Background: an optimization exercise with open tools, aiming at small area, a short achievable clock period and few clock cycles per item. Do not read the settings as production practice.
RTL that was checked went through simulation tests only; none was proved equivalent to the original.
The series may have gaps, and a smaller design here may also do less where the tests do not look.
Only the layout flow was run in runs 2, 3 and 9 to 11; the RTL was not checked for function there.

--- flow/config.mk ---
export PLATFORM = sky130hd
export DESIGN_NAME = speck64_core
export DESIGN_NICKNAME = speck64_core
export VERILOG_FILES = /design/flow/design.v
export SDC_FILE = /design/flow/constraint.sdc
export NUM_CORES = 4
export LEC_CHECK = 0
export CAP_MARGIN = 20
export CORE_MARGIN = 2
export CORE_UTILIZATION = 40
export SLEW_MARGIN = 20
--- flow/run.sh ---
#!/bin/bash
# synth_recipe.tcl (not shown) runs the flow's synth.tcl, then flattens the netlist and writes it again
# the make line also repeats each setting of config.mk as NAME=value (left out here)
make -C /OpenROAD-flow-scripts/flow DESIGN_CONFIG=/design/flow/config.mk WORK_HOME=/design/flow/orfs CLKGATE_MAP_FILE= SYNTH_SCRIPT=/design/flow/synth_recipe.tcl finish
--- flow/constraint.sdc ---
create_clock -name core_clock -period 7.0 [get_ports {clk}]
set_input_delay 1.4000 -clock core_clock [delete_from_list [all_inputs] [get_ports {clk}]]
set_output_delay 1.4000 -clock core_clock [all_outputs]
set_load 0.01 [all_outputs]
--- flow/design.v ---
module speck_round #(
    parameter W = 32
)(
    input  wire [W-1:0] x_in,    
    input  wire [W-1:0] y_in,    
    input  wire [W-1:0] k_in,    
    output wire [W-1:0] x_out,
    output wire [W-1:0] y_out
);
    function [W-1:0] rotr;
        input [W-1:0] v;
        input [5:0]   sh;
        begin
            rotr = (v >> sh) | (v << (W - sh));
        end
    endfunction
    function [W-1:0] rotl;
        input [W-1:0] v;
        input [5:0]   sh;
        begin
            rotl = (v << sh) | (v >> (W - sh));
        end
    endfunction
    wire [W-1:0] x1 = (rotr(x_in, 8) + y_in) ^ k_in;
    wire [W-1:0] y1 =  rotl(y_in, 3) ^ x1;
    assign x_out = x1;
    assign y_out = y1;
endmodule
module speck_round_inverse #(
    parameter W = 32
)(
    input  wire [W-1:0] x_in,
    input  wire [W-1:0] y_in,
    input  wire [W-1:0] k_in,
    output wire [W-1:0] x_out,
    output wire [W-1:0] y_out
);
    wire [W-1:0] y_temp;
    wire [W-1:0] diff;
    assign y_temp = ((y_in ^ x_in) >> 3) |
                    ((y_in ^ x_in) << (W - 3));
    assign diff = (x_in ^ k_in) - y_temp;
    assign x_out = (diff << 8) |
                   (diff >> (W - 8));
    assign y_out = y_temp;
endmodule
module speck64_core (
    input  wire          clk,
    input  wire          rst,           
    output wire          ready,
    input  wire          key_load,
    input  wire [127:0]  key_in,        
    input  wire          blk_start,
    input  wire          blk_dec,
    input  wire [63:0]   blk_in,        
    output reg           blk_done,
    output wire [63:0]   blk_out
);
    reg        busy;       
    reg        expand;     
    reg        dec;        
    reg        fvalid;     
    reg  [4:0] cnt;        
    reg  [31:0] x, y;
    reg  [31:0] kk, la, lb, lc;
    reg  [127:0] km;       
    reg  [127:0] kf;       
    wire [31:0] xf, yf, xi, yi;
    wire [31:0] kf_l, kf_k, ki_l, ki_k;
    wire [4:0]  cnt_m1 = cnt - 5'd1;
    speck_round         u_dat_f (.x_in(x), .y_in(y), .k_in(kk), .x_out(xf), .y_out(yf));
    speck_round_inverse u_dat_i (.x_in(x), .y_in(y), .k_in(kk), .x_out(xi), .y_out(yi));
    speck_round         u_key_f (.x_in(la), .y_in(kk), .k_in({27'd0, cnt}),
                                 .x_out(kf_l), .y_out(kf_k));
    speck_round_inverse u_key_i (.x_in(lc), .y_in(kk), .k_in({27'd0, cnt_m1}),
                                 .x_out(ki_l), .y_out(ki_k));
    assign ready   = !busy;
    assign blk_out = {x, y};
    always @(posedge clk or posedge rst) begin
        if (rst) begin
            busy     <= 1'b0;
            blk_done <= 1'b0;
            fvalid   <= 1'b0;
        end else begin
            blk_done <= 1'b0;
            if (!busy) begin
                if (key_load)
                    fvalid <= 1'b0;
                else if (blk_start)
                    busy <= 1'b1;
            end else if (!expand && (dec ? cnt == 5'd0 : cnt == 5'd26)) begin
                busy     <= 1'b0;
                blk_done <= 1'b1;
            end
            if (busy && !dec && cnt == 5'd25)
                fvalid <= 1'b1;
            if (busy && expand && cnt == 5'd25)
                fvalid <= 1'b1;
        end
    end
    always @(posedge clk) begin
        if (!busy) begin
            if (key_load)
                km <= key_in;
            if (blk_start) begin
                x      <= blk_in[63:32];
                y      <= blk_in[31:0];
                dec    <= blk_dec;
                expand <= blk_dec && !fvalid;
                if (blk_dec && fvalid) begin
                    {lc, lb, la, kk} <= kf;
                    cnt <= 5'd26;
                end else begin
                    {lc, lb, la, kk} <= km;
                    cnt <= 5'd0;
                end
            end
        end else if (expand || !dec) begin
            if (!expand) begin
                x <= xf;
                y <= yf;
            end
            {lc, lb, la, kk} <= {kf_l, lc, lb, kf_k};
            cnt <= cnt + 5'd1;
            if (cnt == 5'd25) begin
                kf <= {kf_l, lc, lb, kf_k};
                if (expand) begin
                    expand <= 1'b0;
                    cnt    <= 5'd26;
                end
            end
        end else begin
            x <= xi;
            y <= yi;
            {lc, lb, la, kk} <= {lb, la, ki_l, ki_k};
            cnt <= cnt_m1;
        end
    end
endmodule
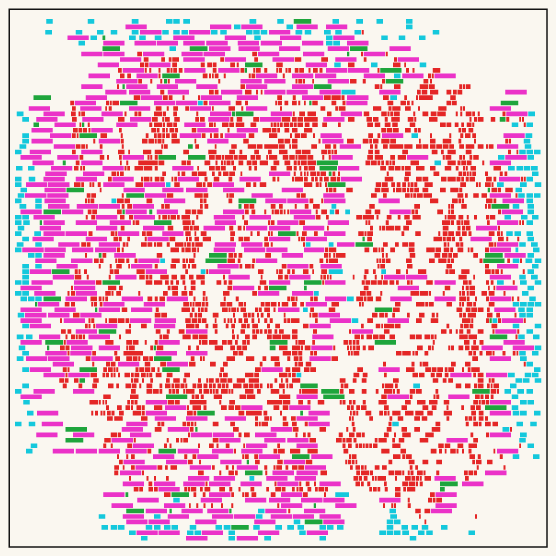
Figure 1: run 1, cell classes on the final placement.
Drawn at 2 px/um.
| class | colour | cells |
|---|---|---|
| sequential cells | magenta | 458 |
| clock drivers and dummy loads | green | 98 |
| remaining logic cells | red | 2020 |
| remaining buffers and delay cells | cyan | 281 |
sequential fraction of total cell area: 41.5%
area of the core: 68800 sq um
cell area after layout: 33100 sq um

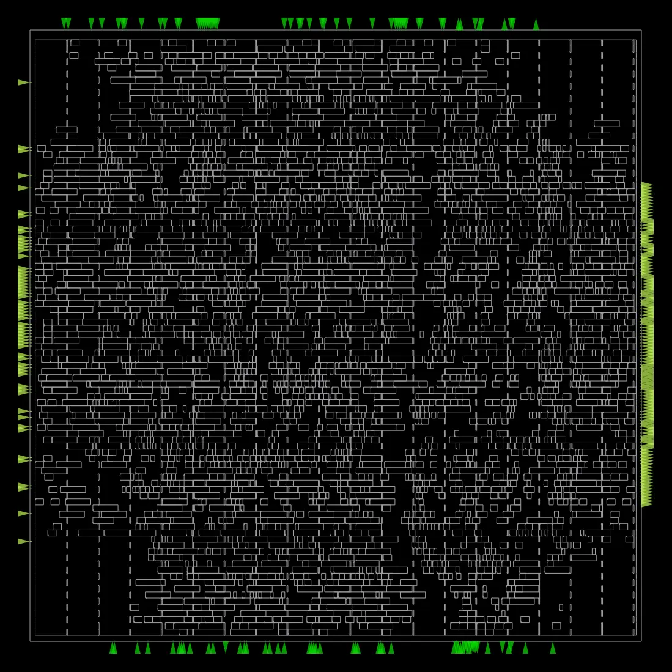
Figure 2: run 1, placement view.
utilization of the core after routing: 48.1%
well-tap cell count: 931
placement row count: 96
Filler cells: 6309

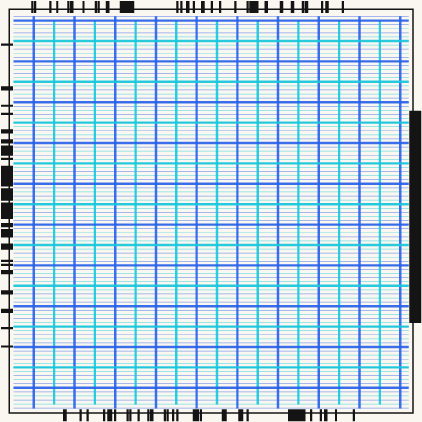
Figure 3: run 1, PDN straps and rails.
Drawn at 1.5 px/um. Pins as bars on the die edge.
| net | colour |
|---|---|
| VSS | blue |
| VDD | cyan |
met1 rails: 97
met4 straps: 19
signal pins: 263
met5 straps: 19
rows: 96
die span in y: 268 um
width of the die: 268 um

==> flow_summary.json, run 1 <==
{
  "cts_hold_buffers": 0,
  "final_critical_path_setup_slack_ns": 2.64,
  "cts_buffer_depth": 3,
  "path_buf_inv": 1,
  "placed_cells_incl_taps": 3689,
  "synth_top_area_cell": "edfxtp_1",
  "grt_pass1_wl_um": 145000,
  "critical_path_class": "flip-flop to flip-flop",
  "cts_tree": "built",
  "finalMaxSlewViolations": 0,
  "worst_skew_pair.late_latency_ns": 0.65,
  "seq_area_frac_synth_pct": 49.2,
  "run_status": "complete, no violations",
  "path_cells": "inv_1, ha_1, xnor2_1, fa_1, a21o_1, a211oi_1, o31ai_1, o311ai_0, a21o_1, o21ai_0, a21oi_1, o21ai_0, o311a_1",
  "starting_drc_count_in_detailed_routing": 2567,
  "final.period_utilization_pct": 62.2,
  "routabilityCongestion": 0.967,
  "floorplan.io_pins": 263,
  "wl_um": 100000,
  "data_required_time_of_the_critical_path_ns": 7.38,
  "finalHoldViolCount": 0,
  "syn-num-nets": 2971,
  "timing.fmax_mhz": 230,
  "antenna-diode-count": 0,
  "arrival_ns": 4.74,
  "critPathSlowestCell": "o311ai_0",
  "syn-mean-instance-area_sq_um": 10.6,
  "min_delay_path_depth": 0,
  "grt_overflow_total": 0,
  "grt_pass1_vias": 21993,
  "dp_slack_ns": 2.72,
  "syn-instance-count": 2641,
  "numCtsBuffers": 53,
  "post_detailed_route_via_to_cell_ratio": 6.03,
  "ys_types": 82,
  "post_cts_setup_driven_buffer_insertion_count": 0,
  "async_reset_ff_share_pct": 0.655,
  "num-nets-final": 3144,
  "post_cts.resized_instances": 0,
  "grt_max_degree": 178,
  "port_buffers": 262,
  "ant_nets": 0,
  "final_period_minus_worst_setup_slack_ns": 4.36,
  "reg2reg_depth": 13,
  "clockRootBuffer": "clkbuf_16",
  "drc_errors": 0,
  "setup.worst_path.start_class": "flip-flop",
  "clk_pin_slew_worst_paths_ns": 0.06,
  "floorplan.die_area_sq_um": 71900,
  "grt_setup_unrepaired": "false",
  "setup_viol_count_final": 0,
  "totalNegativeSetupSlack_ns": 0,
  "synth_edf_count": 455,
  "worst_pin_slew_ns": 1.06,
  "numClockSinks": 458,
  "yosys_warnings": 2,
  "synthFlopType": "edfxtp_1",
  "antenna_found_initial": 0,
  "critical_path_cell_count": 13,
  "initial_core_util_pct": 40.6,
  "area_growth_pct": 18.5,
  "commonest_cells_after_routing_fill_and_taps_aside": "edfxtp_1, nand2_1, clkdlybuf4s50_1",
  "netlist.area_leader.share_pct": 48.9,
  "relSlewSlack_pct": 29.2,
  "cts_max_level": 2,
  "clock_skew_ns": 0.0433,
  "timing.hold.worst.class": "flip-flop to flip-flop",
  "dr_total_vias": 22845,
  "worst-path-max-fanout": 7,
  "critPathCaptureType": "flip-flop",
  "routedWlPerCell_um": 26.5,
  "drv.max_cap_violation_count": 0,
  "critical-path-top-delay-family": "compound AO/OA/AOI/OAI gates",
  "drt-pass1-iter-count": 6,
  "hpwl_um": 72500,
  "instances_no_fill": 3788,
  "synth_area_leaders": "edfxtp_1, xnor2_1, ha_1, nand2_1, a21oi_1",
  "post_synth_instance_area_sq_um": 27900,
  "post_route_cells_drive_above_1_share_pct": 4.97,
  "layout.cells.most_common": "edfxtp_1"
}
Testbench counts for the RTL of run 1, summed over its fixed seeds: cycles 22,364, blocks 784.
-- run 1: worst paths after layout --
| check | slack (ns) | end | startpoint |
|---|---|---|---|
| setup / recovery | 2.64 | la[4]$_DFFE_PP_ | cnt[0]$_SDFFCE_PN0P_ |
| hold / removal | 0.48 | kf[52]$_DFFE_PP_ | lb[20]$_DFFE_PP_ |
| setup reg to reg | 2.64 | la[4]$_DFFE_PP_ | cnt[0]$_SDFFCE_PN0P_ |
| hold reg to reg | 0.48 | kf[52]$_DFFE_PP_ | lb[20]$_DFFE_PP_ |
| max in group asynchronous | 5.73 | fvalid$_DFFE_PP0P_ | rst |
| min in group asynchronous | 1.08 | busy$_DFF_PP0_ | rst |
-- run 1: cells by family after synthesis --
logic type,synth area share [%]
AOI/OAI and AO/OA,18.2
and+or+nand+nor,11.6
DFF,49.2
xor gates and xnor gates,9.88
buffers and inverters,2.77
adders and majority gates,6.07
muxes,2.29
-- run 1: layer usage --
metal | vias to the layer above | part of all wire [%] | track usage [%]
met5 | - | 0 | 0
met4 | 0 | 4.5 | 11.4
met3 | 219 | 7.7 | 4.05
met2 | 1163 | 46 | 43.9
met1 | 11213 | 42 | 36.7
li1 | 10250 | - | -
-- run 1: sequential cells by signal, indices dropped and copies added (netlist names) --
register	flops
dec	1
busy	1
km	128
lb	32
blk_done	1
la	32
fvalid	1
lc	32
cnt	5
y	32
x	32
kf	128
expand	1
kk	32
-- run 1: layout make-up --
class	count	area, sq um
Tap cell	931	1160
Multi-Input combinational cell	1977	13400
Fill cell	6309	35700
Inverter	43	169
Clock buffer	61	1360
Timing Repair Buffer	281	2800
Clock inverter	37	417
Sequential cell	458	13700
-- run 1: cell usage after synthesis (5+ instances only) --
cell type	number
buf_1	19
a2111oi_0	5
nand3_1	59
a21oi_1	207
o21ai_0	137
xnor2_1	194
o21ai_1	12
a221oi_1	6
nand3b_1	5
or2_2	5
edfxtp_1	455
a31oi_1	65
a211oi_1	85
mux2i_1	56
or3_1	15
nand2b_1	14
a211o_1	7
nor4_1	7
nor2_1	129
clkbuf_1	143
nor3_1	34
o21bai_1	17
and2_1	6
mux2_2	7
a32oi_1	17
nand2_1	301
o21a_1	25
xor2_1	114
o221ai_1	9
inv_1	43
nand4_1	18
and3_1	75
a21o_1	71
nor2b_1	10
a21boi_0	8
ha_1	129
o211ai_1	34
o22ai_1	8
o2111ai_1	5
-- run 1: stage by stage --
stage | cell area (sq um) | utilization (%) | hold slack [ns]
floorplan | 27900 | - | 0.443
global placement | 31300 | 45.5 | 0.472
detailed placement | 31300 | 45.5 | 0.469
CTS | 33100 | 48.0 | 0.460
global route | 33100 | 48.1 | 0.496
finish | 33100 | 48.1 | 0.481
-- run 1: worst register-to-register path, delay by kind of cell (launching register included) --
kind / cells / cell delay, ns
AOI/OAI and AO/OA: 9 / 2.44
adders and majority gates: 2 / 0.82
buffers and inverters: 1 / 0.15
DFF: 1 / 0.50
xor gates and xnor gates: 1 / 0.19
Figure 4. Wiring by layer (run 1).
Drawn at 2 px/um.
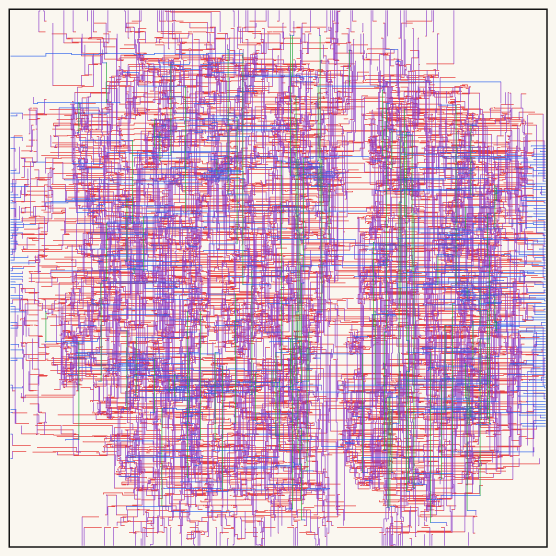

==> run 2: changes to the inputs <==
==> flow/design.v (replaced) <==
module speck_round #(
    parameter W = 32
)(
    input  wire [W-1:0] x_in,    
    input  wire [W-1:0] y_in,    
    input  wire [W-1:0] k_in,    
    output wire [W-1:0] x_out,
    output wire [W-1:0] y_out
);
    wire [W-1:0] sum;
    speck_add #(.W(W)) u_add (.a({x_in[7:0], x_in[W-1:8]}), .b(y_in), .ci(1'b0), .s(sum));
    assign x_out = sum ^ k_in;
    assign y_out = {y_in[W-4:0], y_in[W-1:W-3]} ^ x_out;
endmodule
module speck_add #(
    parameter W = 32
)(
    input  wire [W-1:0] a,
    input  wire [W-1:0] b,
    input  wire         ci,
    output wire [W-1:0] s
);
    reg [W-1:0] g, p;
    integer i, l, j;
    always @* begin
        g = a & b;
        p = a ^ b;
        g[0] = g[0] | (p[0] & ci);
        for (l = 0; (1 << l) < W; l = l + 1)
            for (i = W - 1; i >= 0; i = i - 1)
                if ((i >> l) & 1) begin
                    j = ((i >> l) << l) - 1;
                    g[i] = g[i] | (p[i] & g[j]);
                    p[i] = p[i] & p[j];
                end
    end
    assign s = a ^ b ^ {g[W-2:0], ci};
endmodule
module speck_round_inverse #(
    parameter W = 32
)(
    input  wire [W-1:0] x_in,
    input  wire [W-1:0] y_in,
    input  wire [W-1:0] k_in,
    output wire [W-1:0] x_out,
    output wire [W-1:0] y_out
);
    wire [W-1:0] t = x_in ^ y_in;
    wire [W-1:0] y_temp = {t[2:0], t[W-1:3]};
    wire [W-1:0] diff;
    speck_add #(.W(W)) u_sub (.a(x_in ^ k_in), .b(~y_temp), .ci(1'b1), .s(diff));
    assign x_out = {diff[W-9:0], diff[W-1:W-8]};
    assign y_out = y_temp;
endmodule
module speck64_core (
    input  wire          clk,
    input  wire          rst,           
    output wire          ready,
    input  wire          key_load,
    input  wire [127:0]  key_in,        
    input  wire          blk_start,
    input  wire          blk_dec,
    input  wire [63:0]   blk_in,        
    output reg           blk_done,
    output wire [63:0]   blk_out
);
    reg  [4:0]   ph;        
    reg          run;       
    reg          expand;    
    reg          dec;       
    reg  [63:0]  din;       
    reg  [63:0]  dat;       
    reg  [127:0] ka, kb;
    wire last = (ph == 5'd26);
    wire [31:0] x = (ph == 5'd0) ? din[63:32] : dat[63:32];
    wire [31:0] y = (ph == 5'd0) ? din[31:0]  : dat[31:0];
    wire [31:0] xf, yf, xi, yi;
    wire [31:0] af_l, af_k, bi_l, bi_k;
    wire [4:0]  ph_b = 5'd25 - ph;
    speck_round         u_dat_f (.x_in(x), .y_in(y), .k_in(ka[31:0]), .x_out(xf), .y_out(yf));
    speck_round_inverse u_dat_i (.x_in(x), .y_in(y), .k_in(kb[31:0]), .x_out(xi), .y_out(yi));
    speck_round         u_key_f (.x_in(ka[63:32]), .y_in(ka[31:0]), .k_in({27'd0, ph}),
                                 .x_out(af_l), .y_out(af_k));
    speck_round_inverse u_key_i (.x_in(kb[127:96]), .y_in(kb[31:0]), .k_in({27'd0, ph_b}),
                                 .x_out(bi_l), .y_out(bi_k));
    assign ready   = last;
    assign blk_out = dat;
    always @(posedge clk or posedge rst) begin
        if (rst) begin
            ph       <= 5'd0;
            run      <= 1'b0;
            expand   <= 1'b0;
            blk_done <= 1'b0;
        end else begin
            blk_done <= run && last;
            if (last) begin
                ph     <= 5'd0;
                run    <= blk_start;
                expand <= key_load;
            end else begin
                ph     <= ph + 5'd1;
            end
        end
    end
    always @(posedge clk) begin
        din <= blk_in;
        if (last)
            dec <= blk_dec;
        dat <= dec ? {xi, yi} : {xf, yf};
        if (last) begin
            ka <= key_load ? key_in : kb;
            kb <= ka;
        end else begin
            ka <= {af_l, ka[127:64], af_k};
            if (!expand)
                kb <= {kb[95:32], bi_l, bi_k};
            else if (ph == 5'd0)
                kb <= ka;
        end
    end
endmodule
--- a/flow/config.mk
+++ b/flow/config.mk
@@ -6,4 +6,5 @@
 export NUM_CORES = 4
 export LEC_CHECK = 0
+export ABC_CLOCK_PERIOD_IN_PS = 2500
 export CAP_MARGIN = 20
 export CORE_MARGIN = 2
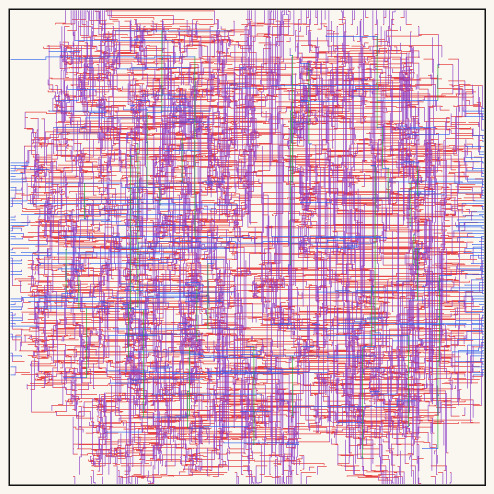
Figure 5: run 2, wiring by layer.
Drawn at 2 px/um.
| layer | colour | wire length |
|---|---|---|
| M1 | red | 35.8 mm |
| M2 | purple | 35.1 mm |
| M4 | green | 1380 um |
| M3 | blue | 4670 um |

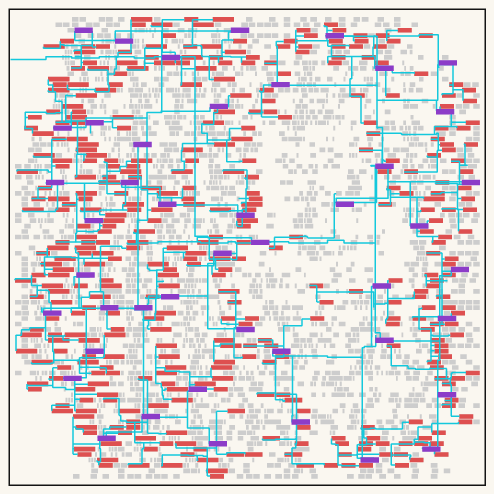
Figure 6: run 2, clock distribution.
Drawn at 2 px/um.
[clock wires] cyan | length: 5760 um
[clock-net drivers] purple | count: 45
[flip-flops] red | count: 393
routed clock nets: 46

==> flow_summary.json, run 2 <==
{
  "run_status": "complete, no violations",
  "dieHeight_um": 237,
  "clockRootBuffer": "clkbuf_16",
  "finalCoreUtilization_pct": 49.3,
  "worst_reg2reg_path_startpoint": "ph[1]$_DFF_PP0_",
  "antenna_found_initial": 0,
  "synthFlopType": "dfxtp_1",
  "relSlewSlack_pct": 36.1,
  "clock_skew_ns": 0.0185,
  "grt_overflow_total": 0,
  "drt-pass1-iter-count": 5,
  "yosys_warnings": 2,
  "num-nets-final": 2864,
  "post_detailed_route_via_to_cell_ratio": 5.32,
  "cts_tree": "built",
  "worstHoldEndpoint": "ka[73]$_DFF_P_",
  "worst-path-max-fanout": 65,
  "finalMaxSlewViolations": 0,
  "synth_simple_gate_area_share_pct": 12.2,
  "synth_area_leaders": "dfxtp_1, edfxtp_1, mux2i_1, xnor2_1, nand2_1",
  "floorplan.io_pins": 263,
  "cts_buffer_depth": 3,
  "layout.cells.most_common": "nand2_1",
  "die_x_um": 237,
  "min_delay_path_depth": 2,
  "syn-instance-count": 2295,
  "critical_path_class": "flip-flop to flip-flop",
  "post_cts.resized_instances": 0,
  "post_synth_mux_area_share_pct": 9.39,
  "yosysMostFrequentCell": "nand2_1",
  "cts_max_level": 2,
  "grt_setup_unrepaired": "false",
  "ant_nets": 0,
  "path_buf_inv": 3,
  "post_route_cells_drive_above_1_share_pct": 4.42,
  "synth-seq-cells": 393,
  "clk_pin_slew_worst_paths_ns": 0.06,
  "critical_path.reg2reg.endpoint": "dat[28]$_DFF_P_",
  "arrival_ns": 5.90,
  "combinational_family_with_the_most_area_after_synthesis": "simple AND/OR/NAND/NOR gates",
  "seq_area_frac_synth_pct": 42.3,
  "critPathCaptureType": "flip-flop",
  "cpPeakStageDelay_ns": 0.77,
  "starting_drc_count_in_detailed_routing": 1382,
  "totalNegativeSetupSlack_ns": 0,
  "cts_hold_buffers": 0,
  "setup.worst_path.start_class": "flip-flop",
  "final.period_utilization_pct": 76.9,
  "initial_core_util_pct": 40.4,
  "numCtsBuffers": 45,
  "final_period_minus_worst_setup_slack_ns": 5.38,
  "grt_pass1_wl_um": 113000,
  "path_cells": "inv_1, ha_1, nor4b_4, buf_12, mux2i_1, inv_1, ha_1, a21oi_1, o22ai_1, nor4_1, o31ai_1, nor3_1, o21ai_0, xnor2_1, xnor2_1, nor2_1, a21oi_1",
  "synth_top_area_cell": "dfxtp_1",
  "data_required_time_of_the_critical_path_ns": 7.52,
  "synth_compound_area_share_pct": 11.7,
  "post_synth_instance_area_sq_um": 21800,
  "port_buffers": 262,
  "worst_skew_pair.late_latency_ns": 0.60,
  "critical-path-top-delay-family": "simple AND/OR/NAND/NOR gates",
  "area_growth_pct": 21.9,
  "holdCritStartpoint": "ka[105]$_DFF_P_",
  "drv.max_cap_violation_count": 0,
  "floorplan.die_area_sq_um": 56300,
  "num_rows": 85,
  "wl_um": 76900,
  "numClockSinks": 393,
  "ys_types": 74,
  "finalHoldViolCount": 0,
  "largest_registers": "ka: 128 flops, kb: 128 flops",
  "syn-mean-instance-area_sq_um": 9.48,
  "netlist.area_leader.share_pct": 23.6,
  "setup_viol_count_final": 0,
  "worst_pin_slew_ns": 0.959,
  "drc_errors": 0,
  "synth-xor-area-share_pct": 12.0,
  "routabilityCongestion": 0.932,
  "async_reset_ff_share_pct": 2.04,
  "critPathSlowestCell": "mux2i_1",
  "routedWlPerCell_um": 23.6,
  "grt_max_degree": 237,
  "syn-num-nets": 2637,
  "timing.hold.worst.class": "flip-flop to flip-flop",
  "n_fill_cell": 5090,
  "track_usage_pct": 26.9,
  "reg2reg_depth": 17,
  "synth.top_cells.by_count": "nand2_1, dfxtp_1, o21ai_0",
  "reg2reg_slack_ns": 1.62,
  "floorplan.core_area_sq_um": 53800,
  "dr_total_vias": 17312,
  "synth_edf_count": 129,
  "post_synth_fa_ha_maj_area_fraction_pct": 9.03,
  "grt_pass1_vias": 17396,
  "timing.fmax_mhz": 186,
  "post_cts_setup_driven_buffer_insertion_count": 0,
  "hpwl_um": 59400,
  "commonest_cells_after_routing_fill_and_taps_aside": "nand2_1, clkdlybuf4s50_1, dfxtp_1"
}
-- run 2: cell type report --
class / count / area (sq um) / area share [%]
multi-input combinational: 1712 / 11800 / 44.7
sequential: 393 / 9200 / 34.7
timing repair buffer: 275 / 2750 / 10.4
clock buffer: 65 / 1290 / 4.87
tap: 696 / 871 / 3.28
inverter: 95 / 357 / 1.34
clock inverter: 18 / 203 / 0.764
antenna: 1 / 2.50 / 0.00944
-- run 2: worst max-delay path by stage --
stage                     cells past startpoint       startpoint         endpoint  slack [ns]
after floorplan                              21  ph[1]$_DFF_PP0_  dat[39]$_DFF_P_        2.31
after global placement                       17  ph[1]$_DFF_PP0_  dat[39]$_DFF_P_        1.80
after detailed placement                     17  ph[1]$_DFF_PP0_  dat[28]$_DFF_P_        1.77
after CTS                                    17  ph[1]$_DFF_PP0_  dat[28]$_DFF_P_        1.70
after global routing                         19  ph[1]$_DFF_PP0_  dat[39]$_DFF_P_        1.33
final                                        17  ph[1]$_DFF_PP0_  dat[28]$_DFF_P_        1.62
-- run 2: cell families after synthesis --
group,after synthesis
AO/OA/AOI/OAI,439
buffers and inverters,190
multiplexers,202
flip-flops,393
XOR/XNOR,296
adder cells (fa/ha/maj),145
AND/OR/NAND/NOR,630
-- run 2: stage by stage --
stage	hold WS (ns)	std cells	cell area, sq um	setup slack, ns
floorplan	0.425	2295	21800	2.31
global placement	0.434	3171	25000	1.80
detailed placement	0.443	3171	25000	1.77
CTS	0.458	3254	26500	1.70
global route	0.481	3254	26500	1.33
finish	0.455	3255	26500	1.62
-- run 2: worst reg2reg max path, cell delays in order, from the launching register on --
cell	delay, ns
dfrtp_1	0.47
inv_1	0.12
ha_1	0.16
nor4b_4	0.24
buf_12	0.40
mux2i_1	0.92
inv_1	0.11
ha_1	0.40
a21oi_1	0.17
o22ai_1	0.18
nor4_1	0.49
o31ai_1	0.20
nor3_1	0.44
o21ai_0	0.21
xnor2_1	0.45
xnor2_1	0.18
nor2_1	0.06
a21oi_1	0.12
-- run 2: layer usage --
layer / share of wire, % / global-route usage (%) / up-vias / wire [um]
met5: 0 / 0 / - / 0
met4: 1.8 / 5.60 / 0 / 1380
met3: 6.1 / 3.55 / 87 / 4670
met2: 46 / 44.0 / 562 / 35100
met1: 47 / 38.0 / 8348 / 35800
li1: - / - / 8315 / -
Figure 7. PDN straps and rails (run 2).
Drawn at 1.5 px/um. Pins as bars on the die edge.
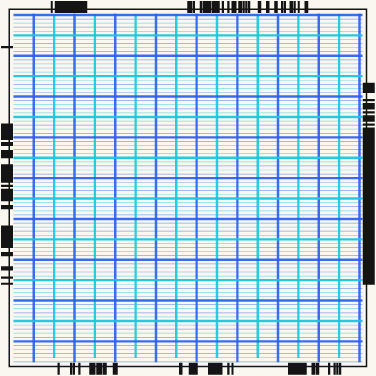

==> run 3: changes to the inputs <==
--- a/flow/config.mk
+++ b/flow/config.mk
@@ -10,3 +10,4 @@
 export CORE_MARGIN = 2
 export CORE_UTILIZATION = 40
+export SETUP_SLACK_MARGIN = 3.6
 export SLEW_MARGIN = 20
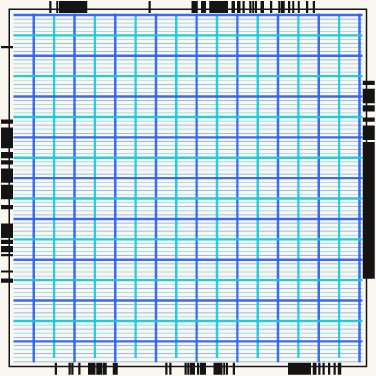
Figure 8: run 3, PDN straps and rails.
Drawn at 1.5 px/um. Pins as bars on the die edge.
| net | colour |
|---|---|
| VDD | cyan |
| VSS | blue |
met5 straps: 17
signal pins: 263

==> flow_summary.json, run 3 <==
{
  "synth-xor-area-share_pct": 12.0,
  "holdCritStartpoint": "ka[94]$_DFF_P_",
  "final.period_utilization_pct": 63.5,
  "combinational_family_with_the_most_area_after_synthesis": "simple AND/OR/NAND/NOR gates",
  "worstHoldEndpoint": "ka[62]$_DFF_P_",
  "ys_types": 74,
  "wl_um": 86500,
  "synth_simple_gate_area_share_pct": 12.2,
  "synth.top_cells.by_count": "nand2_1, dfxtp_1, o21ai_0",
  "antenna_found_initial": 0,
  "num-nets-final": 3025,
  "async_reset_ff_share_pct": 2.04,
  "syn-instance-count": 2295,
  "post_route_cells_drive_above_1_share_pct": 18.8,
  "largest_registers": "ka: 128 flops, kb: 128 flops",
  "layout.cells.most_common": "nand2_1",
  "worst_pin_slew_ns": 1.02,
  "cts_hold_buffers": 0,
  "cts_max_level": 2,
  "yosys_warnings": 2,
  "critical-path-top-delay-family": "compound AO/OA/AOI/OAI gates",
  "fin_worst_hold_slack_ns": 0.449,
  "grt_pass1_wl_um": 117000,
  "path_cells": "inv_2, ha_4, nor4b_4, buf_6, buf_12, buf_12, mux2i_2, xnor2_1, ha_1, a21oi_2, a2bb2oi_2, a21oi_1, nor3_2, o32ai_4, a221o_1, o41a_1, a21oi_2, xnor2_1, a21oi_1",
  "antenna-diode-count": 0,
  "synth_edf_count": 129,
  "commonest_cells_after_routing_fill_and_taps_aside": "nand2_1, clkdlybuf4s50_1, dfxtp_1",
  "critPathCaptureType": "flip-flop",
  "syn-mean-instance-area_sq_um": 9.48,
  "reg2reg_slack_ns": 2.55,
  "port_buffers": 262,
  "drc_errors": 0,
  "post_synth_mux_area_share_pct": 9.39,
  "grt_overflow_total": 0,
  "setup.worst_path.start_class": "flip-flop",
  "synthFlopType": "dfxtp_1",
  "grt_max_degree": 187,
  "worst-path-max-fanout": 5,
  "syn-num-nets": 2637,
  "floorplan.die_area_sq_um": 56300,
  "synth_top_area_cell": "dfxtp_1",
  "num_rows": 85,
  "post_detailed_route_via_to_cell_ratio": 5.49,
  "clock_skew_ns": 0.0162,
  "data_required_time_of_the_critical_path_ns": 7.44,
  "cts_tree": "built",
  "relSlewSlack_pct": 31.9,
  "dr_total_vias": 18752,
  "routabilityCongestion": 0.925,
  "post_synth_instance_area_sq_um": 21800,
  "floorplan.io_pins": 263,
  "starting_drc_count_in_detailed_routing": 1822,
  "drv.max_cap_violation_count": 0,
  "setup_viol_count_final": 0,
  "worst_reg2reg_path_startpoint": "ph[0]$_DFF_PP0_",
  "yosysMostFrequentCell": "nand2_1",
  "n_fill_cell": 4705,
  "run_status": "complete, no violations",
  "final_period_minus_worst_setup_slack_ns": 4.45,
  "critPathSlowestCell": "dfrtp_2",
  "numClockSinks": 393,
  "hpwl_um": 57300,
  "synth_area_leaders": "dfxtp_1, edfxtp_1, mux2i_1, xnor2_1, nand2_1",
  "final_critical_path_setup_slack_ns": 2.55,
  "cts_buffer_depth": 3,
  "numCtsBuffers": 46,
  "critical_path.reg2reg.endpoint": "dat[39]$_DFF_P_",
  "dieHeight_um": 237,
  "seq_area_frac_synth_pct": 42.3,
  "reg2reg_depth": 19,
  "floorplan.core_area_sq_um": 53800,
  "min_delay_path_depth": 2,
  "clockRootBuffer": "clkbuf_16",
  "netlist.area_leader.share_pct": 23.6,
  "cpPeakStageDelay_ns": 0.41,
  "synth-seq-cells": 393,
  "area_growth_pct": 38.6,
  "post_synth_fa_ha_maj_area_fraction_pct": 9.03,
  "grt_setup_unrepaired": "true",
  "placed_cells_incl_taps": 3170,
  "dp_slack_ns": 1.96,
  "grt_pass1_vias": 18262,
  "timing.hold.worst.class": "flip-flop to flip-flop",
  "track_usage_pct": 27.8,
  "ant_nets": 0,
  "critical_path_class": "flip-flop to flip-flop",
  "clk_pin_slew_worst_paths_ns": 0.06,
  "routedWlPerCell_um": 25.3,
  "worst_skew_pair.late_latency_ns": 0.60,
  "arrival_ns": 4.89,
  "timing.fmax_mhz": 225,
  "totalNegativeSetupSlack_ns": 0,
  "drt-pass1-iter-count": 6,
  "finalMaxSlewViolations": 0,
  "path_buf_inv": 4,
  "synth_compound_area_share_pct": 11.7,
  "instances_no_fill": 3413,
  "finalHoldViolCount": 0,
  "die_x_um": 237,
  "initial_core_util_pct": 40.4
}
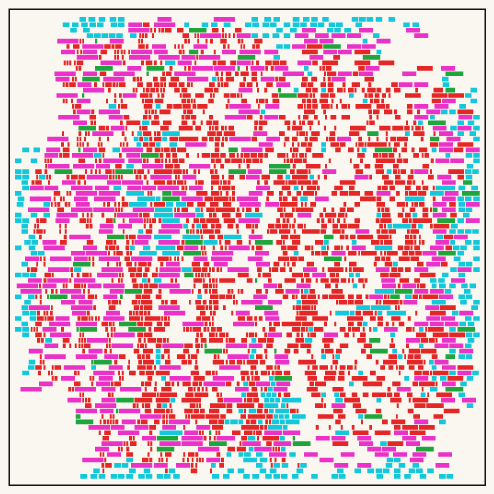
Figure 9: run 3, cell classes on the final placement.
Drawn at 2 px/um.
| class | colour | cells |
|---|---|---|
| remaining logic cells | red | 1807 |
| sequential cells | magenta | 393 |
| clock drivers and dummy loads | green | 82 |
| remaining buffers and delay cells | cyan | 435 |

==> run 3: kinds of logic (layout without fill, tap and decap cells) <==
group | count (synthesis) | count (layout)
fa+ha+maj | 145 | 145
compound gates | 439 | 439
flops | 393 | 393
simple gates | 630 | 630
xor+xnor | 296 | 296
mux | 202 | 202
buf+inv | 190 | 612
==> run 3: worst max-delay path by stage <==
stage / from / end / slack, ns / depth (start not counted)
after detailed placement: ph[0]$_DFF_PP0_ / dat[39]$_DFF_P_ / 1.96 / 19
after CTS: ph[1]$_DFF_PP0_ / dat[39]$_DFF_P_ / 2.40 / 20
final: ph[0]$_DFF_PP0_ / dat[39]$_DFF_P_ / 2.55 / 19
after global placement: ph[0]$_DFF_PP0_ / dat[39]$_DFF_P_ / 2.03 / 19
after floorplan: ph[0]$_DFF_PP0_ / dat[39]$_DFF_P_ / 2.76 / 21
after global routing: ph[0]$_DFF_PP0_ / dat[39]$_DFF_P_ / 2.43 / 19
==> run 3: per-stage QoR <==
stage,util (%),instance area [sq um]
finish,56.0,30200
global route,56.0,30200
CTS,52.5,28200
detailed placement,46.9,25200
global placement,46.9,25200
floorplan,-,22000
==> run 3: layer usage <==
metal  GRT usage (%)  routed length [um]  vias to the layer above
met2            45.4               40500                      838
li1                -                   -                     8643
met3            3.70                6340                      172
met4            8.77                3270                        0
met5               0                   0                        -
met1            38.3               36500                     9099
==> run 3: layout make-up <==
| type | count | area, sq um | share of cell area, % |
|---|---|---|---|
| multi-input cells | 1712 | 13600 | 45.2 |
| clock buffers | 72 | 1370 | 4.54 |
| repair buffers | 435 | 4600 | 15.3 |
| inverters | 95 | 359 | 1.19 |
| flip-flops and latches | 393 | 9200 | 30.5 |
| clock inverters | 10 | 126 | 0.419 |
| well taps | 696 | 871 | 2.89 |
==> run 3: repair_timing <==
item / in CTS / in global routing
gates resized for setup: 162 / 233
setup buffers: 63 / 65
gates cloned: 8 / 25
pin swaps: 49 / 81
setup endpoints to repair: 174 / 243
==> run 3: worst reg2reg max path, stage by stage, from the launching register on <==
cell	delay, ns
dfrtp_2	0.41
inv_2	0.09
ha_4	0.13
nor4b_4	0.25
buf_6	0.20
buf_12	0.15
buf_12	0.12
mux2i_2	0.35
xnor2_1	0.25
ha_1	0.38
a21oi_2	0.23
a2bb2oi_2	0.20
a21oi_1	0.10
nor3_2	0.20
o32ai_4	0.14
a221o_1	0.34
o41a_1	0.35
a21oi_2	0.16
xnor2_1	0.15
a21oi_1	0.09
Figure 10. Placement view (run 3).
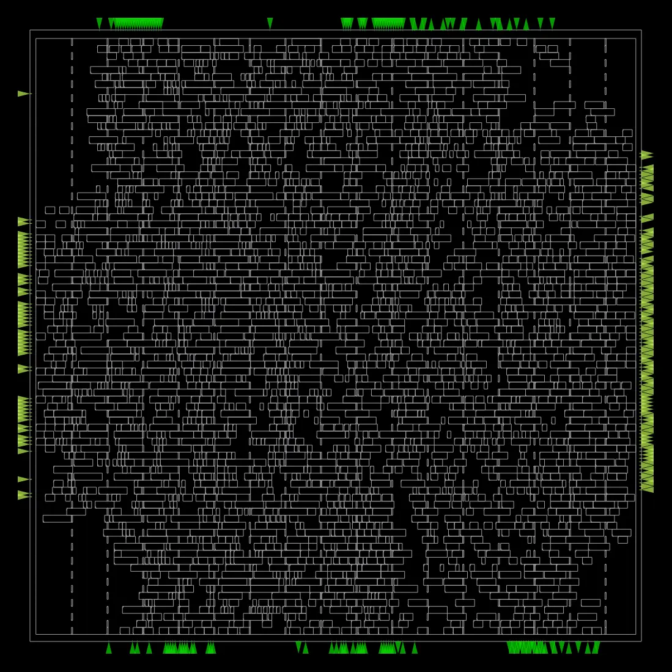

==> run 4: changes to the inputs <==
--- a/flow/design.v
+++ b/flow/design.v
@@ -69,10 +69,10 @@
     reg          expand;    
     reg          dec;       
-    reg  [63:0]  din;       
     reg  [63:0]  dat;       
+    reg  [63:0]  res;       
     reg  [127:0] ka, kb;
-    wire last = (ph == 5'd26);
-    wire [31:0] x = (ph == 5'd0) ? din[63:32] : dat[63:32];
-    wire [31:0] y = (ph == 5'd0) ? din[31:0]  : dat[31:0];
+    reg  last;              
+    wire [31:0] x = dat[63:32];
+    wire [31:0] y = dat[31:0];
     wire [31:0] xf, yf, xi, yi;
     wire [31:0] af_l, af_k, bi_l, bi_k;
@@ -85,8 +85,9 @@
                                  .x_out(bi_l), .y_out(bi_k));
     assign ready   = last;
-    assign blk_out = dat;
+    assign blk_out = res;
     always @(posedge clk or posedge rst) begin
         if (rst) begin
             ph       <= 5'd0;
+            last     <= 1'b0;
             run      <= 1'b0;
             expand   <= 1'b0;
@@ -94,4 +95,5 @@
         end else begin
             blk_done <= run && last;
+            last     <= (ph == 5'd25);
             if (last) begin
                 ph     <= 5'd0;
@@ -104,8 +106,11 @@
     end
     always @(posedge clk) begin
-        din <= blk_in;
-        if (last)
+        res <= dec ? {xi, yi} : {xf, yf};
+        if (last) begin
             dec <= blk_dec;
-        dat <= dec ? {xi, yi} : {xf, yf};
+            dat <= blk_in;
+        end else begin
+            dat <= dec ? {xi, yi} : {xf, yf};
+        end
         if (last) begin
             ka <= key_load ? key_in : kb;
--- a/flow/config.mk
+++ b/flow/config.mk
@@ -6,8 +6,6 @@
 export NUM_CORES = 4
 export LEC_CHECK = 0
-export ABC_CLOCK_PERIOD_IN_PS = 2500
 export CAP_MARGIN = 20
 export CORE_MARGIN = 2
 export CORE_UTILIZATION = 40
-export SETUP_SLACK_MARGIN = 3.6
 export SLEW_MARGIN = 20
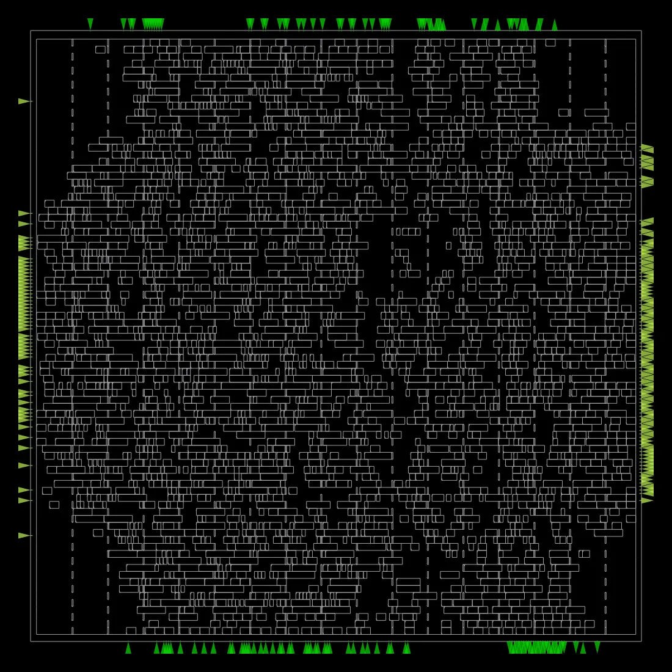
Figure 11: run 4, placement view.
placement row count: 85
Filler cells: 4963

==> flow_summary.json, run 4 <==
{
  "run_status": "complete, no violations",
  "final_critical_path_setup_slack_ns": 3.17,
  "area_growth_pct": 22.2,
  "cts_buffer_depth": 3,
  "instances_no_fill": 3202,
  "grt_max_degree": 123,
  "seq_area_frac_synth_pct": 42.4,
  "post_detailed_route_via_to_cell_ratio": 5.30,
  "die_x_um": 237,
  "setup.worst_path.start_class": "flip-flop",
  "min_delay_path_depth": 2,
  "worst_pin_slew_ns": 1.07,
  "worst_reg2reg_path_startpoint": "kb[0]$_DFFE_PP_",
  "yosysMostFrequentCell": "nand2_1",
  "commonest_cells_after_routing_fill_and_taps_aside": "nand2_1, clkdlybuf4s50_1, dfxtp_1",
  "ant_nets": 0,
  "syn-num-nets": 2587,
  "synth_top_area_cell": "dfxtp_1",
  "final.period_utilization_pct": 54.7,
  "drt-pass1-iter-count": 6,
  "floorplan.die_area_sq_um": 56300,
  "floorplan.io_pins": 263,
  "routedWlPerCell_um": 22.4,
  "worstHoldEndpoint": "ka[45]$_DFF_P_",
  "dieHeight_um": 237,
  "synth_area_leaders": "dfxtp_1, edfxtp_1, xnor2_1, ha_1, nand2_1",
  "clockRootBuffer": "clkbuf_16",
  "post_cts.resized_instances": 0,
  "critical_path.reg2reg.endpoint": "dat[37]$_DFF_P_",
  "netlist.area_leader.share_pct": 23.5,
  "reg2reg_depth": 14,
  "port_buffers": 262,
  "num-nets-final": 2809,
  "arrival_ns": 4.28,
  "async_reset_ff_share_pct": 2.28,
  "clock_skew_ns": 0.0161,
  "worst_skew_pair.late_latency_ns": 0.60,
  "multi_input_area_sq_um": 11900,
  "timing.hold.worst.class": "flip-flop to flip-flop",
  "critPathCaptureType": "flip-flop",
  "routabilityCongestion": 0.947,
  "grt_overflow_total": 0,
  "cts_hold_buffers": 0,
  "grt_pass1_wl_um": 106000,
  "critical_path_class": "flip-flop to flip-flop",
  "wl_um": 71700,
  "synth.top_cells.by_count": "nand2_1, dfxtp_1, a21oi_1",
  "drv.max_cap_violation_count": 0,
  "dp_slack_ns": 3.22,
  "starting_drc_count_in_detailed_routing": 1169,
  "antenna_found_initial": 0,
  "cts_max_level": 2,
  "synthFlopType": "dfxtp_1",
  "synth_edf_count": 129,
  "seqCellArea_sq_um": 9230,
  "holdCritStartpoint": "ka[77]$_DFF_P_",
  "hpwl_um": 54600,
  "ys_types": 70,
  "drc_errors": 0,
  "numClockSinks": 394,
  "finalHoldViolCount": 0,
  "track_usage_pct": 25.2,
  "totalNegativeSetupSlack_ns": 0,
  "layout.cells.most_common": "nand2_1",
  "largest_registers": "ka: 128 flops, kb: 128 flops",
  "synth-seq-cells": 394,
  "initial_core_util_pct": 40.4,
  "syn-mean-instance-area_sq_um": 9.69,
  "final_period_minus_worst_setup_slack_ns": 3.83,
  "grt_setup_unrepaired": "false",
  "cts_tree": "built",
  "yosys_warnings": 2,
  "post_synth_instance_area_sq_um": 21800,
  "grt_pass1_vias": 16776,
  "dr_total_vias": 16980,
  "data_required_time_of_the_critical_path_ns": 7.45,
  "worst-path-max-fanout": 3,
  "setup_viol_count_final": 0,
  "syn-instance-count": 2246,
  "numCtsBuffers": 45,
  "clk_pin_slew_worst_paths_ns": 0.07,
  "relSlewSlack_pct": 28.9,
  "post_cts_setup_driven_buffer_insertion_count": 0,
  "timing.fmax_mhz": 261,
  "post_route_cells_drive_above_1_share_pct": 7.62
}
Testbench counts for the RTL of run 4, summed over its fixed seeds: cycles 22,464, blocks 784.
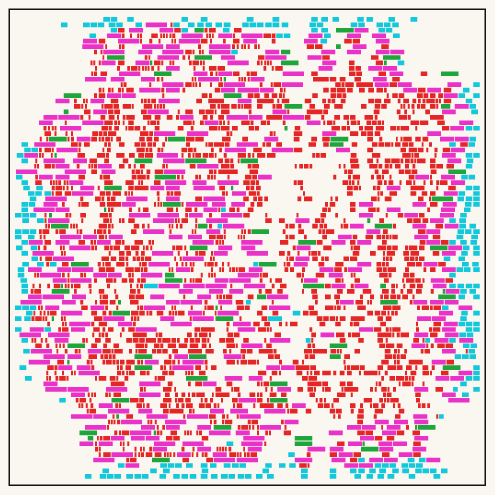
Figure 12: run 4, cell classes on the final placement.
Drawn at 2 px/um.
| class | colour | cells |
|---|---|---|
| remaining buffers and delay cells | cyan | 272 |
| sequential cells | magenta | 394 |
| clock drivers and dummy loads | green | 84 |
| remaining logic cells | red | 1755 |
area of the core: 53800 sq um
cell area after layout: 26600 sq um
sequential fraction of total cell area: 34.7%

==> run 4: cell count changes after synthesis, sizes merged, moves of 11 or more <==
cell / delta
mux2: +84
nand2: -94
o21ai: -84
xor2: +23
a211oi: -12
xnor2: -26
inv: -31
mux2i: -78
a21oi: +90
nor2: +60
nor2b: -11
==> run 4: layout make-up <==
cell class / count / area share (%)
sequential: 394 / 34.7
inverter: 64 / 0.903
clock inverter: 19 / 0.965
tap: 696 / 3.27
timing repair buffer: 272 / 10.2
multi-input combinational: 1691 / 44.9
clock buffer: 65 / 4.98
antenna: 1 / 0.00941
==> run 4: logic make-up after synthesis <==
| logic type | Yosys count | share of synthesized area [%] |
|---|---|---|
| flip-flops | 394 | 42.4 |
| multiplexers | 208 | 10.1 |
| XOR/XNOR | 298 | 12.4 |
| AO/OA/AOI/OAI | 451 | 12.1 |
| AND/OR/NAND/NOR | 590 | 11.3 |
| adder cells (fa/ha/maj) | 144 | 8.97 |
| buffers and inverters | 161 | 2.78 |
==> run 4: worst max path at each step <==
stage                         start               to  slack, ns  cells after the start
floorplan            last$_DFF_PP0_  kb[0]$_DFFE_PP_       1.64                      4
global placement    kb[0]$_DFFE_PP_  dat[36]$_DFF_P_       3.28                     14
detailed placement  kb[0]$_DFFE_PP_  dat[37]$_DFF_P_       3.22                     14
CTS                 kb[0]$_DFFE_PP_  dat[37]$_DFF_P_       3.19                     14
global route        kb[0]$_DFFE_PP_  dat[37]$_DFF_P_       2.90                     14
finish              kb[0]$_DFFE_PP_  dat[37]$_DFF_P_       3.17                     14
==> run 4: critical path, cell delays in order, from the launching register on <==
cell and delay [ns]:
edfxtp_1 0.45, xnor2_1 0.20, ha_1 0.17, inv_1 0.05, fa_1 0.42, a211oi_1 0.25, o21bai_1 0.15, o2111a_1 0.33
a21boi_1 0.35, o21a_1 0.24, o31ai_1 0.13, a2111oi_0 0.50, o21ai_1 0.14, a21oi_1 0.21, o31ai_1 0.10
==> run 4: metrics by stage <==
step	util [%]	hold WS, ns
floorplan	-	0.451
global placement	46.5	0.461
detailed placement	46.5	0.465
CTS	49.4	0.470
global route	49.4	0.494
finish	49.4	0.474
==> run 4: per-layer routing <==
layer / GRT usage (%) / part of all wire, % / up-vias
met5: 0 / 0 / -
met4: 7.45 / 2.9 / 0
met3: 3.18 / 4.9 / 104
met2: 41.5 / 47 / 501
met1: 34.6 / 46 / 8160
li1: - / - / 8215
Figure 13. PDN straps and rails (run 4).
Drawn at 1.5 px/um. Pins as bars on the die edge.
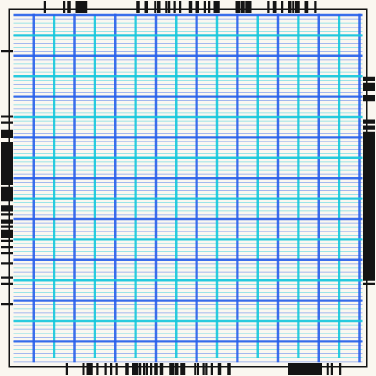

==> run 5: changes to the inputs <==
--- a/flow/config.mk
+++ b/flow/config.mk
@@ -9,3 +9,4 @@
 export CORE_MARGIN = 2
 export CORE_UTILIZATION = 40
+export SETUP_SLACK_MARGIN = 4.5
 export SLEW_MARGIN = 20
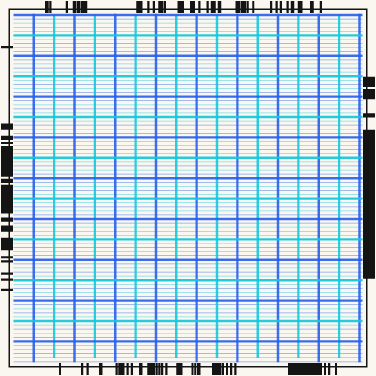
Figure 14: run 5, PDN straps and rails.
Drawn at 1.5 px/um. Pins as bars on the die edge.
| net | colour |
|---|---|
| VSS | blue |
| VDD | cyan |
met4 straps: 17
signal pins: 263
met5 straps: 17
met1 rails: 86
rows: 85
die span in y: 237 um
width of the die: 237 um

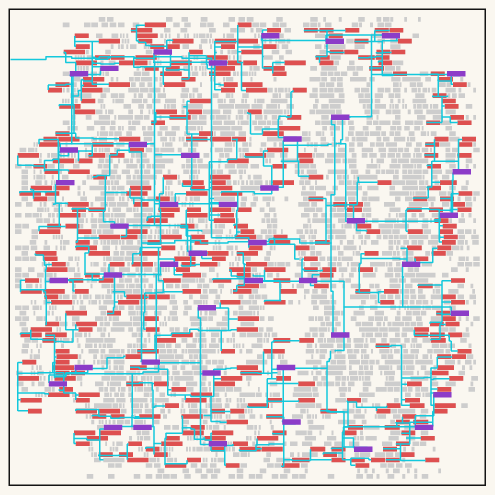
Figure 15: run 5, clock distribution.
Drawn at 2 px/um.
[clock-net drivers] purple | count: 44
[flip-flops] red | count: 394
[clock wires] cyan | length: 5760 um
flops lie: widely spread
routed clock nets: 45

==> flow_summary.json, run 5 <==
{
  "clk_pin_slew_worst_paths_ns": 0.06,
  "drt-pass1-iter-count": 8,
  "critical-path-top-delay-family": "compound AO/OA/AOI/OAI gates",
  "routedWlPerCell_um": 23.3,
  "syn-num-nets": 2587,
  "clockRootBuffer": "clkbuf_16",
  "num-nets-final": 3014,
  "worst_reg2reg_path_startpoint": "kb[0]$_DFFE_PP_",
  "grt_setup_unrepaired": "true",
  "dr_total_vias": 18327,
  "critical_path_class": "flip-flop to flip-flop",
  "seqCellArea_sq_um": 9350,
  "routabilityCongestion": 0.926,
  "yosysMostFrequentCell": "nand2_1",
  "worst_skew_pair.late_latency_ns": 0.59,
  "dp_slack_ns": 3.34,
  "cts_buffer_depth": 3,
  "timing.hold.worst.class": "flip-flop to flip-flop",
  "setup.worst_path.start_class": "flip-flop",
  "totalNegativeSetupSlack_ns": 0,
  "antenna_found_initial": 0,
  "cts_tree": "built",
  "synth_top_area_cell": "dfxtp_1",
  "setup_viol_count_final": 0,
  "cts_max_level": 2,
  "holdCritStartpoint": "ka[72]$_DFF_P_",
  "path_cells": "xnor2_2, ha_2, inv_2, fa_2, a211oi_2, o21bai_2, o2111a_2, a21boi_4, o21a_1, or3_4, a21oi_4, or3_1, a31o_1, mux2_4",
  "finalMaxSlewViolations": 0,
  "area_growth_pct": 42.2,
  "post_detailed_route_via_to_cell_ratio": 5.38,
  "critical_path.reg2reg.endpoint": "dat[36]$_DFF_P_",
  "final_period_minus_worst_setup_slack_ns": 3.38,
  "arrival_ns": 3.86,
  "layout.cells.most_common": "nand2_1",
  "run_status": "complete, no violations",
  "numCtsBuffers": 44,
  "drc_errors": 0,
  "grt_overflow_total": 0,
  "critical_path_cell_count": 14,
  "post_route_cells_drive_above_1_share_pct": 32.1,
  "critPathSlowestCell": "edfxtp_1",
  "syn-mean-instance-area_sq_um": 9.69,
  "worstHoldEndpoint": "ka[40]$_DFF_P_",
  "cpPeakStageDelay_ns": 0.44,
  "synth_edf_count": 129,
  "num_rows": 85,
  "cts_hold_buffers": 0,
  "multi_input_area_sq_um": 14700,
  "largest_registers": "ka: 128 flops, kb: 128 flops",
  "min_delay_path_depth": 2,
  "data_required_time_of_the_critical_path_ns": 7.47,
  "starting_drc_count_in_detailed_routing": 1308,
  "reg2reg_slack_ns": 3.62,
  "grt_pass1_vias": 18047,
  "synthFlopType": "dfxtp_1",
  "worst-path-max-fanout": 2,
  "floorplan.die_area_sq_um": 56300,
  "floorplan.core_area_sq_um": 53800,
  "ant_nets": 0,
  "clock_skew_ns": 0.0182,
  "final_critical_path_setup_slack_ns": 3.62,
  "path_buf_inv": 1,
  "numClockSinks": 394,
  "timing.fmax_mhz": 296,
  "grt_max_degree": 152,
  "reg2reg_depth": 14,
  "floorplan.io_pins": 263,
  "commonest_cells_after_routing_fill_and_taps_aside": "nand2_1, dfxtp_1, clkdlybuf4s50_1",
  "final.period_utilization_pct": 48.3,
  "wl_um": 79200,
  "relSlewSlack_pct": 37.2,
  "syn-instance-count": 2246,
  "post_synth_instance_area_sq_um": 21800,
  "synth.top_cells.by_count": "nand2_1, dfxtp_1, a21oi_1",
  "grt_pass1_wl_um": 115000,
  "synth_area_leaders": "dfxtp_1, edfxtp_1, xnor2_1, ha_1, nand2_1",
  "initial_core_util_pct": 40.4,
  "port_buffers": 262,
  "synth-seq-cells": 394,
  "seq_area_frac_synth_pct": 42.4,
  "hpwl_um": 56300,
  "async_reset_ff_share_pct": 2.28,
  "n_fill_cell": 4535,
  "yosys_warnings": 2,
  "worst_pin_slew_ns": 0.942,
  "drv.max_cap_violation_count": 0,
  "finalHoldViolCount": 0,
  "critPathCaptureType": "flip-flop",
  "track_usage_pct": 27.2,
  "netlist.area_leader.share_pct": 23.5,
  "ys_types": 70
}
[run 5: final cells by class]
class                           count  area share (%)
Clock buffer                       57            3.98
Sequential cell                   394            30.2
Antenna cell                        1         0.00808
Multi-Input combinational cell   1691            47.4
Inverter                           64           0.812
Timing Repair Buffer              478            13.7
Clock inverter                     25            1.10
Tap cell                          696            2.81
[run 5: kinds of logic (layout without fill, tap and decap cells)]
group                    Yosys count  after routing  share of synthesized area (%)
XOR/XNOR                         298            298                           12.4
buffers and inverters            161            624                           2.78
multiplexers                     208            208                           10.1
AND/OR/NAND/NOR                  590            590                           11.3
other                              0              1                              0
flip-flops                       394            394                           42.4
AO/OA/AOI/OAI                    451            451                           12.1
adder cells (fa/ha/maj)          144            144                           8.97
[run 5: stage by stage]
stage | hold slack, ns | instance area (sq um) | util (%) | instances
after floorplan | 0.451 | 22200 | - | 2246
after global placement | 0.461 | 25400 | 47.1 | 3119
after detailed placement | 0.462 | 25400 | 47.1 | 3119
after CTS | 0.463 | 29500 | 54.8 | 3333
after global routing | 0.484 | 31000 | 57.5 | 3405
final | 0.464 | 31000 | 57.5 | 3406
[run 5: worst reg2reg max path, cell delays in order (launching register included)]
cell and delay [ns]:
edfxtp_1 0.44, xnor2_2 0.20, ha_2 0.19, inv_2 0.04
fa_2 0.34, a211oi_2 0.26, o21bai_2 0.10, o2111a_2 0.30
a21boi_4 0.20, o21a_1 0.20, or3_4 0.16, a21oi_4 0.06
or3_1 0.32, a31o_1 0.23, mux2_4 0.25
[run 5: worst max-delay path by stage]
stage	startpoint	endpoint
after CTS	kb[99]$_DFFE_PP_	kb[39]$_DFFE_PP_
after detailed placement	ph[1]$_DFF_PP0_	kb[38]$_DFFE_PP_
after global placement	ph[1]$_DFF_PP0_	kb[38]$_DFFE_PP_
final	kb[0]$_DFFE_PP_	dat[36]$_DFF_P_
after global routing	kb[16]$_DFFE_PP_	dat[36]$_DFF_P_
after floorplan	last$_DFF_PP0_	kb[0]$_DFFE_PP_
[run 5: per-layer routing]
metal  track usage [%]  share of wire [%]  vias to the layer above
met3              3.21                5.1                      124
met5                 0                  0                        -
met4              9.17                3.4                        0
li1                  -                  -                     8600
met2              45.2                 47                      610
met1              36.9                 44                     8993
[run 5: timing repair]
action / 4_1_cts / 5_1_grt
endpoints found under the setup margin: 476 / 270
pin swaps: 158 / 135
gates resized for setup: 667 / 203
setup buffers: 132 / 72
Figure 16. Placement view (run 5).
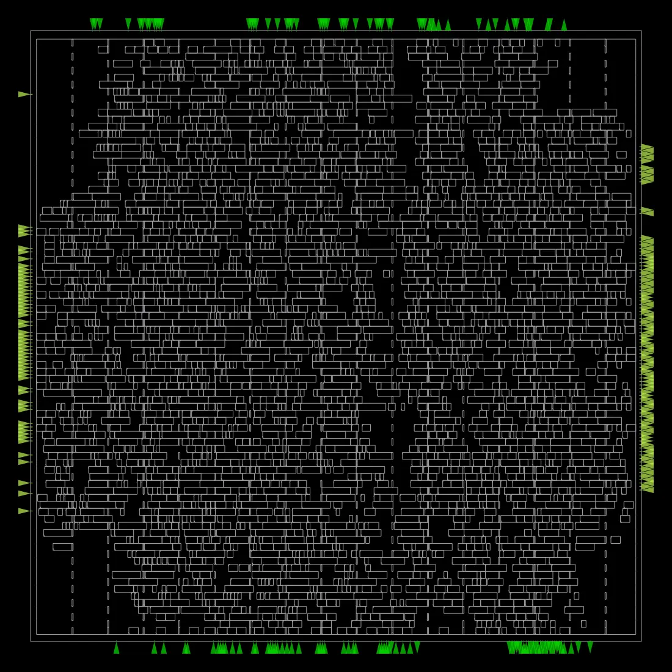

==> run 6: changes to the inputs <==
--- a/flow/config.mk
+++ b/flow/config.mk
@@ -6,7 +6,8 @@
 export NUM_CORES = 4
 export LEC_CHECK = 0
+export ABC_CLOCK_PERIOD_IN_PS = 2500
 export CAP_MARGIN = 20
 export CORE_MARGIN = 2
 export CORE_UTILIZATION = 40
-export SETUP_SLACK_MARGIN = 4.5
+export SETUP_SLACK_MARGIN = 3.6
 export SLEW_MARGIN = 20
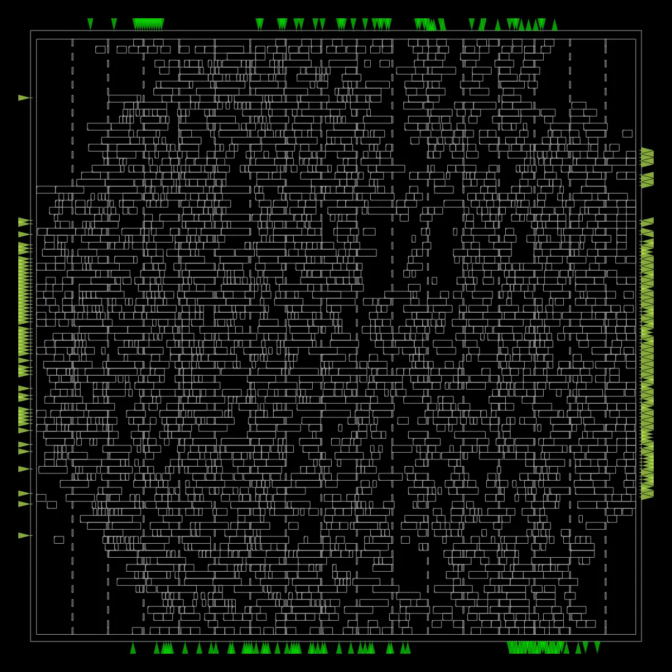
Figure 17: run 6, placement view.
Post-Layout Cell Count: 3251
utilization of the core after routing: 51.0%

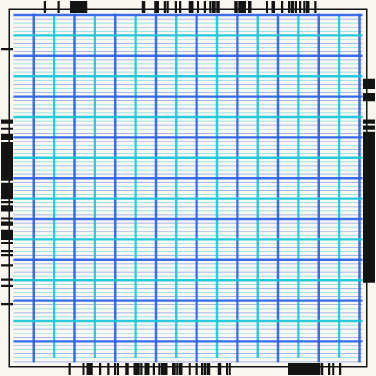
Figure 18: run 6, PDN straps and rails.
Drawn at 1.5 px/um. Pins as bars on the die edge.
| net | colour |
|---|---|
| VSS | blue |
| VDD | cyan |
met4 straps: 17
met5 straps: 17
signal pins: 263

==> flow_summary.json, run 6 <==
{
  "numClockSinks": 394,
  "async_reset_ff_share_pct": 2.28,
  "grt_overflow_total": 0,
  "cts_tree": "built",
  "synth_top_area_cell": "dfxtp_1",
  "commonest_cells_after_routing_fill_and_taps_aside": "nand2_1, clkdlybuf4s50_1, dfxtp_1",
  "placed_cell_area_sq_um": 25000,
  "post_route_cells_drive_above_1_share_pct": 12.7,
  "post_synth_instance_area_sq_um": 21800,
  "grt_max_degree": 112,
  "antenna_found_initial": 1,
  "design_area_sq_um": 27400,
  "floorplan.io_pins": 263,
  "dr_total_vias": 17496,
  "clk_pin_slew_worst_paths_ns": 0.06,
  "grt_pass1_vias": 17142,
  "seqCellArea_sq_um": 9240,
  "routedWlPerCell_um": 23.3,
  "synth_compound_area_share_pct": 12.1,
  "numCtsBuffers": 44,
  "num-nets-final": 2861,
  "syn-mean-instance-area_sq_um": 9.69,
  "seq_area_frac_synth_pct": 42.4,
  "post_synth_mux_area_share_pct": 10.1,
  "netlist.area_leader.share_pct": 23.5,
  "antenna-diode-count": 0,
  "run_status": "complete, no violations",
  "clock_skew_ns": 0.0145,
  "worst_skew_pair.late_latency_ns": 0.59,
  "grt_pass1_wl_um": 109000,
  "timing.hold.worst.class": "flip-flop to flip-flop",
  "synth.top_cells.by_count": "nand2_1, dfxtp_1, a21oi_1",
  "syn-instance-count": 2246,
  "drt-pass1-iter-count": 5,
  "floorplan.die_area_sq_um": 56300,
  "drc_errors": 0,
  "dieHeight_um": 237,
  "finalMaxSlewViolations": 0,
  "n_fill_cell": 4905,
  "syn-num-nets": 2587,
  "data_required_time_of_the_critical_path_ns": 7.32,
  "track_usage_pct": 26.1,
  "post_detailed_route_via_to_cell_ratio": 5.38,
  "wl_um": 75700,
  "synth-seq-cells": 394,
  "setup_viol_count_final": 0,
  "floorplan.core_area_sq_um": 53800,
  "area_growth_pct": 26.0,
  "largest_registers": "ka: 128 flops, kb: 128 flops",
  "ys_types": 70,
  "routabilityCongestion": 0.924,
  "synth_area_leaders": "dfxtp_1, edfxtp_1, xnor2_1, ha_1, nand2_1",
  "critPathCaptureType": "flip-flop",
  "die_x_um": 237,
  "cts_hold_buffers": 0,
  "grt_setup_unrepaired": "true",
  "cts_buffer_depth": 3,
  "yosys_warnings": 2,
  "ant_nets": 0,
  "arrival_ns": 3.83,
  "drv.max_cap_violation_count": 0,
  "hpwl_um": 55300
}
[run 6: changes by cell type in the layout (fill, tap and decap cells not counted), moves of 36 or more]
cell / delta
xnor2_1: +48
o21ai_0: +56
clkdlybuf4s50_1: +66
dfxtp_2: -36
a21oi_1: +52
buf_6: -60
mux2_2: +37
dfxtp_1: +53
buf_4: -96
mux2_4: -37
buf_2: -60
[run 6: repair_timing]
action                                 4_1_cts  5_1_grt
buffers inserted                            16       32
resized for setup                           39       73
endpoints found under the hold margin        0        0
gates cloned                                 3        0
setup endpoints to repair                   51       57
pin swaps                                   17       43
[run 6: layout make-up]
class	instances	area share (%)
inverter	64	0.885
tap	696	3.18
clock inverter	21	0.643
clock buffer	60	4.64
sequential	394	33.7
timing repair buffer	325	11.7
multi-input combinational	1691	45.3
[run 6: cells by family (layout without fill, tap and decap cells)]
kind of cell | after synthesis | after routing
buffers and inverters | 161 | 470
AO/OA/AOI/OAI | 451 | 451
XOR/XNOR | 298 | 298
adder cells (fa/ha/maj) | 144 | 144
multiplexers | 208 | 208
flip-flops | 394 | 394
AND/OR/NAND/NOR | 590 | 590
[run 6: critical path, stage by stage (launching register included)]
cell       delay [ns]
edfxtp_1         0.44
xnor2_1          0.26
ha_1             0.36
a21o_1           0.24
a2111oi_1        0.49
o21ai_0          0.16
o21ai_0          0.20
a311oi_2         0.18
o21a_1           0.22
o21a_4           0.23
or3_4            0.35
nand2_2          0.07
o21ai_1          0.06
[run 6: final timing paths]
check | cells past startpoint | end | slack [ns] | startpoint
max | 12 | kb[37]$_DFFE_PP_ | 3.49 | kb[23]$_DFFE_PP_
min | 2 | ka[56]$_DFF_P_ | 0.46 | ka[88]$_DFF_P_
max reg2reg | 12 | kb[37]$_DFFE_PP_ | 3.49 | kb[23]$_DFFE_PP_
min reg2reg | 2 | ka[56]$_DFF_P_ | 0.46 | ka[88]$_DFF_P_
max in group asynchronous | 2 | last$_DFF_PP0_ | 5.53 | rst
min in group asynchronous | 2 | last$_DFF_PP0_ | 1.12 | rst
[run 6: per-stage QoR]
step / util (%) / instances / setup slack, ns / hold slack (ns)
after CTS: 49.9 / 3219 / 3.55 / 0.471
after detailed placement: 46.5 / 3119 / 3.17 / 0.463
after floorplan: - / 2246 / 1.79 / 0.451
after global routing: 51.0 / 3251 / 3.38 / 0.489
final: 51.0 / 3251 / 3.49 / 0.463
after global placement: 46.5 / 3119 / 3.29 / 0.461
[run 6: layer usage]
metal / GRT usage, % / wire [um] / part of all wire (%)
met3: 3.75 / 4420 / 5.8
met5: 0 / 0 / 0
met2: 42.4 / 34700 / 46
met1: 34.8 / 33200 / 44
met4: 11.2 / 3330 / 4.4
==> run 7: changes to the inputs <==
--- a/flow/config.mk
+++ b/flow/config.mk
@@ -6,5 +6,4 @@
 export NUM_CORES = 4
 export LEC_CHECK = 0
-export ABC_CLOCK_PERIOD_IN_PS = 2500
 export CAP_MARGIN = 20
 export CORE_MARGIN = 2
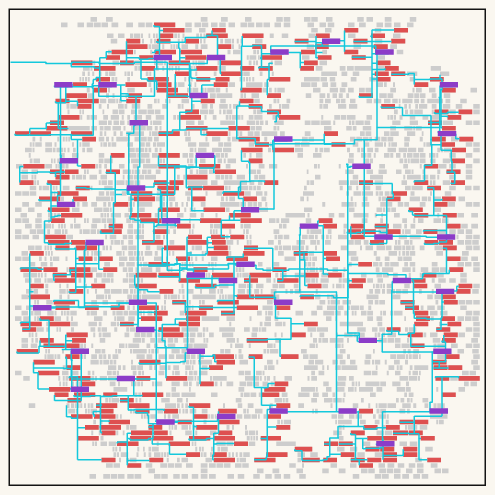
Figure 19: run 7, clock distribution.
Drawn at 2 px/um.
[clock-net drivers] purple | count: 44
[clock wires] cyan | length: 5690 um
[flip-flops] red | count: 394
flops lie: widely spread
routed clock nets: 45

==> flow_summary.json, run 7 <==
{
  "dp_slack_ns": 3.17,
  "starting_drc_count_in_detailed_routing": 1197,
  "num_rows": 85,
  "post_synth_instance_area_sq_um": 21800,
  "commonest_cells_after_routing_fill_and_taps_aside": "nand2_1, clkdlybuf4s50_1, dfxtp_1",
  "track_usage_pct": 26.1,
  "grt_pass1_wl_um": 109000,
  "instances_no_fill": 3251,
  "num-nets-final": 2861,
  "syn-instance-count": 2246,
  "floorplan.io_pins": 263,
  "grt_setup_unrepaired": "true",
  "synthFlopType": "dfxtp_1",
  "synth.top_cells.by_count": "nand2_1, dfxtp_1, a21oi_1",
  "cp_common_cell": "o21ai_0",
  "largest_registers": "ka: 128 flops, kb: 128 flops",
  "numCtsBuffers": 44,
  "syn-num-nets": 2587,
  "seqCellArea_sq_um": 9240,
  "routedWlPerCell_um": 23.3,
  "critical_path_class": "flip-flop to flip-flop",
  "finalCoreUtilization_pct": 51.0,
  "cts_max_level": 2,
  "die_x_um": 237,
  "wl_um": 75700,
  "dr_total_vias": 17496,
  "dieHeight_um": 237,
  "grt_pass1_vias": 17142,
  "placed_cells_incl_taps": 3119,
  "post_route_cells_drive_above_1_share_pct": 12.7,
  "synth-seq-cells": 394,
  "area_growth_pct": 26.0,
  "finalMaxSlewViolations": 0,
  "cts_tree": "built",
  "post_detailed_route_via_to_cell_ratio": 5.38,
  "drv.max_cap_violation_count": 0,
  "data_required_time_of_the_critical_path_ns": 7.32,
  "yosysMostFrequentCell": "nand2_1",
  "critical-path-top-delay-family": "compound AO/OA/AOI/OAI gates",
  "grt_most_used_layer": "met2",
  "numClockSinks": 394,
  "floorplan.die_area_sq_um": 56300,
  "clock_skew_ns": 0.0145,
  "cpPeakStageDelay_ns": 0.49,
  "run_status": "complete, no violations",
  "async_reset_ff_share_pct": 2.28,
  "critPathSlowestCell": "a2111oi_1",
  "synth_edf_count": 129,
  "port_buffers": 262,
  "antenna_found_initial": 1,
  "multi_input_area_sq_um": 12400,
  "ant_nets": 0,
  "worst_pin_slew_ns": 0.924,
  "reg2reg_slack_ns": 3.49,
  "relSlewSlack_pct": 38.2,
  "cts_buffer_depth": 3,
  "ys_types": 70,
  "initial_core_util_pct": 40.4,
  "drt-pass1-iter-count": 5,
  "setup_viol_count_final": 0,
  "grt_use_met1_pct": 34.8,
  "final_critical_path_setup_slack_ns": 3.49,
  "floorplan.core_area_sq_um": 53800,
  "timing.fmax_mhz": 285,
  "global_route.usage.met3_pct": 3.75,
  "routabilityCongestion": 0.924,
  "worst-path-max-fanout": 5,
  "final.period_utilization_pct": 50.1,
  "final_period_minus_worst_setup_slack_ns": 3.51,
  "layout.cells.most_common": "nand2_1",
  "grtUsageMet2_pct": 42.4,
  "drc_errors": 0,
  "n_fill_cell": 4905,
  "synth_top_area_cell": "dfxtp_1",
  "clk_pin_slew_worst_paths_ns": 0.06,
  "antenna-diode-count": 0,
  "seq_area_frac_synth_pct": 42.4,
  "timing.hold.worst.class": "flip-flop to flip-flop",
  "finalHoldViolCount": 0,
  "synth_area_leaders": "dfxtp_1, edfxtp_1, xnor2_1, ha_1, nand2_1",
  "path_buf_inv": 0,
  "syn-mean-instance-area_sq_um": 9.69,
  "critPathCaptureType": "flip-flop",
  "grt_overflow_total": 0,
  "netlist.area_leader.share_pct": 23.5,
  "path_cells": "xnor2_1, ha_1, a21o_1, a2111oi_1, o21ai_0, o21ai_0, a311oi_2, o21a_1, o21a_4, or3_4, nand2_2, o21ai_1",
  "clockRootBuffer": "clkbuf_16",
  "hpwl_um": 55300,
  "grt_max_degree": 112,
  "setup.worst_path.start_class": "flip-flop",
  "yosys_warnings": 2,
  "arrival_ns": 3.83,
  "worst_skew_pair.late_latency_ns": 0.59,
  "totalNegativeSetupSlack_ns": 0
}
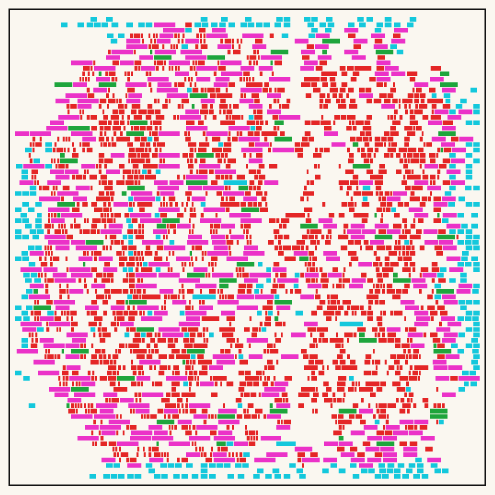
Figure 20: run 7, cell classes on the final placement.
Drawn at 2 px/um.
| class | colour | cells |
|---|---|---|
| remaining buffers and delay cells | cyan | 325 |
| remaining logic cells | red | 1755 |
| sequential cells | magenta | 394 |
| clock drivers and dummy loads | green | 81 |

==> run 7: cell counts in the layout (fill, tap and decap cells not counted) <==
Identical to the previous run, type by type.
==> run 7: final cells by class <==
class | count | area share, %
flip-flops and latches | 394 | 33.7
clock buffers | 60 | 4.64
well taps | 696 | 3.18
clock inverters | 21 | 0.643
repair buffers | 325 | 11.7
inverters | 64 | 0.885
multi-input cells | 1691 | 45.3
==> run 7: tightest hold or removal path, delay by kind of cell (launching register included) <==
kind             cells  cell delay (ns)
AND/OR/NAND/NOR      1             0.08
flip-flops           1             0.30
AO/OA/AOI/OAI        1             0.04
==> run 7: cell families (layout without fill, tap and decap cells) <==
family	Yosys count	after routing	synth area share (%)
compound gates	451	451	12.1
buf+inv	161	470	2.78
simple gates	590	590	11.3
mux	208	208	10.1
xor+xnor	298	298	12.4
fa+ha+maj	144	144	8.97
flops	394	394	42.4
==> run 7: worst paths after layout <==
path | startpoint | cells past startpoint | end
worst max-delay path | kb[23]$_DFFE_PP_ | 12 | kb[37]$_DFFE_PP_
worst min-delay path | ka[88]$_DFF_P_ | 2 | ka[56]$_DFF_P_
worst max register to register | kb[23]$_DFFE_PP_ | 12 | kb[37]$_DFFE_PP_
worst min register to register | ka[88]$_DFF_P_ | 2 | ka[56]$_DFF_P_
max in group asynchronous | rst | 2 | last$_DFF_PP0_
min in group asynchronous | rst | 2 | last$_DFF_PP0_
==> run 7: per-layer routing <==
layer / wire length [um] / vias to the layer above
li1: - / 8317
met1: 33200 / 8360
met2: 34700 / 655
met3: 4420 / 164
met4: 3330 / 0
met5: 0 / -
==> run 7: repair_timing <==
item,CTS,global route
pin swaps,17,43
gates cloned,3,0
setup endpoints to repair,51,57
setup buffers,16,32
hold buffers,0,0
resized for setup,39,73
==> run 7: metrics by stage <==
step           hold slack, ns  cell area (sq um)
2_1_floorplan           0.451              21800
3_3_place_gp            0.461              25000
3_5_place_dp            0.463              25000
4_1_cts                 0.471              26800
5_1_grt                 0.489              27400
6_report                0.463              27400
Figure 21. Wiring by layer (run 7).
Drawn at 2 px/um.
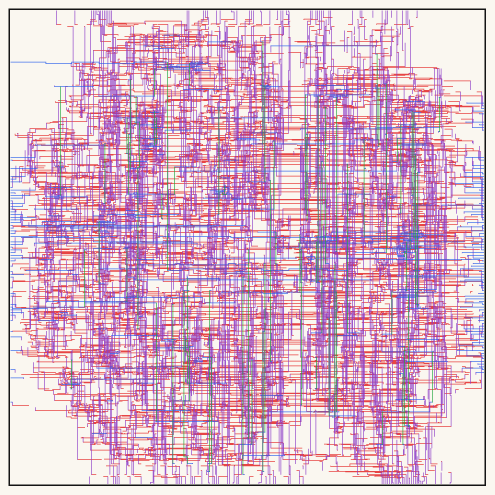

==> run 8: changes to the inputs <==
==> flow/flow/run.sh (new file) <==
#!/bin/bash
# The standard layout, with the port buffers made from the smallest buffer
# (buf_1) instead of the one buffer_ports picks by default.
set -euo pipefail
export BUFFER_PORTS_ARGS="-buffer_cell sky130_fd_sc_hd__buf_1"
bash standard.sh > standard_flow.log 2>&1
==> flow/standard.sh (new file) <==
#!/bin/bash
# synth_recipe.tcl (not shown) runs the flow's synth.tcl, then flattens the netlist and writes it again
# the make line also repeats each setting of config.mk as NAME=value (left out here)
make -C /OpenROAD-flow-scripts/flow DESIGN_CONFIG=/design/flow/config.mk WORK_HOME=/design/flow/orfs CLKGATE_MAP_FILE= SYNTH_SCRIPT=/design/flow/synth_recipe.tcl "${@:-finish}"
removed: flow/run.sh
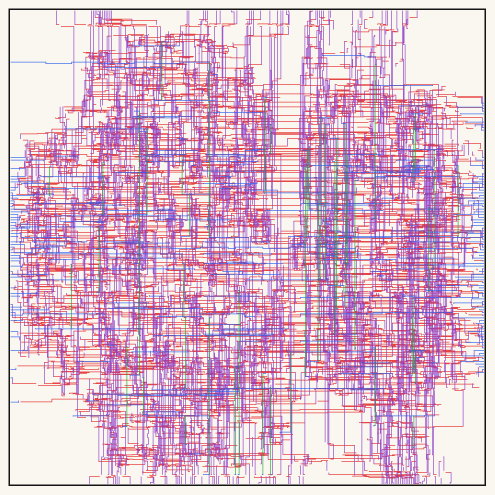
Figure 22: run 8, wiring by layer.
Drawn at 2 px/um.
| layer | colour | wire length |
|---|---|---|
| M3 | blue | 4840 um |
| M1 | red | 31.6 mm |
| M4 | green | 2210 um |
| M2 | purple | 33.7 mm |

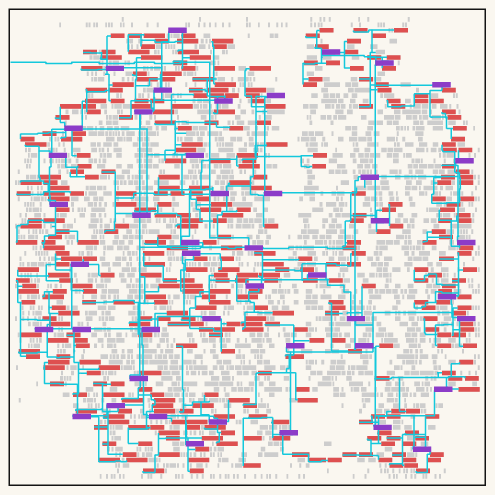
Figure 23: run 8, clock distribution.
Drawn at 2 px/um.
[clock-net drivers] purple | count: 45
[flip-flops] red | count: 394
[clock wires] cyan | length: 5680 um
flops lie: widely spread
routed clock nets: 46
clock insertion delay at the later pin of the skew report: 0.59 ns

==> flow_summary.json, run 8 <==
{
  "synth.top_cells.by_count": "nand2_1, dfxtp_1, a21oi_1",
  "ant_nets": 0,
  "grt_overflow_total": 0,
  "setup.worst_path.start_class": "flip-flop",
  "cts_buffer_depth": 3,
  "grt_pass1_wl_um": 107000,
  "die_x_um": 237,
  "path_cells": "xor2_1, ha_2, inv_1, fa_2, a211oi_2, o21a_2, nor3_4, o31ai_4, a311oi_2, o21a_1, o21a_4, o41ai_4, xnor2_1, o21ai_1",
  "floorplan.core_area_sq_um": 53800,
  "critPathSlowestCell": "edfxtp_1",
  "routabilityCongestion": 0.970,
  "initial_core_util_pct": 40.4,
  "numCtsBuffers": 45,
  "starting_drc_count_in_detailed_routing": 1373,
  "ys_types": 70,
  "drt-pass1-iter-count": 5,
  "worst_setup_path_startpoint": "kb[3]$_DFFE_PP_",
  "timing.fmax_mhz": 292,
  "worst-path-max-fanout": 5,
  "cpPeakStageDelay_ns": 0.41,
  "dp_slack_ns": 3.19,
  "netlist.area_leader.share_pct": 23.5,
  "largest_registers": "ka: 128 flops, kb: 128 flops",
  "hpwl_um": 54100,
  "syn-mean-instance-area_sq_um": 9.69,
  "num-nets-final": 2852,
  "final.period_utilization_pct": 49.0,
  "yosysMostFrequentCell": "nand2_1",
  "placed_cell_area_sq_um": 23400,
  "floorplan.die_area_sq_um": 56300,
  "num_rows": 85,
  "post_route_cells_drive_above_1_share_pct": 12.1,
  "port_buffers": 262,
  "grt_pass1_vias": 17238,
  "commonest_cells_after_routing_fill_and_taps_aside": "nand2_1, buf_1, dfxtp_1",
  "synth-seq-cells": 394,
  "reg2reg_slack_ns": 3.57,
  "timing.critical_path.to": "kb[39]$_DFFE_PP_",
  "timing.hold.worst.class": "flip-flop to flip-flop",
  "instances_no_fill": 3241,
  "synth_edf_count": 129,
  "antenna-diode-count": 0,
  "dieHeight_um": 237,
  "totalNegativeSetupSlack_ns": 0,
  "critical_path.reg2reg.endpoint": "kb[39]$_DFFE_PP_",
  "worst_pin_slew_ns": 1.01,
  "arrival_ns": 3.74,
  "post_detailed_route_via_to_cell_ratio": 5.37,
  "area_growth_pct": 17.8,
  "grt_max_degree": 133,
  "finalHoldViolCount": 0,
  "synth_top_area_cell": "dfxtp_1",
  "worst_reg2reg_path_startpoint": "kb[3]$_DFFE_PP_",
  "floorplan.io_pins": 263,
  "data_required_time_of_the_critical_path_ns": 7.31,
  "syn-instance-count": 2246,
  "cts_tree": "built",
  "critPathCaptureType": "flip-flop",
  "track_usage_pct": 25.2,
  "run_status": "complete, no violations",
  "setup_viol_count_final": 0,
  "drc_errors": 0,
  "relSlewSlack_pct": 32.6,
  "layout.cells.most_common": "nand2_1",
  "clk_pin_slew_worst_paths_ns": 0.06,
  "clockRootBuffer": "clkbuf_16",
  "finalMaxSlewViolations": 0,
  "routedWlPerCell_um": 22.3,
  "critical_path_class": "flip-flop to flip-flop",
  "drv.max_cap_violation_count": 0,
  "n_fill_cell": 5144,
  "syn-num-nets": 2587,
  "design_area_sq_um": 25600,
  "dr_total_vias": 17404,
  "reg2reg_depth": 14,
  "wl_um": 72400,
  "fin_worst_hold_slack_ns": 0.475,
  "seq_area_frac_synth_pct": 42.4,
  "final_period_minus_worst_setup_slack_ns": 3.43,
  "finalCoreUtilization_pct": 47.7,
  "async_reset_ff_share_pct": 2.28,
  "numClockSinks": 394,
  "final_critical_path_setup_slack_ns": 3.57,
  "antenna_found_initial": 1,
  "synthFlopType": "dfxtp_1",
  "post_synth_instance_area_sq_um": 21800,
  "grt_setup_unrepaired": "true",
  "clock_skew_ns": 0.0220,
  "placed_cells_incl_taps": 3117,
  "synth_area_leaders": "dfxtp_1, edfxtp_1, xnor2_1, ha_1, nand2_1",
  "cts_max_level": 2,
  "yosys_warnings": 2
}
[run 8: worst min path at each step]
stage / cells after the start / startpoint / end
floorplan: 2 / ka[64]$_DFF_P_ / ka[32]$_DFF_P_
finish: 2 / ka[78]$_DFF_P_ / ka[46]$_DFF_P_
global placement: 2 / ka[108]$_DFF_P_ / ka[76]$_DFF_P_
detailed placement: 2 / ka[74]$_DFF_P_ / ka[42]$_DFF_P_
global route: 2 / ka[100]$_DFF_P_ / ka[68]$_DFF_P_
CTS: 2 / ka[81]$_DFF_P_ / ka[49]$_DFF_P_
[run 8: final cells by class]
cell class | instances | area, sq um | area share (%)
Clock inverter | 13 | 113 | 0.439
Multi-Input combinational cell | 1691 | 12400 | 48.5
Timing Repair Buffer | 315 | 1430 | 5.57
Inverter | 64 | 243 | 0.946
Sequential cell | 394 | 9240 | 36.0
Tap cell | 696 | 871 | 3.40
Clock buffer | 68 | 1320 | 5.13
[run 8: worst max-delay path: cells and delay by family, from the launching register on]
kind | cells | cell delay, ns
compound gates | 8 | 1.67
fa+ha+maj | 2 | 0.55
flops | 1 | 0.41
xor+xnor | 2 | 0.37
simple gates | 1 | 0.09
buf+inv | 1 | 0.04
[run 8: kinds of logic after synthesis]
| logic type | after synthesis | synth area share [%] |
|---|---|---|
| AO/OA/AOI/OAI | 451 | 12.1 |
| AND/OR/NAND/NOR | 590 | 11.3 |
| buffers and inverters | 161 | 2.78 |
| multiplexers | 208 | 10.1 |
| flip-flops | 394 | 42.4 |
| adder cells (fa/ha/maj) | 144 | 8.97 |
| XOR/XNOR | 298 | 12.4 |
[run 8: timing repair]
item,4_1_cts,5_1_grt
setup endpoints to repair,49,75
setup buffers,17,26
endpoints found under the hold margin,0,0
pin swaps,14,36
gates resized for setup,37,81
hold buffers,0,0
[run 8: layer usage]
layer	routed length, um	vias to the layer above	GRT usage, %
li1	-	8283	-
met1	31600	8396	34.3
met2	33700	618	41.4
met3	4840	107	3.08
met4	2210	0	8.88
met5	0	-	0
Figure 24. Cell classes on the final placement (run 8).
Drawn at 2 px/um.
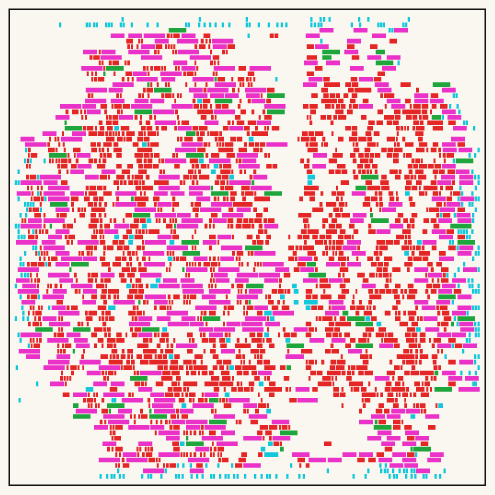

==> run 9: changes to the inputs <==
--- a/flow/design.v
+++ b/flow/design.v
@@ -66,4 +66,5 @@
 );
     reg  [4:0]   ph;        
+    reg          nokey;     
     reg          run;       
     reg          expand;    
@@ -88,6 +89,7 @@
     always @(posedge clk or posedge rst) begin
         if (rst) begin
-            ph       <= 5'd0;
-            last     <= 1'b0;
+            ph       <= 5'd26;
+            last     <= 1'b1;
+            nokey    <= 1'b1;
             run      <= 1'b0;
             expand   <= 1'b0;
@@ -95,11 +97,16 @@
         end else begin
             blk_done <= run && last;
-            last     <= (ph == 5'd25);
-            if (last) begin
+            if (last && nokey && !key_load) begin
+                run    <= 1'b0;
+                expand <= 1'b0;
+            end else if (last) begin
                 ph     <= 5'd0;
+                last   <= 1'b0;
+                nokey  <= 1'b0;
                 run    <= blk_start;
                 expand <= key_load;
             end else begin
                 ph     <= ph + 5'd1;
+                last   <= (ph == 5'd25);
             end
         end
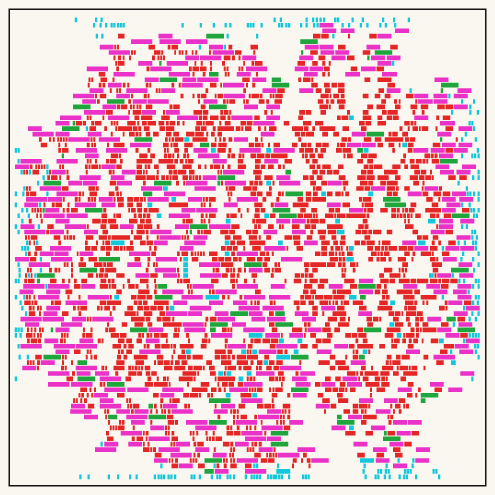
Figure 25: run 9, cell classes on the final placement.
Drawn at 2 px/um.
| class | colour | cells |
|---|---|---|
| remaining logic cells | red | 1723 |
| sequential cells | magenta | 395 |
| clock drivers and dummy loads | green | 82 |
| remaining buffers and delay cells | cyan | 320 |

==> flow_summary.json, run 9 <==
{
  "grt_pass1_wl_um": 106000,
  "clk_pin_slew_worst_paths_ns": 0.06,
  "final.period_utilization_pct": 51.0,
  "grt_max_degree": 203,
  "commonest_cells_after_routing_fill_and_taps_aside": "nand2_1, buf_1, dfxtp_1",
  "grt_overflow_total": 0,
  "ys_types": 76,
  "syn-instance-count": 2213,
  "seq_area_frac_synth_pct": 42.4,
  "grt_setup_unrepaired": "true",
  "synth.top_cells.by_count": "nand2_1, dfxtp_1, xnor2_1",
  "routedWlPerCell_um": 22.2,
  "numCtsBuffers": 45,
  "area_growth_pct": 18.9,
  "port_buffers": 262,
  "critical_path_class": "flip-flop to flip-flop",
  "cts_buffer_depth": 3,
  "path_cells": "xnor2_2, ha_2, inv_2, fa_2, a21o_1, a21o_1, a211oi_4, o211ai_1, a41oi_4, nor2_1, a21oi_1, xor2_1, a21oi_2, mux2_4",
  "floorplan.core_area_sq_um": 53800,
  "relSlewSlack_pct": 14.7,
  "die_x_um": 237,
  "syn-mean-instance-area_sq_um": 9.85,
  "post_synth_instance_area_sq_um": 21800,
  "finalMaxSlewViolations": 0,
  "post_detailed_route_via_to_cell_ratio": 5.31,
  "syn-num-nets": 2554,
  "hpwl_um": 54000,
  "final_critical_path_setup_slack_ns": 3.43,
  "instances_no_fill": 3217,
  "clock_skew_ns": 0.0154,
  "dieHeight_um": 237,
  "ant_nets": 0,
  "critPathCaptureType": "flip-flop",
  "placed_cells_incl_taps": 3085,
  "wl_um": 71400,
  "floorplan.io_pins": 263,
  "dp_slack_ns": 3.17,
  "arrival_ns": 4.03,
  "synth_edf_count": 129,
  "totalNegativeSetupSlack_ns": 0,
  "post_route_cells_drive_above_1_share_pct": 13.5,
  "timing.fmax_mhz": 280,
  "finalHoldViolCount": 0,
  "track_usage_pct": 25.0,
  "cpPeakStageDelay_ns": 0.43,
  "synth_area_leaders": "dfxtp_1, edfxtp_1, xnor2_1, ha_1, mux2i_1",
  "num-nets-final": 2826,
  "drv.max_cap_violation_count": 0,
  "cts_max_level": 2,
  "drt-pass1-iter-count": 5,
  "critPathSlowestCell": "edfxtp_1",
  "fin_worst_hold_slack_ns": 0.470,
  "layout.cells.most_common": "nand2_1",
  "final_period_minus_worst_setup_slack_ns": 3.57,
  "largest_registers": "ka: 128 flops, kb: 128 flops",
  "synth-seq-cells": 395,
  "reg2reg_depth": 14,
  "yosys_warnings": 2,
  "dr_total_vias": 17071,
  "async_reset_ff_share_pct": 2.53,
  "min_delay_path_depth": 2,
  "netlist.area_leader.share_pct": 23.5,
  "initial_core_util_pct": 40.5,
  "run_status": "complete, no violations",
  "synthFlopType": "dfxtp_1",
  "worst_skew_pair.late_latency_ns": 0.59,
  "routabilityCongestion": 0.960,
  "num_rows": 85,
  "placed_cell_area_sq_um": 23500,
  "worst_pin_slew_ns": 1.28,
  "timing.hold.worst.class": "flip-flop to flip-flop",
  "worst-path-max-fanout": 4,
  "antenna_found_initial": 1,
  "setup_viol_count_final": 0,
  "yosysMostFrequentCell": "nand2_1",
  "setup.worst_path.start_class": "flip-flop",
  "synth_top_area_cell": "dfxtp_1",
  "drc_errors": 0,
  "design_area_sq_um": 25900,
  "clockRootBuffer": "clkbuf_16",
  "starting_drc_count_in_detailed_routing": 1120,
  "floorplan.die_area_sq_um": 56400,
  "finalCoreUtilization_pct": 48.2,
  "cts_tree": "built",
  "data_required_time_of_the_critical_path_ns": 7.46,
  "grt_pass1_vias": 17025,
  "numClockSinks": 395,
  "cp_common_cell": "a21o_1"
}
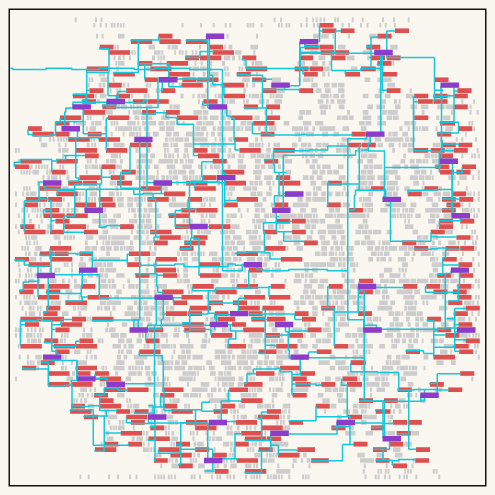
Figure 26: run 9, clock distribution.
Drawn at 2 px/um.
[clock wires] cyan | length: 5870 um
[flip-flops] red | count: 395
[clock-net drivers] purple | count: 45
routed clock nets: 46

[run 9: kinds of logic after synthesis]
kind of cell	share of synthesized area, %
fa+ha+maj	8.95
buf+inv	2.74
simple gates	10.8
xor+xnor	12.6
mux	10.4
flops	42.4
compound gates	12.0
[run 9: path summary, 6_finish.rpt]
| check | startpoint | endpoint | slack, ns |
|---|---|---|---|
| hold / removal | ka[101]$_DFF_P_ | ka[69]$_DFF_P_ | 0.47 |
| setup / recovery | kb[0]$_DFFE_PP_ | dat[35]$_DFF_P_ | 3.43 |
| hold reg to reg | ka[101]$_DFF_P_ | ka[69]$_DFF_P_ | 0.47 |
| min in group asynchronous | rst | ph[0]$_DFFE_PP0N_ | 0.80 |
| max in group asynchronous | rst | ph[2]$_DFFE_PP0N_ | 5.84 |
| setup reg to reg | kb[0]$_DFFE_PP_ | dat[35]$_DFF_P_ | 3.43 |
[run 9: critical path, delay by kind of cell (launching register included)]
| family | cells | cell delay, ns |
|---|---|---|
| muxes | 1 | 0.32 |
| adders and majority gates | 2 | 0.51 |
| AOI/OAI and AO/OA | 7 | 1.51 |
| xor gates and xnor gates | 2 | 0.51 |
| buffers and inverters | 1 | 0.04 |
| and+or+nand+nor | 1 | 0.09 |
| DFF | 1 | 0.43 |
[run 9: layout make-up]
cell class	count	area (sq um)
inverter	64	240
antenna	1	2.50
clock inverter	14	171
clock buffer	68	1380
fill	5074	27900
timing repair buffer	320	1520
sequential	395	9280
tap	696	871
multi-input combinational	1659	12500
[run 9: per-layer routing]
layer	vias to the layer above	GRT usage, %	wire, um
met5	-	0	0
met4	0	8.48	2340
met3	110	3.55	3980
met2	515	40.5	32400
met1	8252	34.3	32700
li1	8194	-	-
[run 9: repair_timing]
item / CTS / global route
setup buffers: 17 / 32
hold endpoints to repair: 0 / 0
pin swaps: 30 / 53
setup endpoints to repair: 86 / 90
resized for setup: 35 / 89
hold buffers: 0 / 0
Figure 27. Wiring by layer (run 9).
Drawn at 2 px/um.
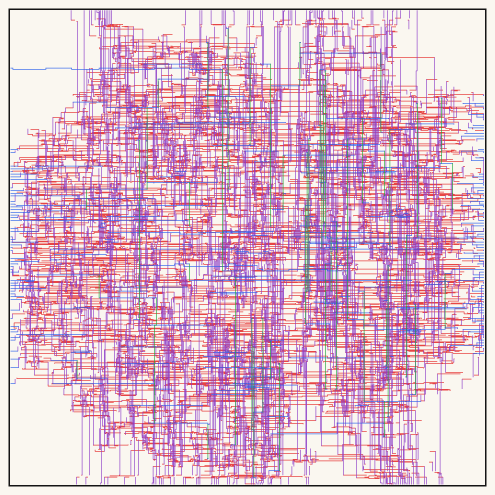

==> run 10: changes to the inputs <==
--- a/flow/config.mk
+++ b/flow/config.mk
@@ -9,4 +9,5 @@
 export CORE_MARGIN = 2
 export CORE_UTILIZATION = 40
+export CTS_BUF_LIST = sky130_fd_sc_hd__clkbuf_4 sky130_fd_sc_hd__clkbuf_8
 export SETUP_SLACK_MARGIN = 3.6
 export SLEW_MARGIN = 20
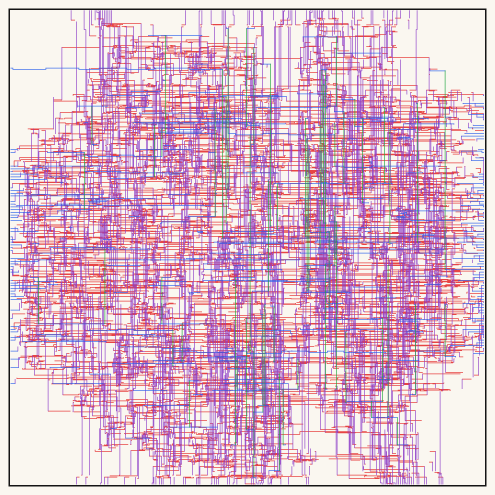
Figure 28: run 10, wiring by layer.
Drawn at 2 px/um.
| layer | colour | wire length |
|---|---|---|
| M3 | blue | 4520 um |
| M4 | green | 2710 um |
| M1 | red | 32.4 mm |
| M2 | purple | 32.7 mm |
wire length after detailed routing: 72300 um
global-route total usage across every layer: 25.3%

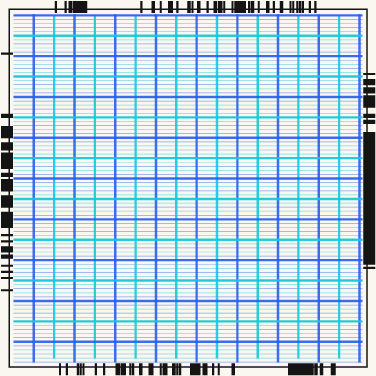
Figure 29: run 10, PDN straps and rails.
Drawn at 1.5 px/um. Pins as bars on the die edge.
| net | colour |
|---|---|
| VSS | blue |
| VDD | cyan |
met1 rails: 86
rows: 85
met5 straps: 17
signal pins: 263
width of the die: 237 um

==> flow_summary.json, run 10 <==
{
  "worst_pin_slew_ns": 1.10,
  "final.period_utilization_pct": 50.7,
  "reg2reg_slack_ns": 3.45,
  "yosys_warnings": 2,
  "final_period_minus_worst_setup_slack_ns": 3.55,
  "drv.max_cap_violation_count": 0,
  "finalHoldViolCount": 0,
  "run_status": "complete, no violations",
  "critical_path_class": "flip-flop to flip-flop",
  "num-nets-final": 2854,
  "cts_buffer_depth": 3,
  "grt_pass1_wl_um": 107000,
  "yosysMostFrequentCell": "nand2_1",
  "holdCritStartpoint": "ka[107]$_DFF_P_",
  "async_reset_ff_share_pct": 2.53,
  "timing.fmax_mhz": 282,
  "drt-pass1-iter-count": 5,
  "worst-path-max-fanout": 5,
  "clockRootBuffer": "clkbuf_8",
  "instances_no_fill": 3268,
  "placed_cells_incl_taps": 3085,
  "finalMaxSlewViolations": 0,
  "data_required_time_of_the_critical_path_ns": 7.55,
  "synth.top_cells.by_count": "nand2_1, dfxtp_1, xnor2_1",
  "antenna-diode-count": 0,
  "synth_edf_count": 129,
  "syn-num-nets": 2554,
  "grt_setup_unrepaired": "true",
  "commonest_cells_after_routing_fill_and_taps_aside": "nand2_1, buf_1, dfxtp_1",
  "syn-instance-count": 2213,
  "clock_skew_ns": 0.0300,
  "worst_skew_pair.late_latency_ns": 0.66,
  "post_synth_instance_area_sq_um": 21800,
  "min_delay_path_depth": 2,
  "post_detailed_route_via_to_cell_ratio": 5.30,
  "floorplan.io_pins": 263,
  "grt_pass1_vias": 17294,
  "synth_top_area_cell": "dfxtp_1",
  "seq_area_frac_synth_pct": 42.4,
  "grt_overflow_total": 0,
  "setup.worst_path.start_class": "flip-flop",
  "numClockSinks": 395,
  "num_rows": 85,
  "reg2reg_depth": 12,
  "layout.cells.most_common": "nand2_1",
  "cts_max_level": 3,
  "floorplan.core_area_sq_um": 53800,
  "ys_types": 76,
  "critPathCaptureType": "flip-flop",
  "arrival_ns": 4.10,
  "setup_viol_count_final": 0,
  "area_growth_pct": 19.2,
  "grt_max_degree": 203,
  "routabilityCongestion": 0.960,
  "synth-seq-cells": 395,
  "timing.hold.worst.class": "flip-flop to flip-flop",
  "synthFlopType": "dfxtp_1",
  "routedWlPerCell_um": 22.1,
  "port_buffers": 262,
  "netlist.area_leader.share_pct": 23.5,
  "worst_reg2reg_path_startpoint": "kb[17]$_DFFE_PP_",
  "ant_nets": 0,
  "critical_path.reg2reg.endpoint": "dat[34]$_DFF_P_",
  "synth_area_leaders": "dfxtp_1, edfxtp_1, xnor2_1, ha_1, mux2i_1",
  "starting_drc_count_in_detailed_routing": 1246,
  "design_area_sq_um": 26000,
  "placed_cell_area_sq_um": 23500,
  "totalNegativeSetupSlack_ns": 0,
  "initial_core_util_pct": 40.5,
  "worstHoldEndpoint": "ka[75]$_DFF_P_",
  "clk_pin_slew_worst_paths_ns": 0.06,
  "syn-mean-instance-area_sq_um": 9.85,
  "post_route_cells_drive_above_1_share_pct": 15.8,
  "hpwl_um": 54000,
  "drc_errors": 0,
  "antenna_found_initial": 2,
  "dr_total_vias": 17322,
  "numCtsBuffers": 73,
  "floorplan.die_area_sq_um": 56400,
  "relSlewSlack_pct": 26.9,
  "largest_registers": "ka: 128 flops, kb: 128 flops",
  "cts_tree": "built"
}
[run 10: critical path: stages, from the launching register on]
cell	delay [ns]
edfxtp_1	0.51
xor2_1	0.28
ha_2	0.36
a21o_1	0.16
a21o_1	0.20
a221o_1	0.33
a31o_1	0.26
a41oi_4	0.27
o21bai_1	0.14
a21oi_1	0.19
xor2_1	0.32
mux2i_1	0.15
mux2_2	0.29
[run 10: layout make-up]
class / instances / area, sq um
clock buffer: 120 / 1480
sequential: 395 / 9280
inverter: 64 / 240
tap: 696 / 871
fill: 5074 / 27800
timing repair buffer: 320 / 1510
clock inverter: 14 / 110
multi-input combinational: 1659 / 12500
[run 10: through the flow]
stage	hold slack (ns)	setup slack, ns	util (%)
after floorplan	0.451	1.82	-
after global placement	0.459	3.24	43.6
after detailed placement	0.467	3.17	43.6
after CTS	0.470	3.48	47.1
after global routing	0.494	3.29	48.3
final	0.466	3.45	48.3
[run 10: cell families after synthesis]
group                    Yosys count  synth area share, %
AND/OR/NAND/NOR                  568                 10.8
AO/OA/AOI/OAI                    430                 12.0
flip-flops                       395                 42.4
XOR/XNOR                         302                 12.6
multiplexers                     215                 10.4
buffers and inverters            159                 2.74
adder cells (fa/ha/maj)          144                 8.95
[run 10: repair_timing]
action	CTS	global route
gates resized for setup	34	94
endpoints found under the hold margin	0	0
setup endpoints to repair	85	86
hold buffers	0	0
pin swaps	30	54
buffers inserted	16	33
gates cloned	0	0
[run 10: metal layers]
| metal | global-route usage (%) | part of all wire (%) | routed length (um) |
|---|---|---|---|
| met1 | 34.1 | 45 | 32400 |
| met2 | 40.5 | 45 | 32700 |
| met3 | 4.70 | 6.3 | 4520 |
| met4 | 9.49 | 3.7 | 2710 |
| met5 | 0 | 0 | 0 |
[run 10: how the worst max path moves through the flow]
stage                       from               to  slack (ns)
6_report        kb[17]$_DFFE_PP_  dat[34]$_DFF_P_        3.45
5_1_grt          kb[0]$_DFFE_PP_  dat[34]$_DFF_P_        3.29
4_1_cts          kb[0]$_DFFE_PP_  dat[34]$_DFF_P_        3.48
3_5_place_dp      dat[3]$_DFF_P_  dat[62]$_DFF_P_        3.17
3_3_place_gp     kb[0]$_DFFE_PP_  dat[62]$_DFF_P_        3.24
2_1_floorplan  ph[1]$_DFFE_PP1N_  kb[0]$_DFFE_PP_        1.82
Figure 30. Placement view (run 10).
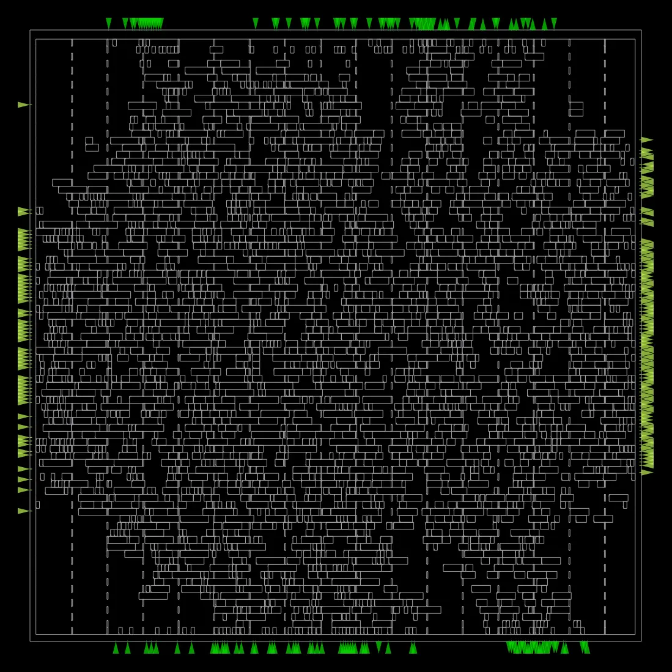

==> run 11: changes to the inputs <==
--- a/flow/design.v
+++ b/flow/design.v
@@ -66,4 +66,5 @@
 );
     reg  [4:0]   ph;        
+    reg  [4:0]   ph_b;      
     reg          nokey;     
     reg          run;       
@@ -78,5 +79,4 @@
     wire [31:0] xf, yf, xi, yi;
     wire [31:0] af_l, af_k, bi_l, bi_k;
-    wire [4:0]  ph_b = 5'd25 - ph;
     speck_round         u_dat_f (.x_in(x), .y_in(y), .k_in(ka[31:0]), .x_out(xf), .y_out(yf));
     speck_round_inverse u_dat_i (.x_in(x), .y_in(y), .k_in(kb[31:0]), .x_out(xi), .y_out(yi));
@@ -90,4 +90,5 @@
         if (rst) begin
             ph       <= 5'd26;
+            ph_b     <= 5'd31;
             last     <= 1'b1;
             nokey    <= 1'b1;
@@ -102,4 +103,5 @@
             end else if (last) begin
                 ph     <= 5'd0;
+                ph_b   <= 5'd25;
                 last   <= 1'b0;
                 nokey  <= 1'b0;
@@ -108,4 +110,5 @@
             end else begin
                 ph     <= ph + 5'd1;
+                ph_b   <= ph_b - 5'd1;
                 last   <= (ph == 5'd25);
             end
--- a/flow/config.mk
+++ b/flow/config.mk
@@ -9,5 +9,4 @@
 export CORE_MARGIN = 2
 export CORE_UTILIZATION = 40
-export CTS_BUF_LIST = sky130_fd_sc_hd__clkbuf_4 sky130_fd_sc_hd__clkbuf_8
 export SETUP_SLACK_MARGIN = 3.6
 export SLEW_MARGIN = 20
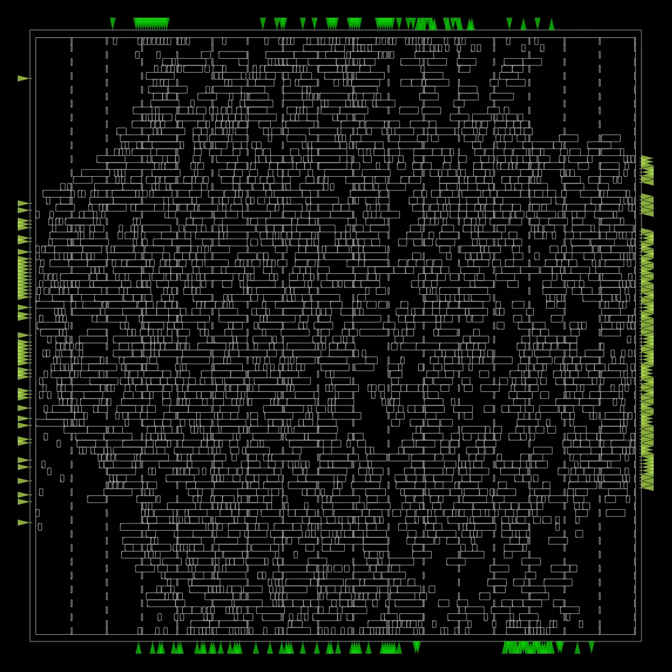
Figure 31: run 11, placement view.
well-tap cell count: 748
area of the core: 55000 sq um
placement row count: 86
Filler cells: 5241

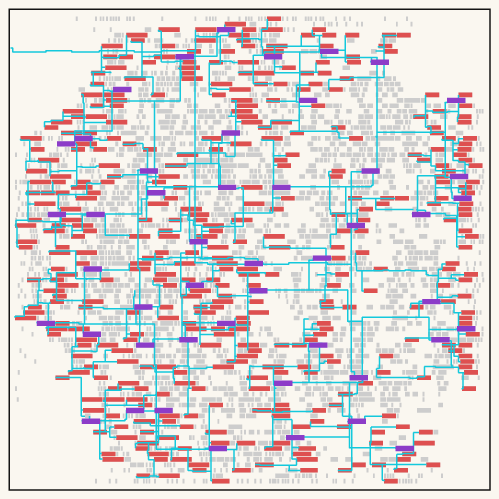
Figure 32: run 11, clock distribution.
Drawn at 2 px/um.
[clock wires] cyan | length: 5930 um
[clock-net drivers] purple | count: 47
[flip-flops] red | count: 400
routed clock nets: 48
flops lie: widely spread
worst clock skew on the final layout: 0.0173 ns

==> flow_summary.json, run 11 <==
{
  "run_status": "complete, no violations",
  "starting_drc_count_in_detailed_routing": 1234,
  "dieHeight_um": 240,
  "grt_overflow_total": 0,
  "totalNegativeSetupSlack_ns": 0,
  "yosysMostFrequentCell": "nand2_1",
  "seqCellArea_sq_um": 9400,
  "worst_skew_pair.late_latency_ns": 0.59,
  "synth_compound_area_share_pct": 12.5,
  "synth-xor-area-share_pct": 12.4,
  "final_period_minus_worst_setup_slack_ns": 3.75,
  "initial_core_util_pct": 40.4,
  "netlist.area_leader.share_pct": 23.1,
  "layout.cells.most_common": "nand2_1",
  "synth_area_leaders": "dfxtp_1, edfxtp_1, xnor2_1, ha_1, nand2_1",
  "cts_max_level": 2,
  "critical_path_class": "flip-flop to flip-flop",
  "arrival_ns": 4.04,
  "cts_hold_buffers": 0,
  "combinational_family_with_the_most_area_after_synthesis": "compound AO/OA/AOI/OAI gates",
  "cpPeakStageDelay_ns": 0.56,
  "reg2reg_slack_ns": 3.25,
  "synth_simple_gate_area_share_pct": 11.6,
  "post_synth_mux_area_share_pct": 9.88,
  "antenna_found_initial": 0,
  "syn-num-nets": 2625,
  "largest_registers": "ka: 128 flops, kb: 128 flops",
  "track_usage_pct": 25.7,
  "worst-path-max-fanout": 3,
  "cts_tree": "built",
  "post_synth_fa_ha_maj_area_fraction_pct": 8.79,
  "data_required_time_of_the_critical_path_ns": 7.29,
  "ys_types": 75,
  "instances_no_fill": 3343,
  "path_cells": "xnor2_2, ha_2, inv_2, fa_2, a21o_1, a21o_1, a2111oi_4, buf_4, o21ai_4, a2111oi_4, nor3_2, buf_4, a21o_1, buf_4, xnor2_2, o21ai_0",
  "syn-mean-instance-area_sq_um": 9.73,
  "floorplan.io_pins": 263,
  "numCtsBuffers": 47,
  "numClockSinks": 400,
  "synthFlopType": "dfxtp_1",
  "detailroute.wirelength.met3_um": 4030,
  "syn-instance-count": 2284,
  "multi_input_area_sq_um": 12700,
  "async_reset_ff_share_pct": 3.75,
  "cts_buffer_depth": 3,
  "synth_top_area_cell": "dfxtp_1",
  "dr_total_vias": 17588,
  "final.period_utilization_pct": 53.5,
  "grt_max_degree": 133,
  "met2WireLength_um": 35100,
  "timing.hold.worst.class": "flip-flop to flip-flop",
  "worst_pin_slew_ns": 1.01,
  "num-nets-final": 2899,
  "synth-seq-cells": 400,
  "clockRootBuffer": "clkbuf_16",
  "routedWlPerCell_um": 22.5,
  "clk_pin_slew_worst_paths_ns": 0.06,
  "synth_edf_count": 129,
  "routabilityCongestion": 0.959,
  "drc_errors": 0,
  "die_x_um": 240,
  "post_synth_instance_area_sq_um": 22200,
  "drt-pass1-iter-count": 5,
  "grt_setup_unrepaired": "true"
}
run 11: cell types whose count changed after synthesis, moves of 5 or more:
cell	change
a21o_1	+7
o21ai_0	+20
nand3_1	+12
xnor2_1	-6
and3_1	+8
dfstp_2	+5
or2_2	+6
nand2_1	+12
run 11: what timing repair did:
item,CTS,global route
setup buffers,18,29
resized for setup,59,53
endpoints found under the setup margin,74,62
pin swaps,26,33
run 11: worst paths after layout:
kind / depth (start not counted) / startpoint / end
setup / recovery: 16 / ph_b[0]$_DFFE_PP1N_ / kb[35]$_DFFE_PP_
hold / removal: 2 / ka[105]$_DFF_P_ / ka[73]$_DFF_P_
setup reg to reg: 16 / ph_b[0]$_DFFE_PP1N_ / kb[35]$_DFFE_PP_
hold reg to reg: 2 / ka[105]$_DFF_P_ / ka[73]$_DFF_P_
max in group asynchronous: 2 / rst / expand$_DFFE_PP0P_
min in group asynchronous: 2 / rst / run$_DFFE_PP0P_
run 11: cell type report:
cell class / count / share of cell area (%)
Inverter: 63 / 0.900
Multi-Input combinational cell: 1725 / 48.3
Clock buffer: 72 / 5.31
Sequential cell: 400 / 35.8
Clock inverter: 14 / 0.595
Tap cell: 748 / 3.56
Timing Repair Buffer: 321 / 5.57
run 11: kinds of logic after synthesis:
group | after synthesis
DFF | 400
AOI/OAI and AO/OA | 466
buffers and inverters | 159
adders and majority gates | 144
and+or+nand+nor | 608
muxes | 208
xor gates and xnor gates | 299
run 11: worst max-delay path, delay by kind of cell (launching register included):
| family | cells | cell delay (ns) |
|---|---|---|
| buffers and inverters | 4 | 0.53 |
| flip-flops | 1 | 0.56 |
| AND/OR/NAND/NOR | 1 | 0.10 |
| AO/OA/AOI/OAI | 7 | 1.47 |
| XOR/XNOR | 2 | 0.26 |
| adder cells (fa/ha/maj) | 2 | 0.53 |
run 11: layer usage:
layer / vias up / track usage [%]
li1: 8468 / -
met1: 8481 / 35.1
met2: 536 / 42.3
met3: 103 / 3.56
met4: 0 / 7.44
met5: - / 0
run 11: metrics by stage:
| stage | instance area (sq um) | utilization, % | hold slack [ns] | setup slack (ns) |
|---|---|---|---|---|
| after global placement | 23900 | 43.5 | 0.460 | 3.18 |
| after CTS | 25900 | 47.0 | 0.471 | 3.26 |
| final | 26300 | 47.8 | 0.466 | 3.25 |
| after global routing | 26300 | 47.8 | 0.483 | 3.11 |
| after floorplan | 22300 | - | 0.451 | 1.85 |
| after detailed placement | 23900 | 43.5 | 0.462 | 3.11 |

==> separate check: timing with driven ports <==
The results above use ideal ports. As a check the final layouts listed here were re-extracted and re-timed, cells and wires unchanged.
Step 1, drivers: a clkbuf_16 drives clk and a buf_2 each remaining input, both assumed.
Step 2, shift: input delay + t, output delay - t, t = (earliest + latest rising clock arrival at the registers) / 2. This alone moves slack from input paths to output paths.
a / b / c = no drivers / after step 1 / after step 2; a / b = the first two.
run	shift t [ns]	setup slack, ns	worst setup path after step 2	latest minus earliest clock arrival (ns)
run 1	0.696	2.645 / 2.645 / 2.645	register to register	0.044 / 0.044
run 2	0.647	1.617 / 1.617 / 1.617	register to register	0.020 / 0.020
run 3	0.653	2.554 / 2.554 / 2.554	register to register	0.016 / 0.017
run 4	0.648	3.171 / 3.171 / 3.171	register to register	0.018 / 0.018
run 5	0.641	3.617 / 3.617 / 3.617	register to register	0.018 / 0.018
run 6	0.645	3.493 / 3.493 / 3.467	input to register	0.014 / 0.014
run 7	0.645	3.493 / 3.493 / 3.467	input to register	0.014 / 0.014
run 8	0.645	3.573 / 3.573 / 3.573	register to register	0.023 / 0.023
run 9	0.641	3.431 / 3.431 / 3.431	register to register	0.018 / 0.019
run 10	0.704	3.451 / 3.451 / 3.451	register to register	0.031 / 0.032
run 11	0.641	3.255 / 3.255 / 3.255	register to register	0.020 / 0.020
After both steps setup and hold are still met in every run listed.
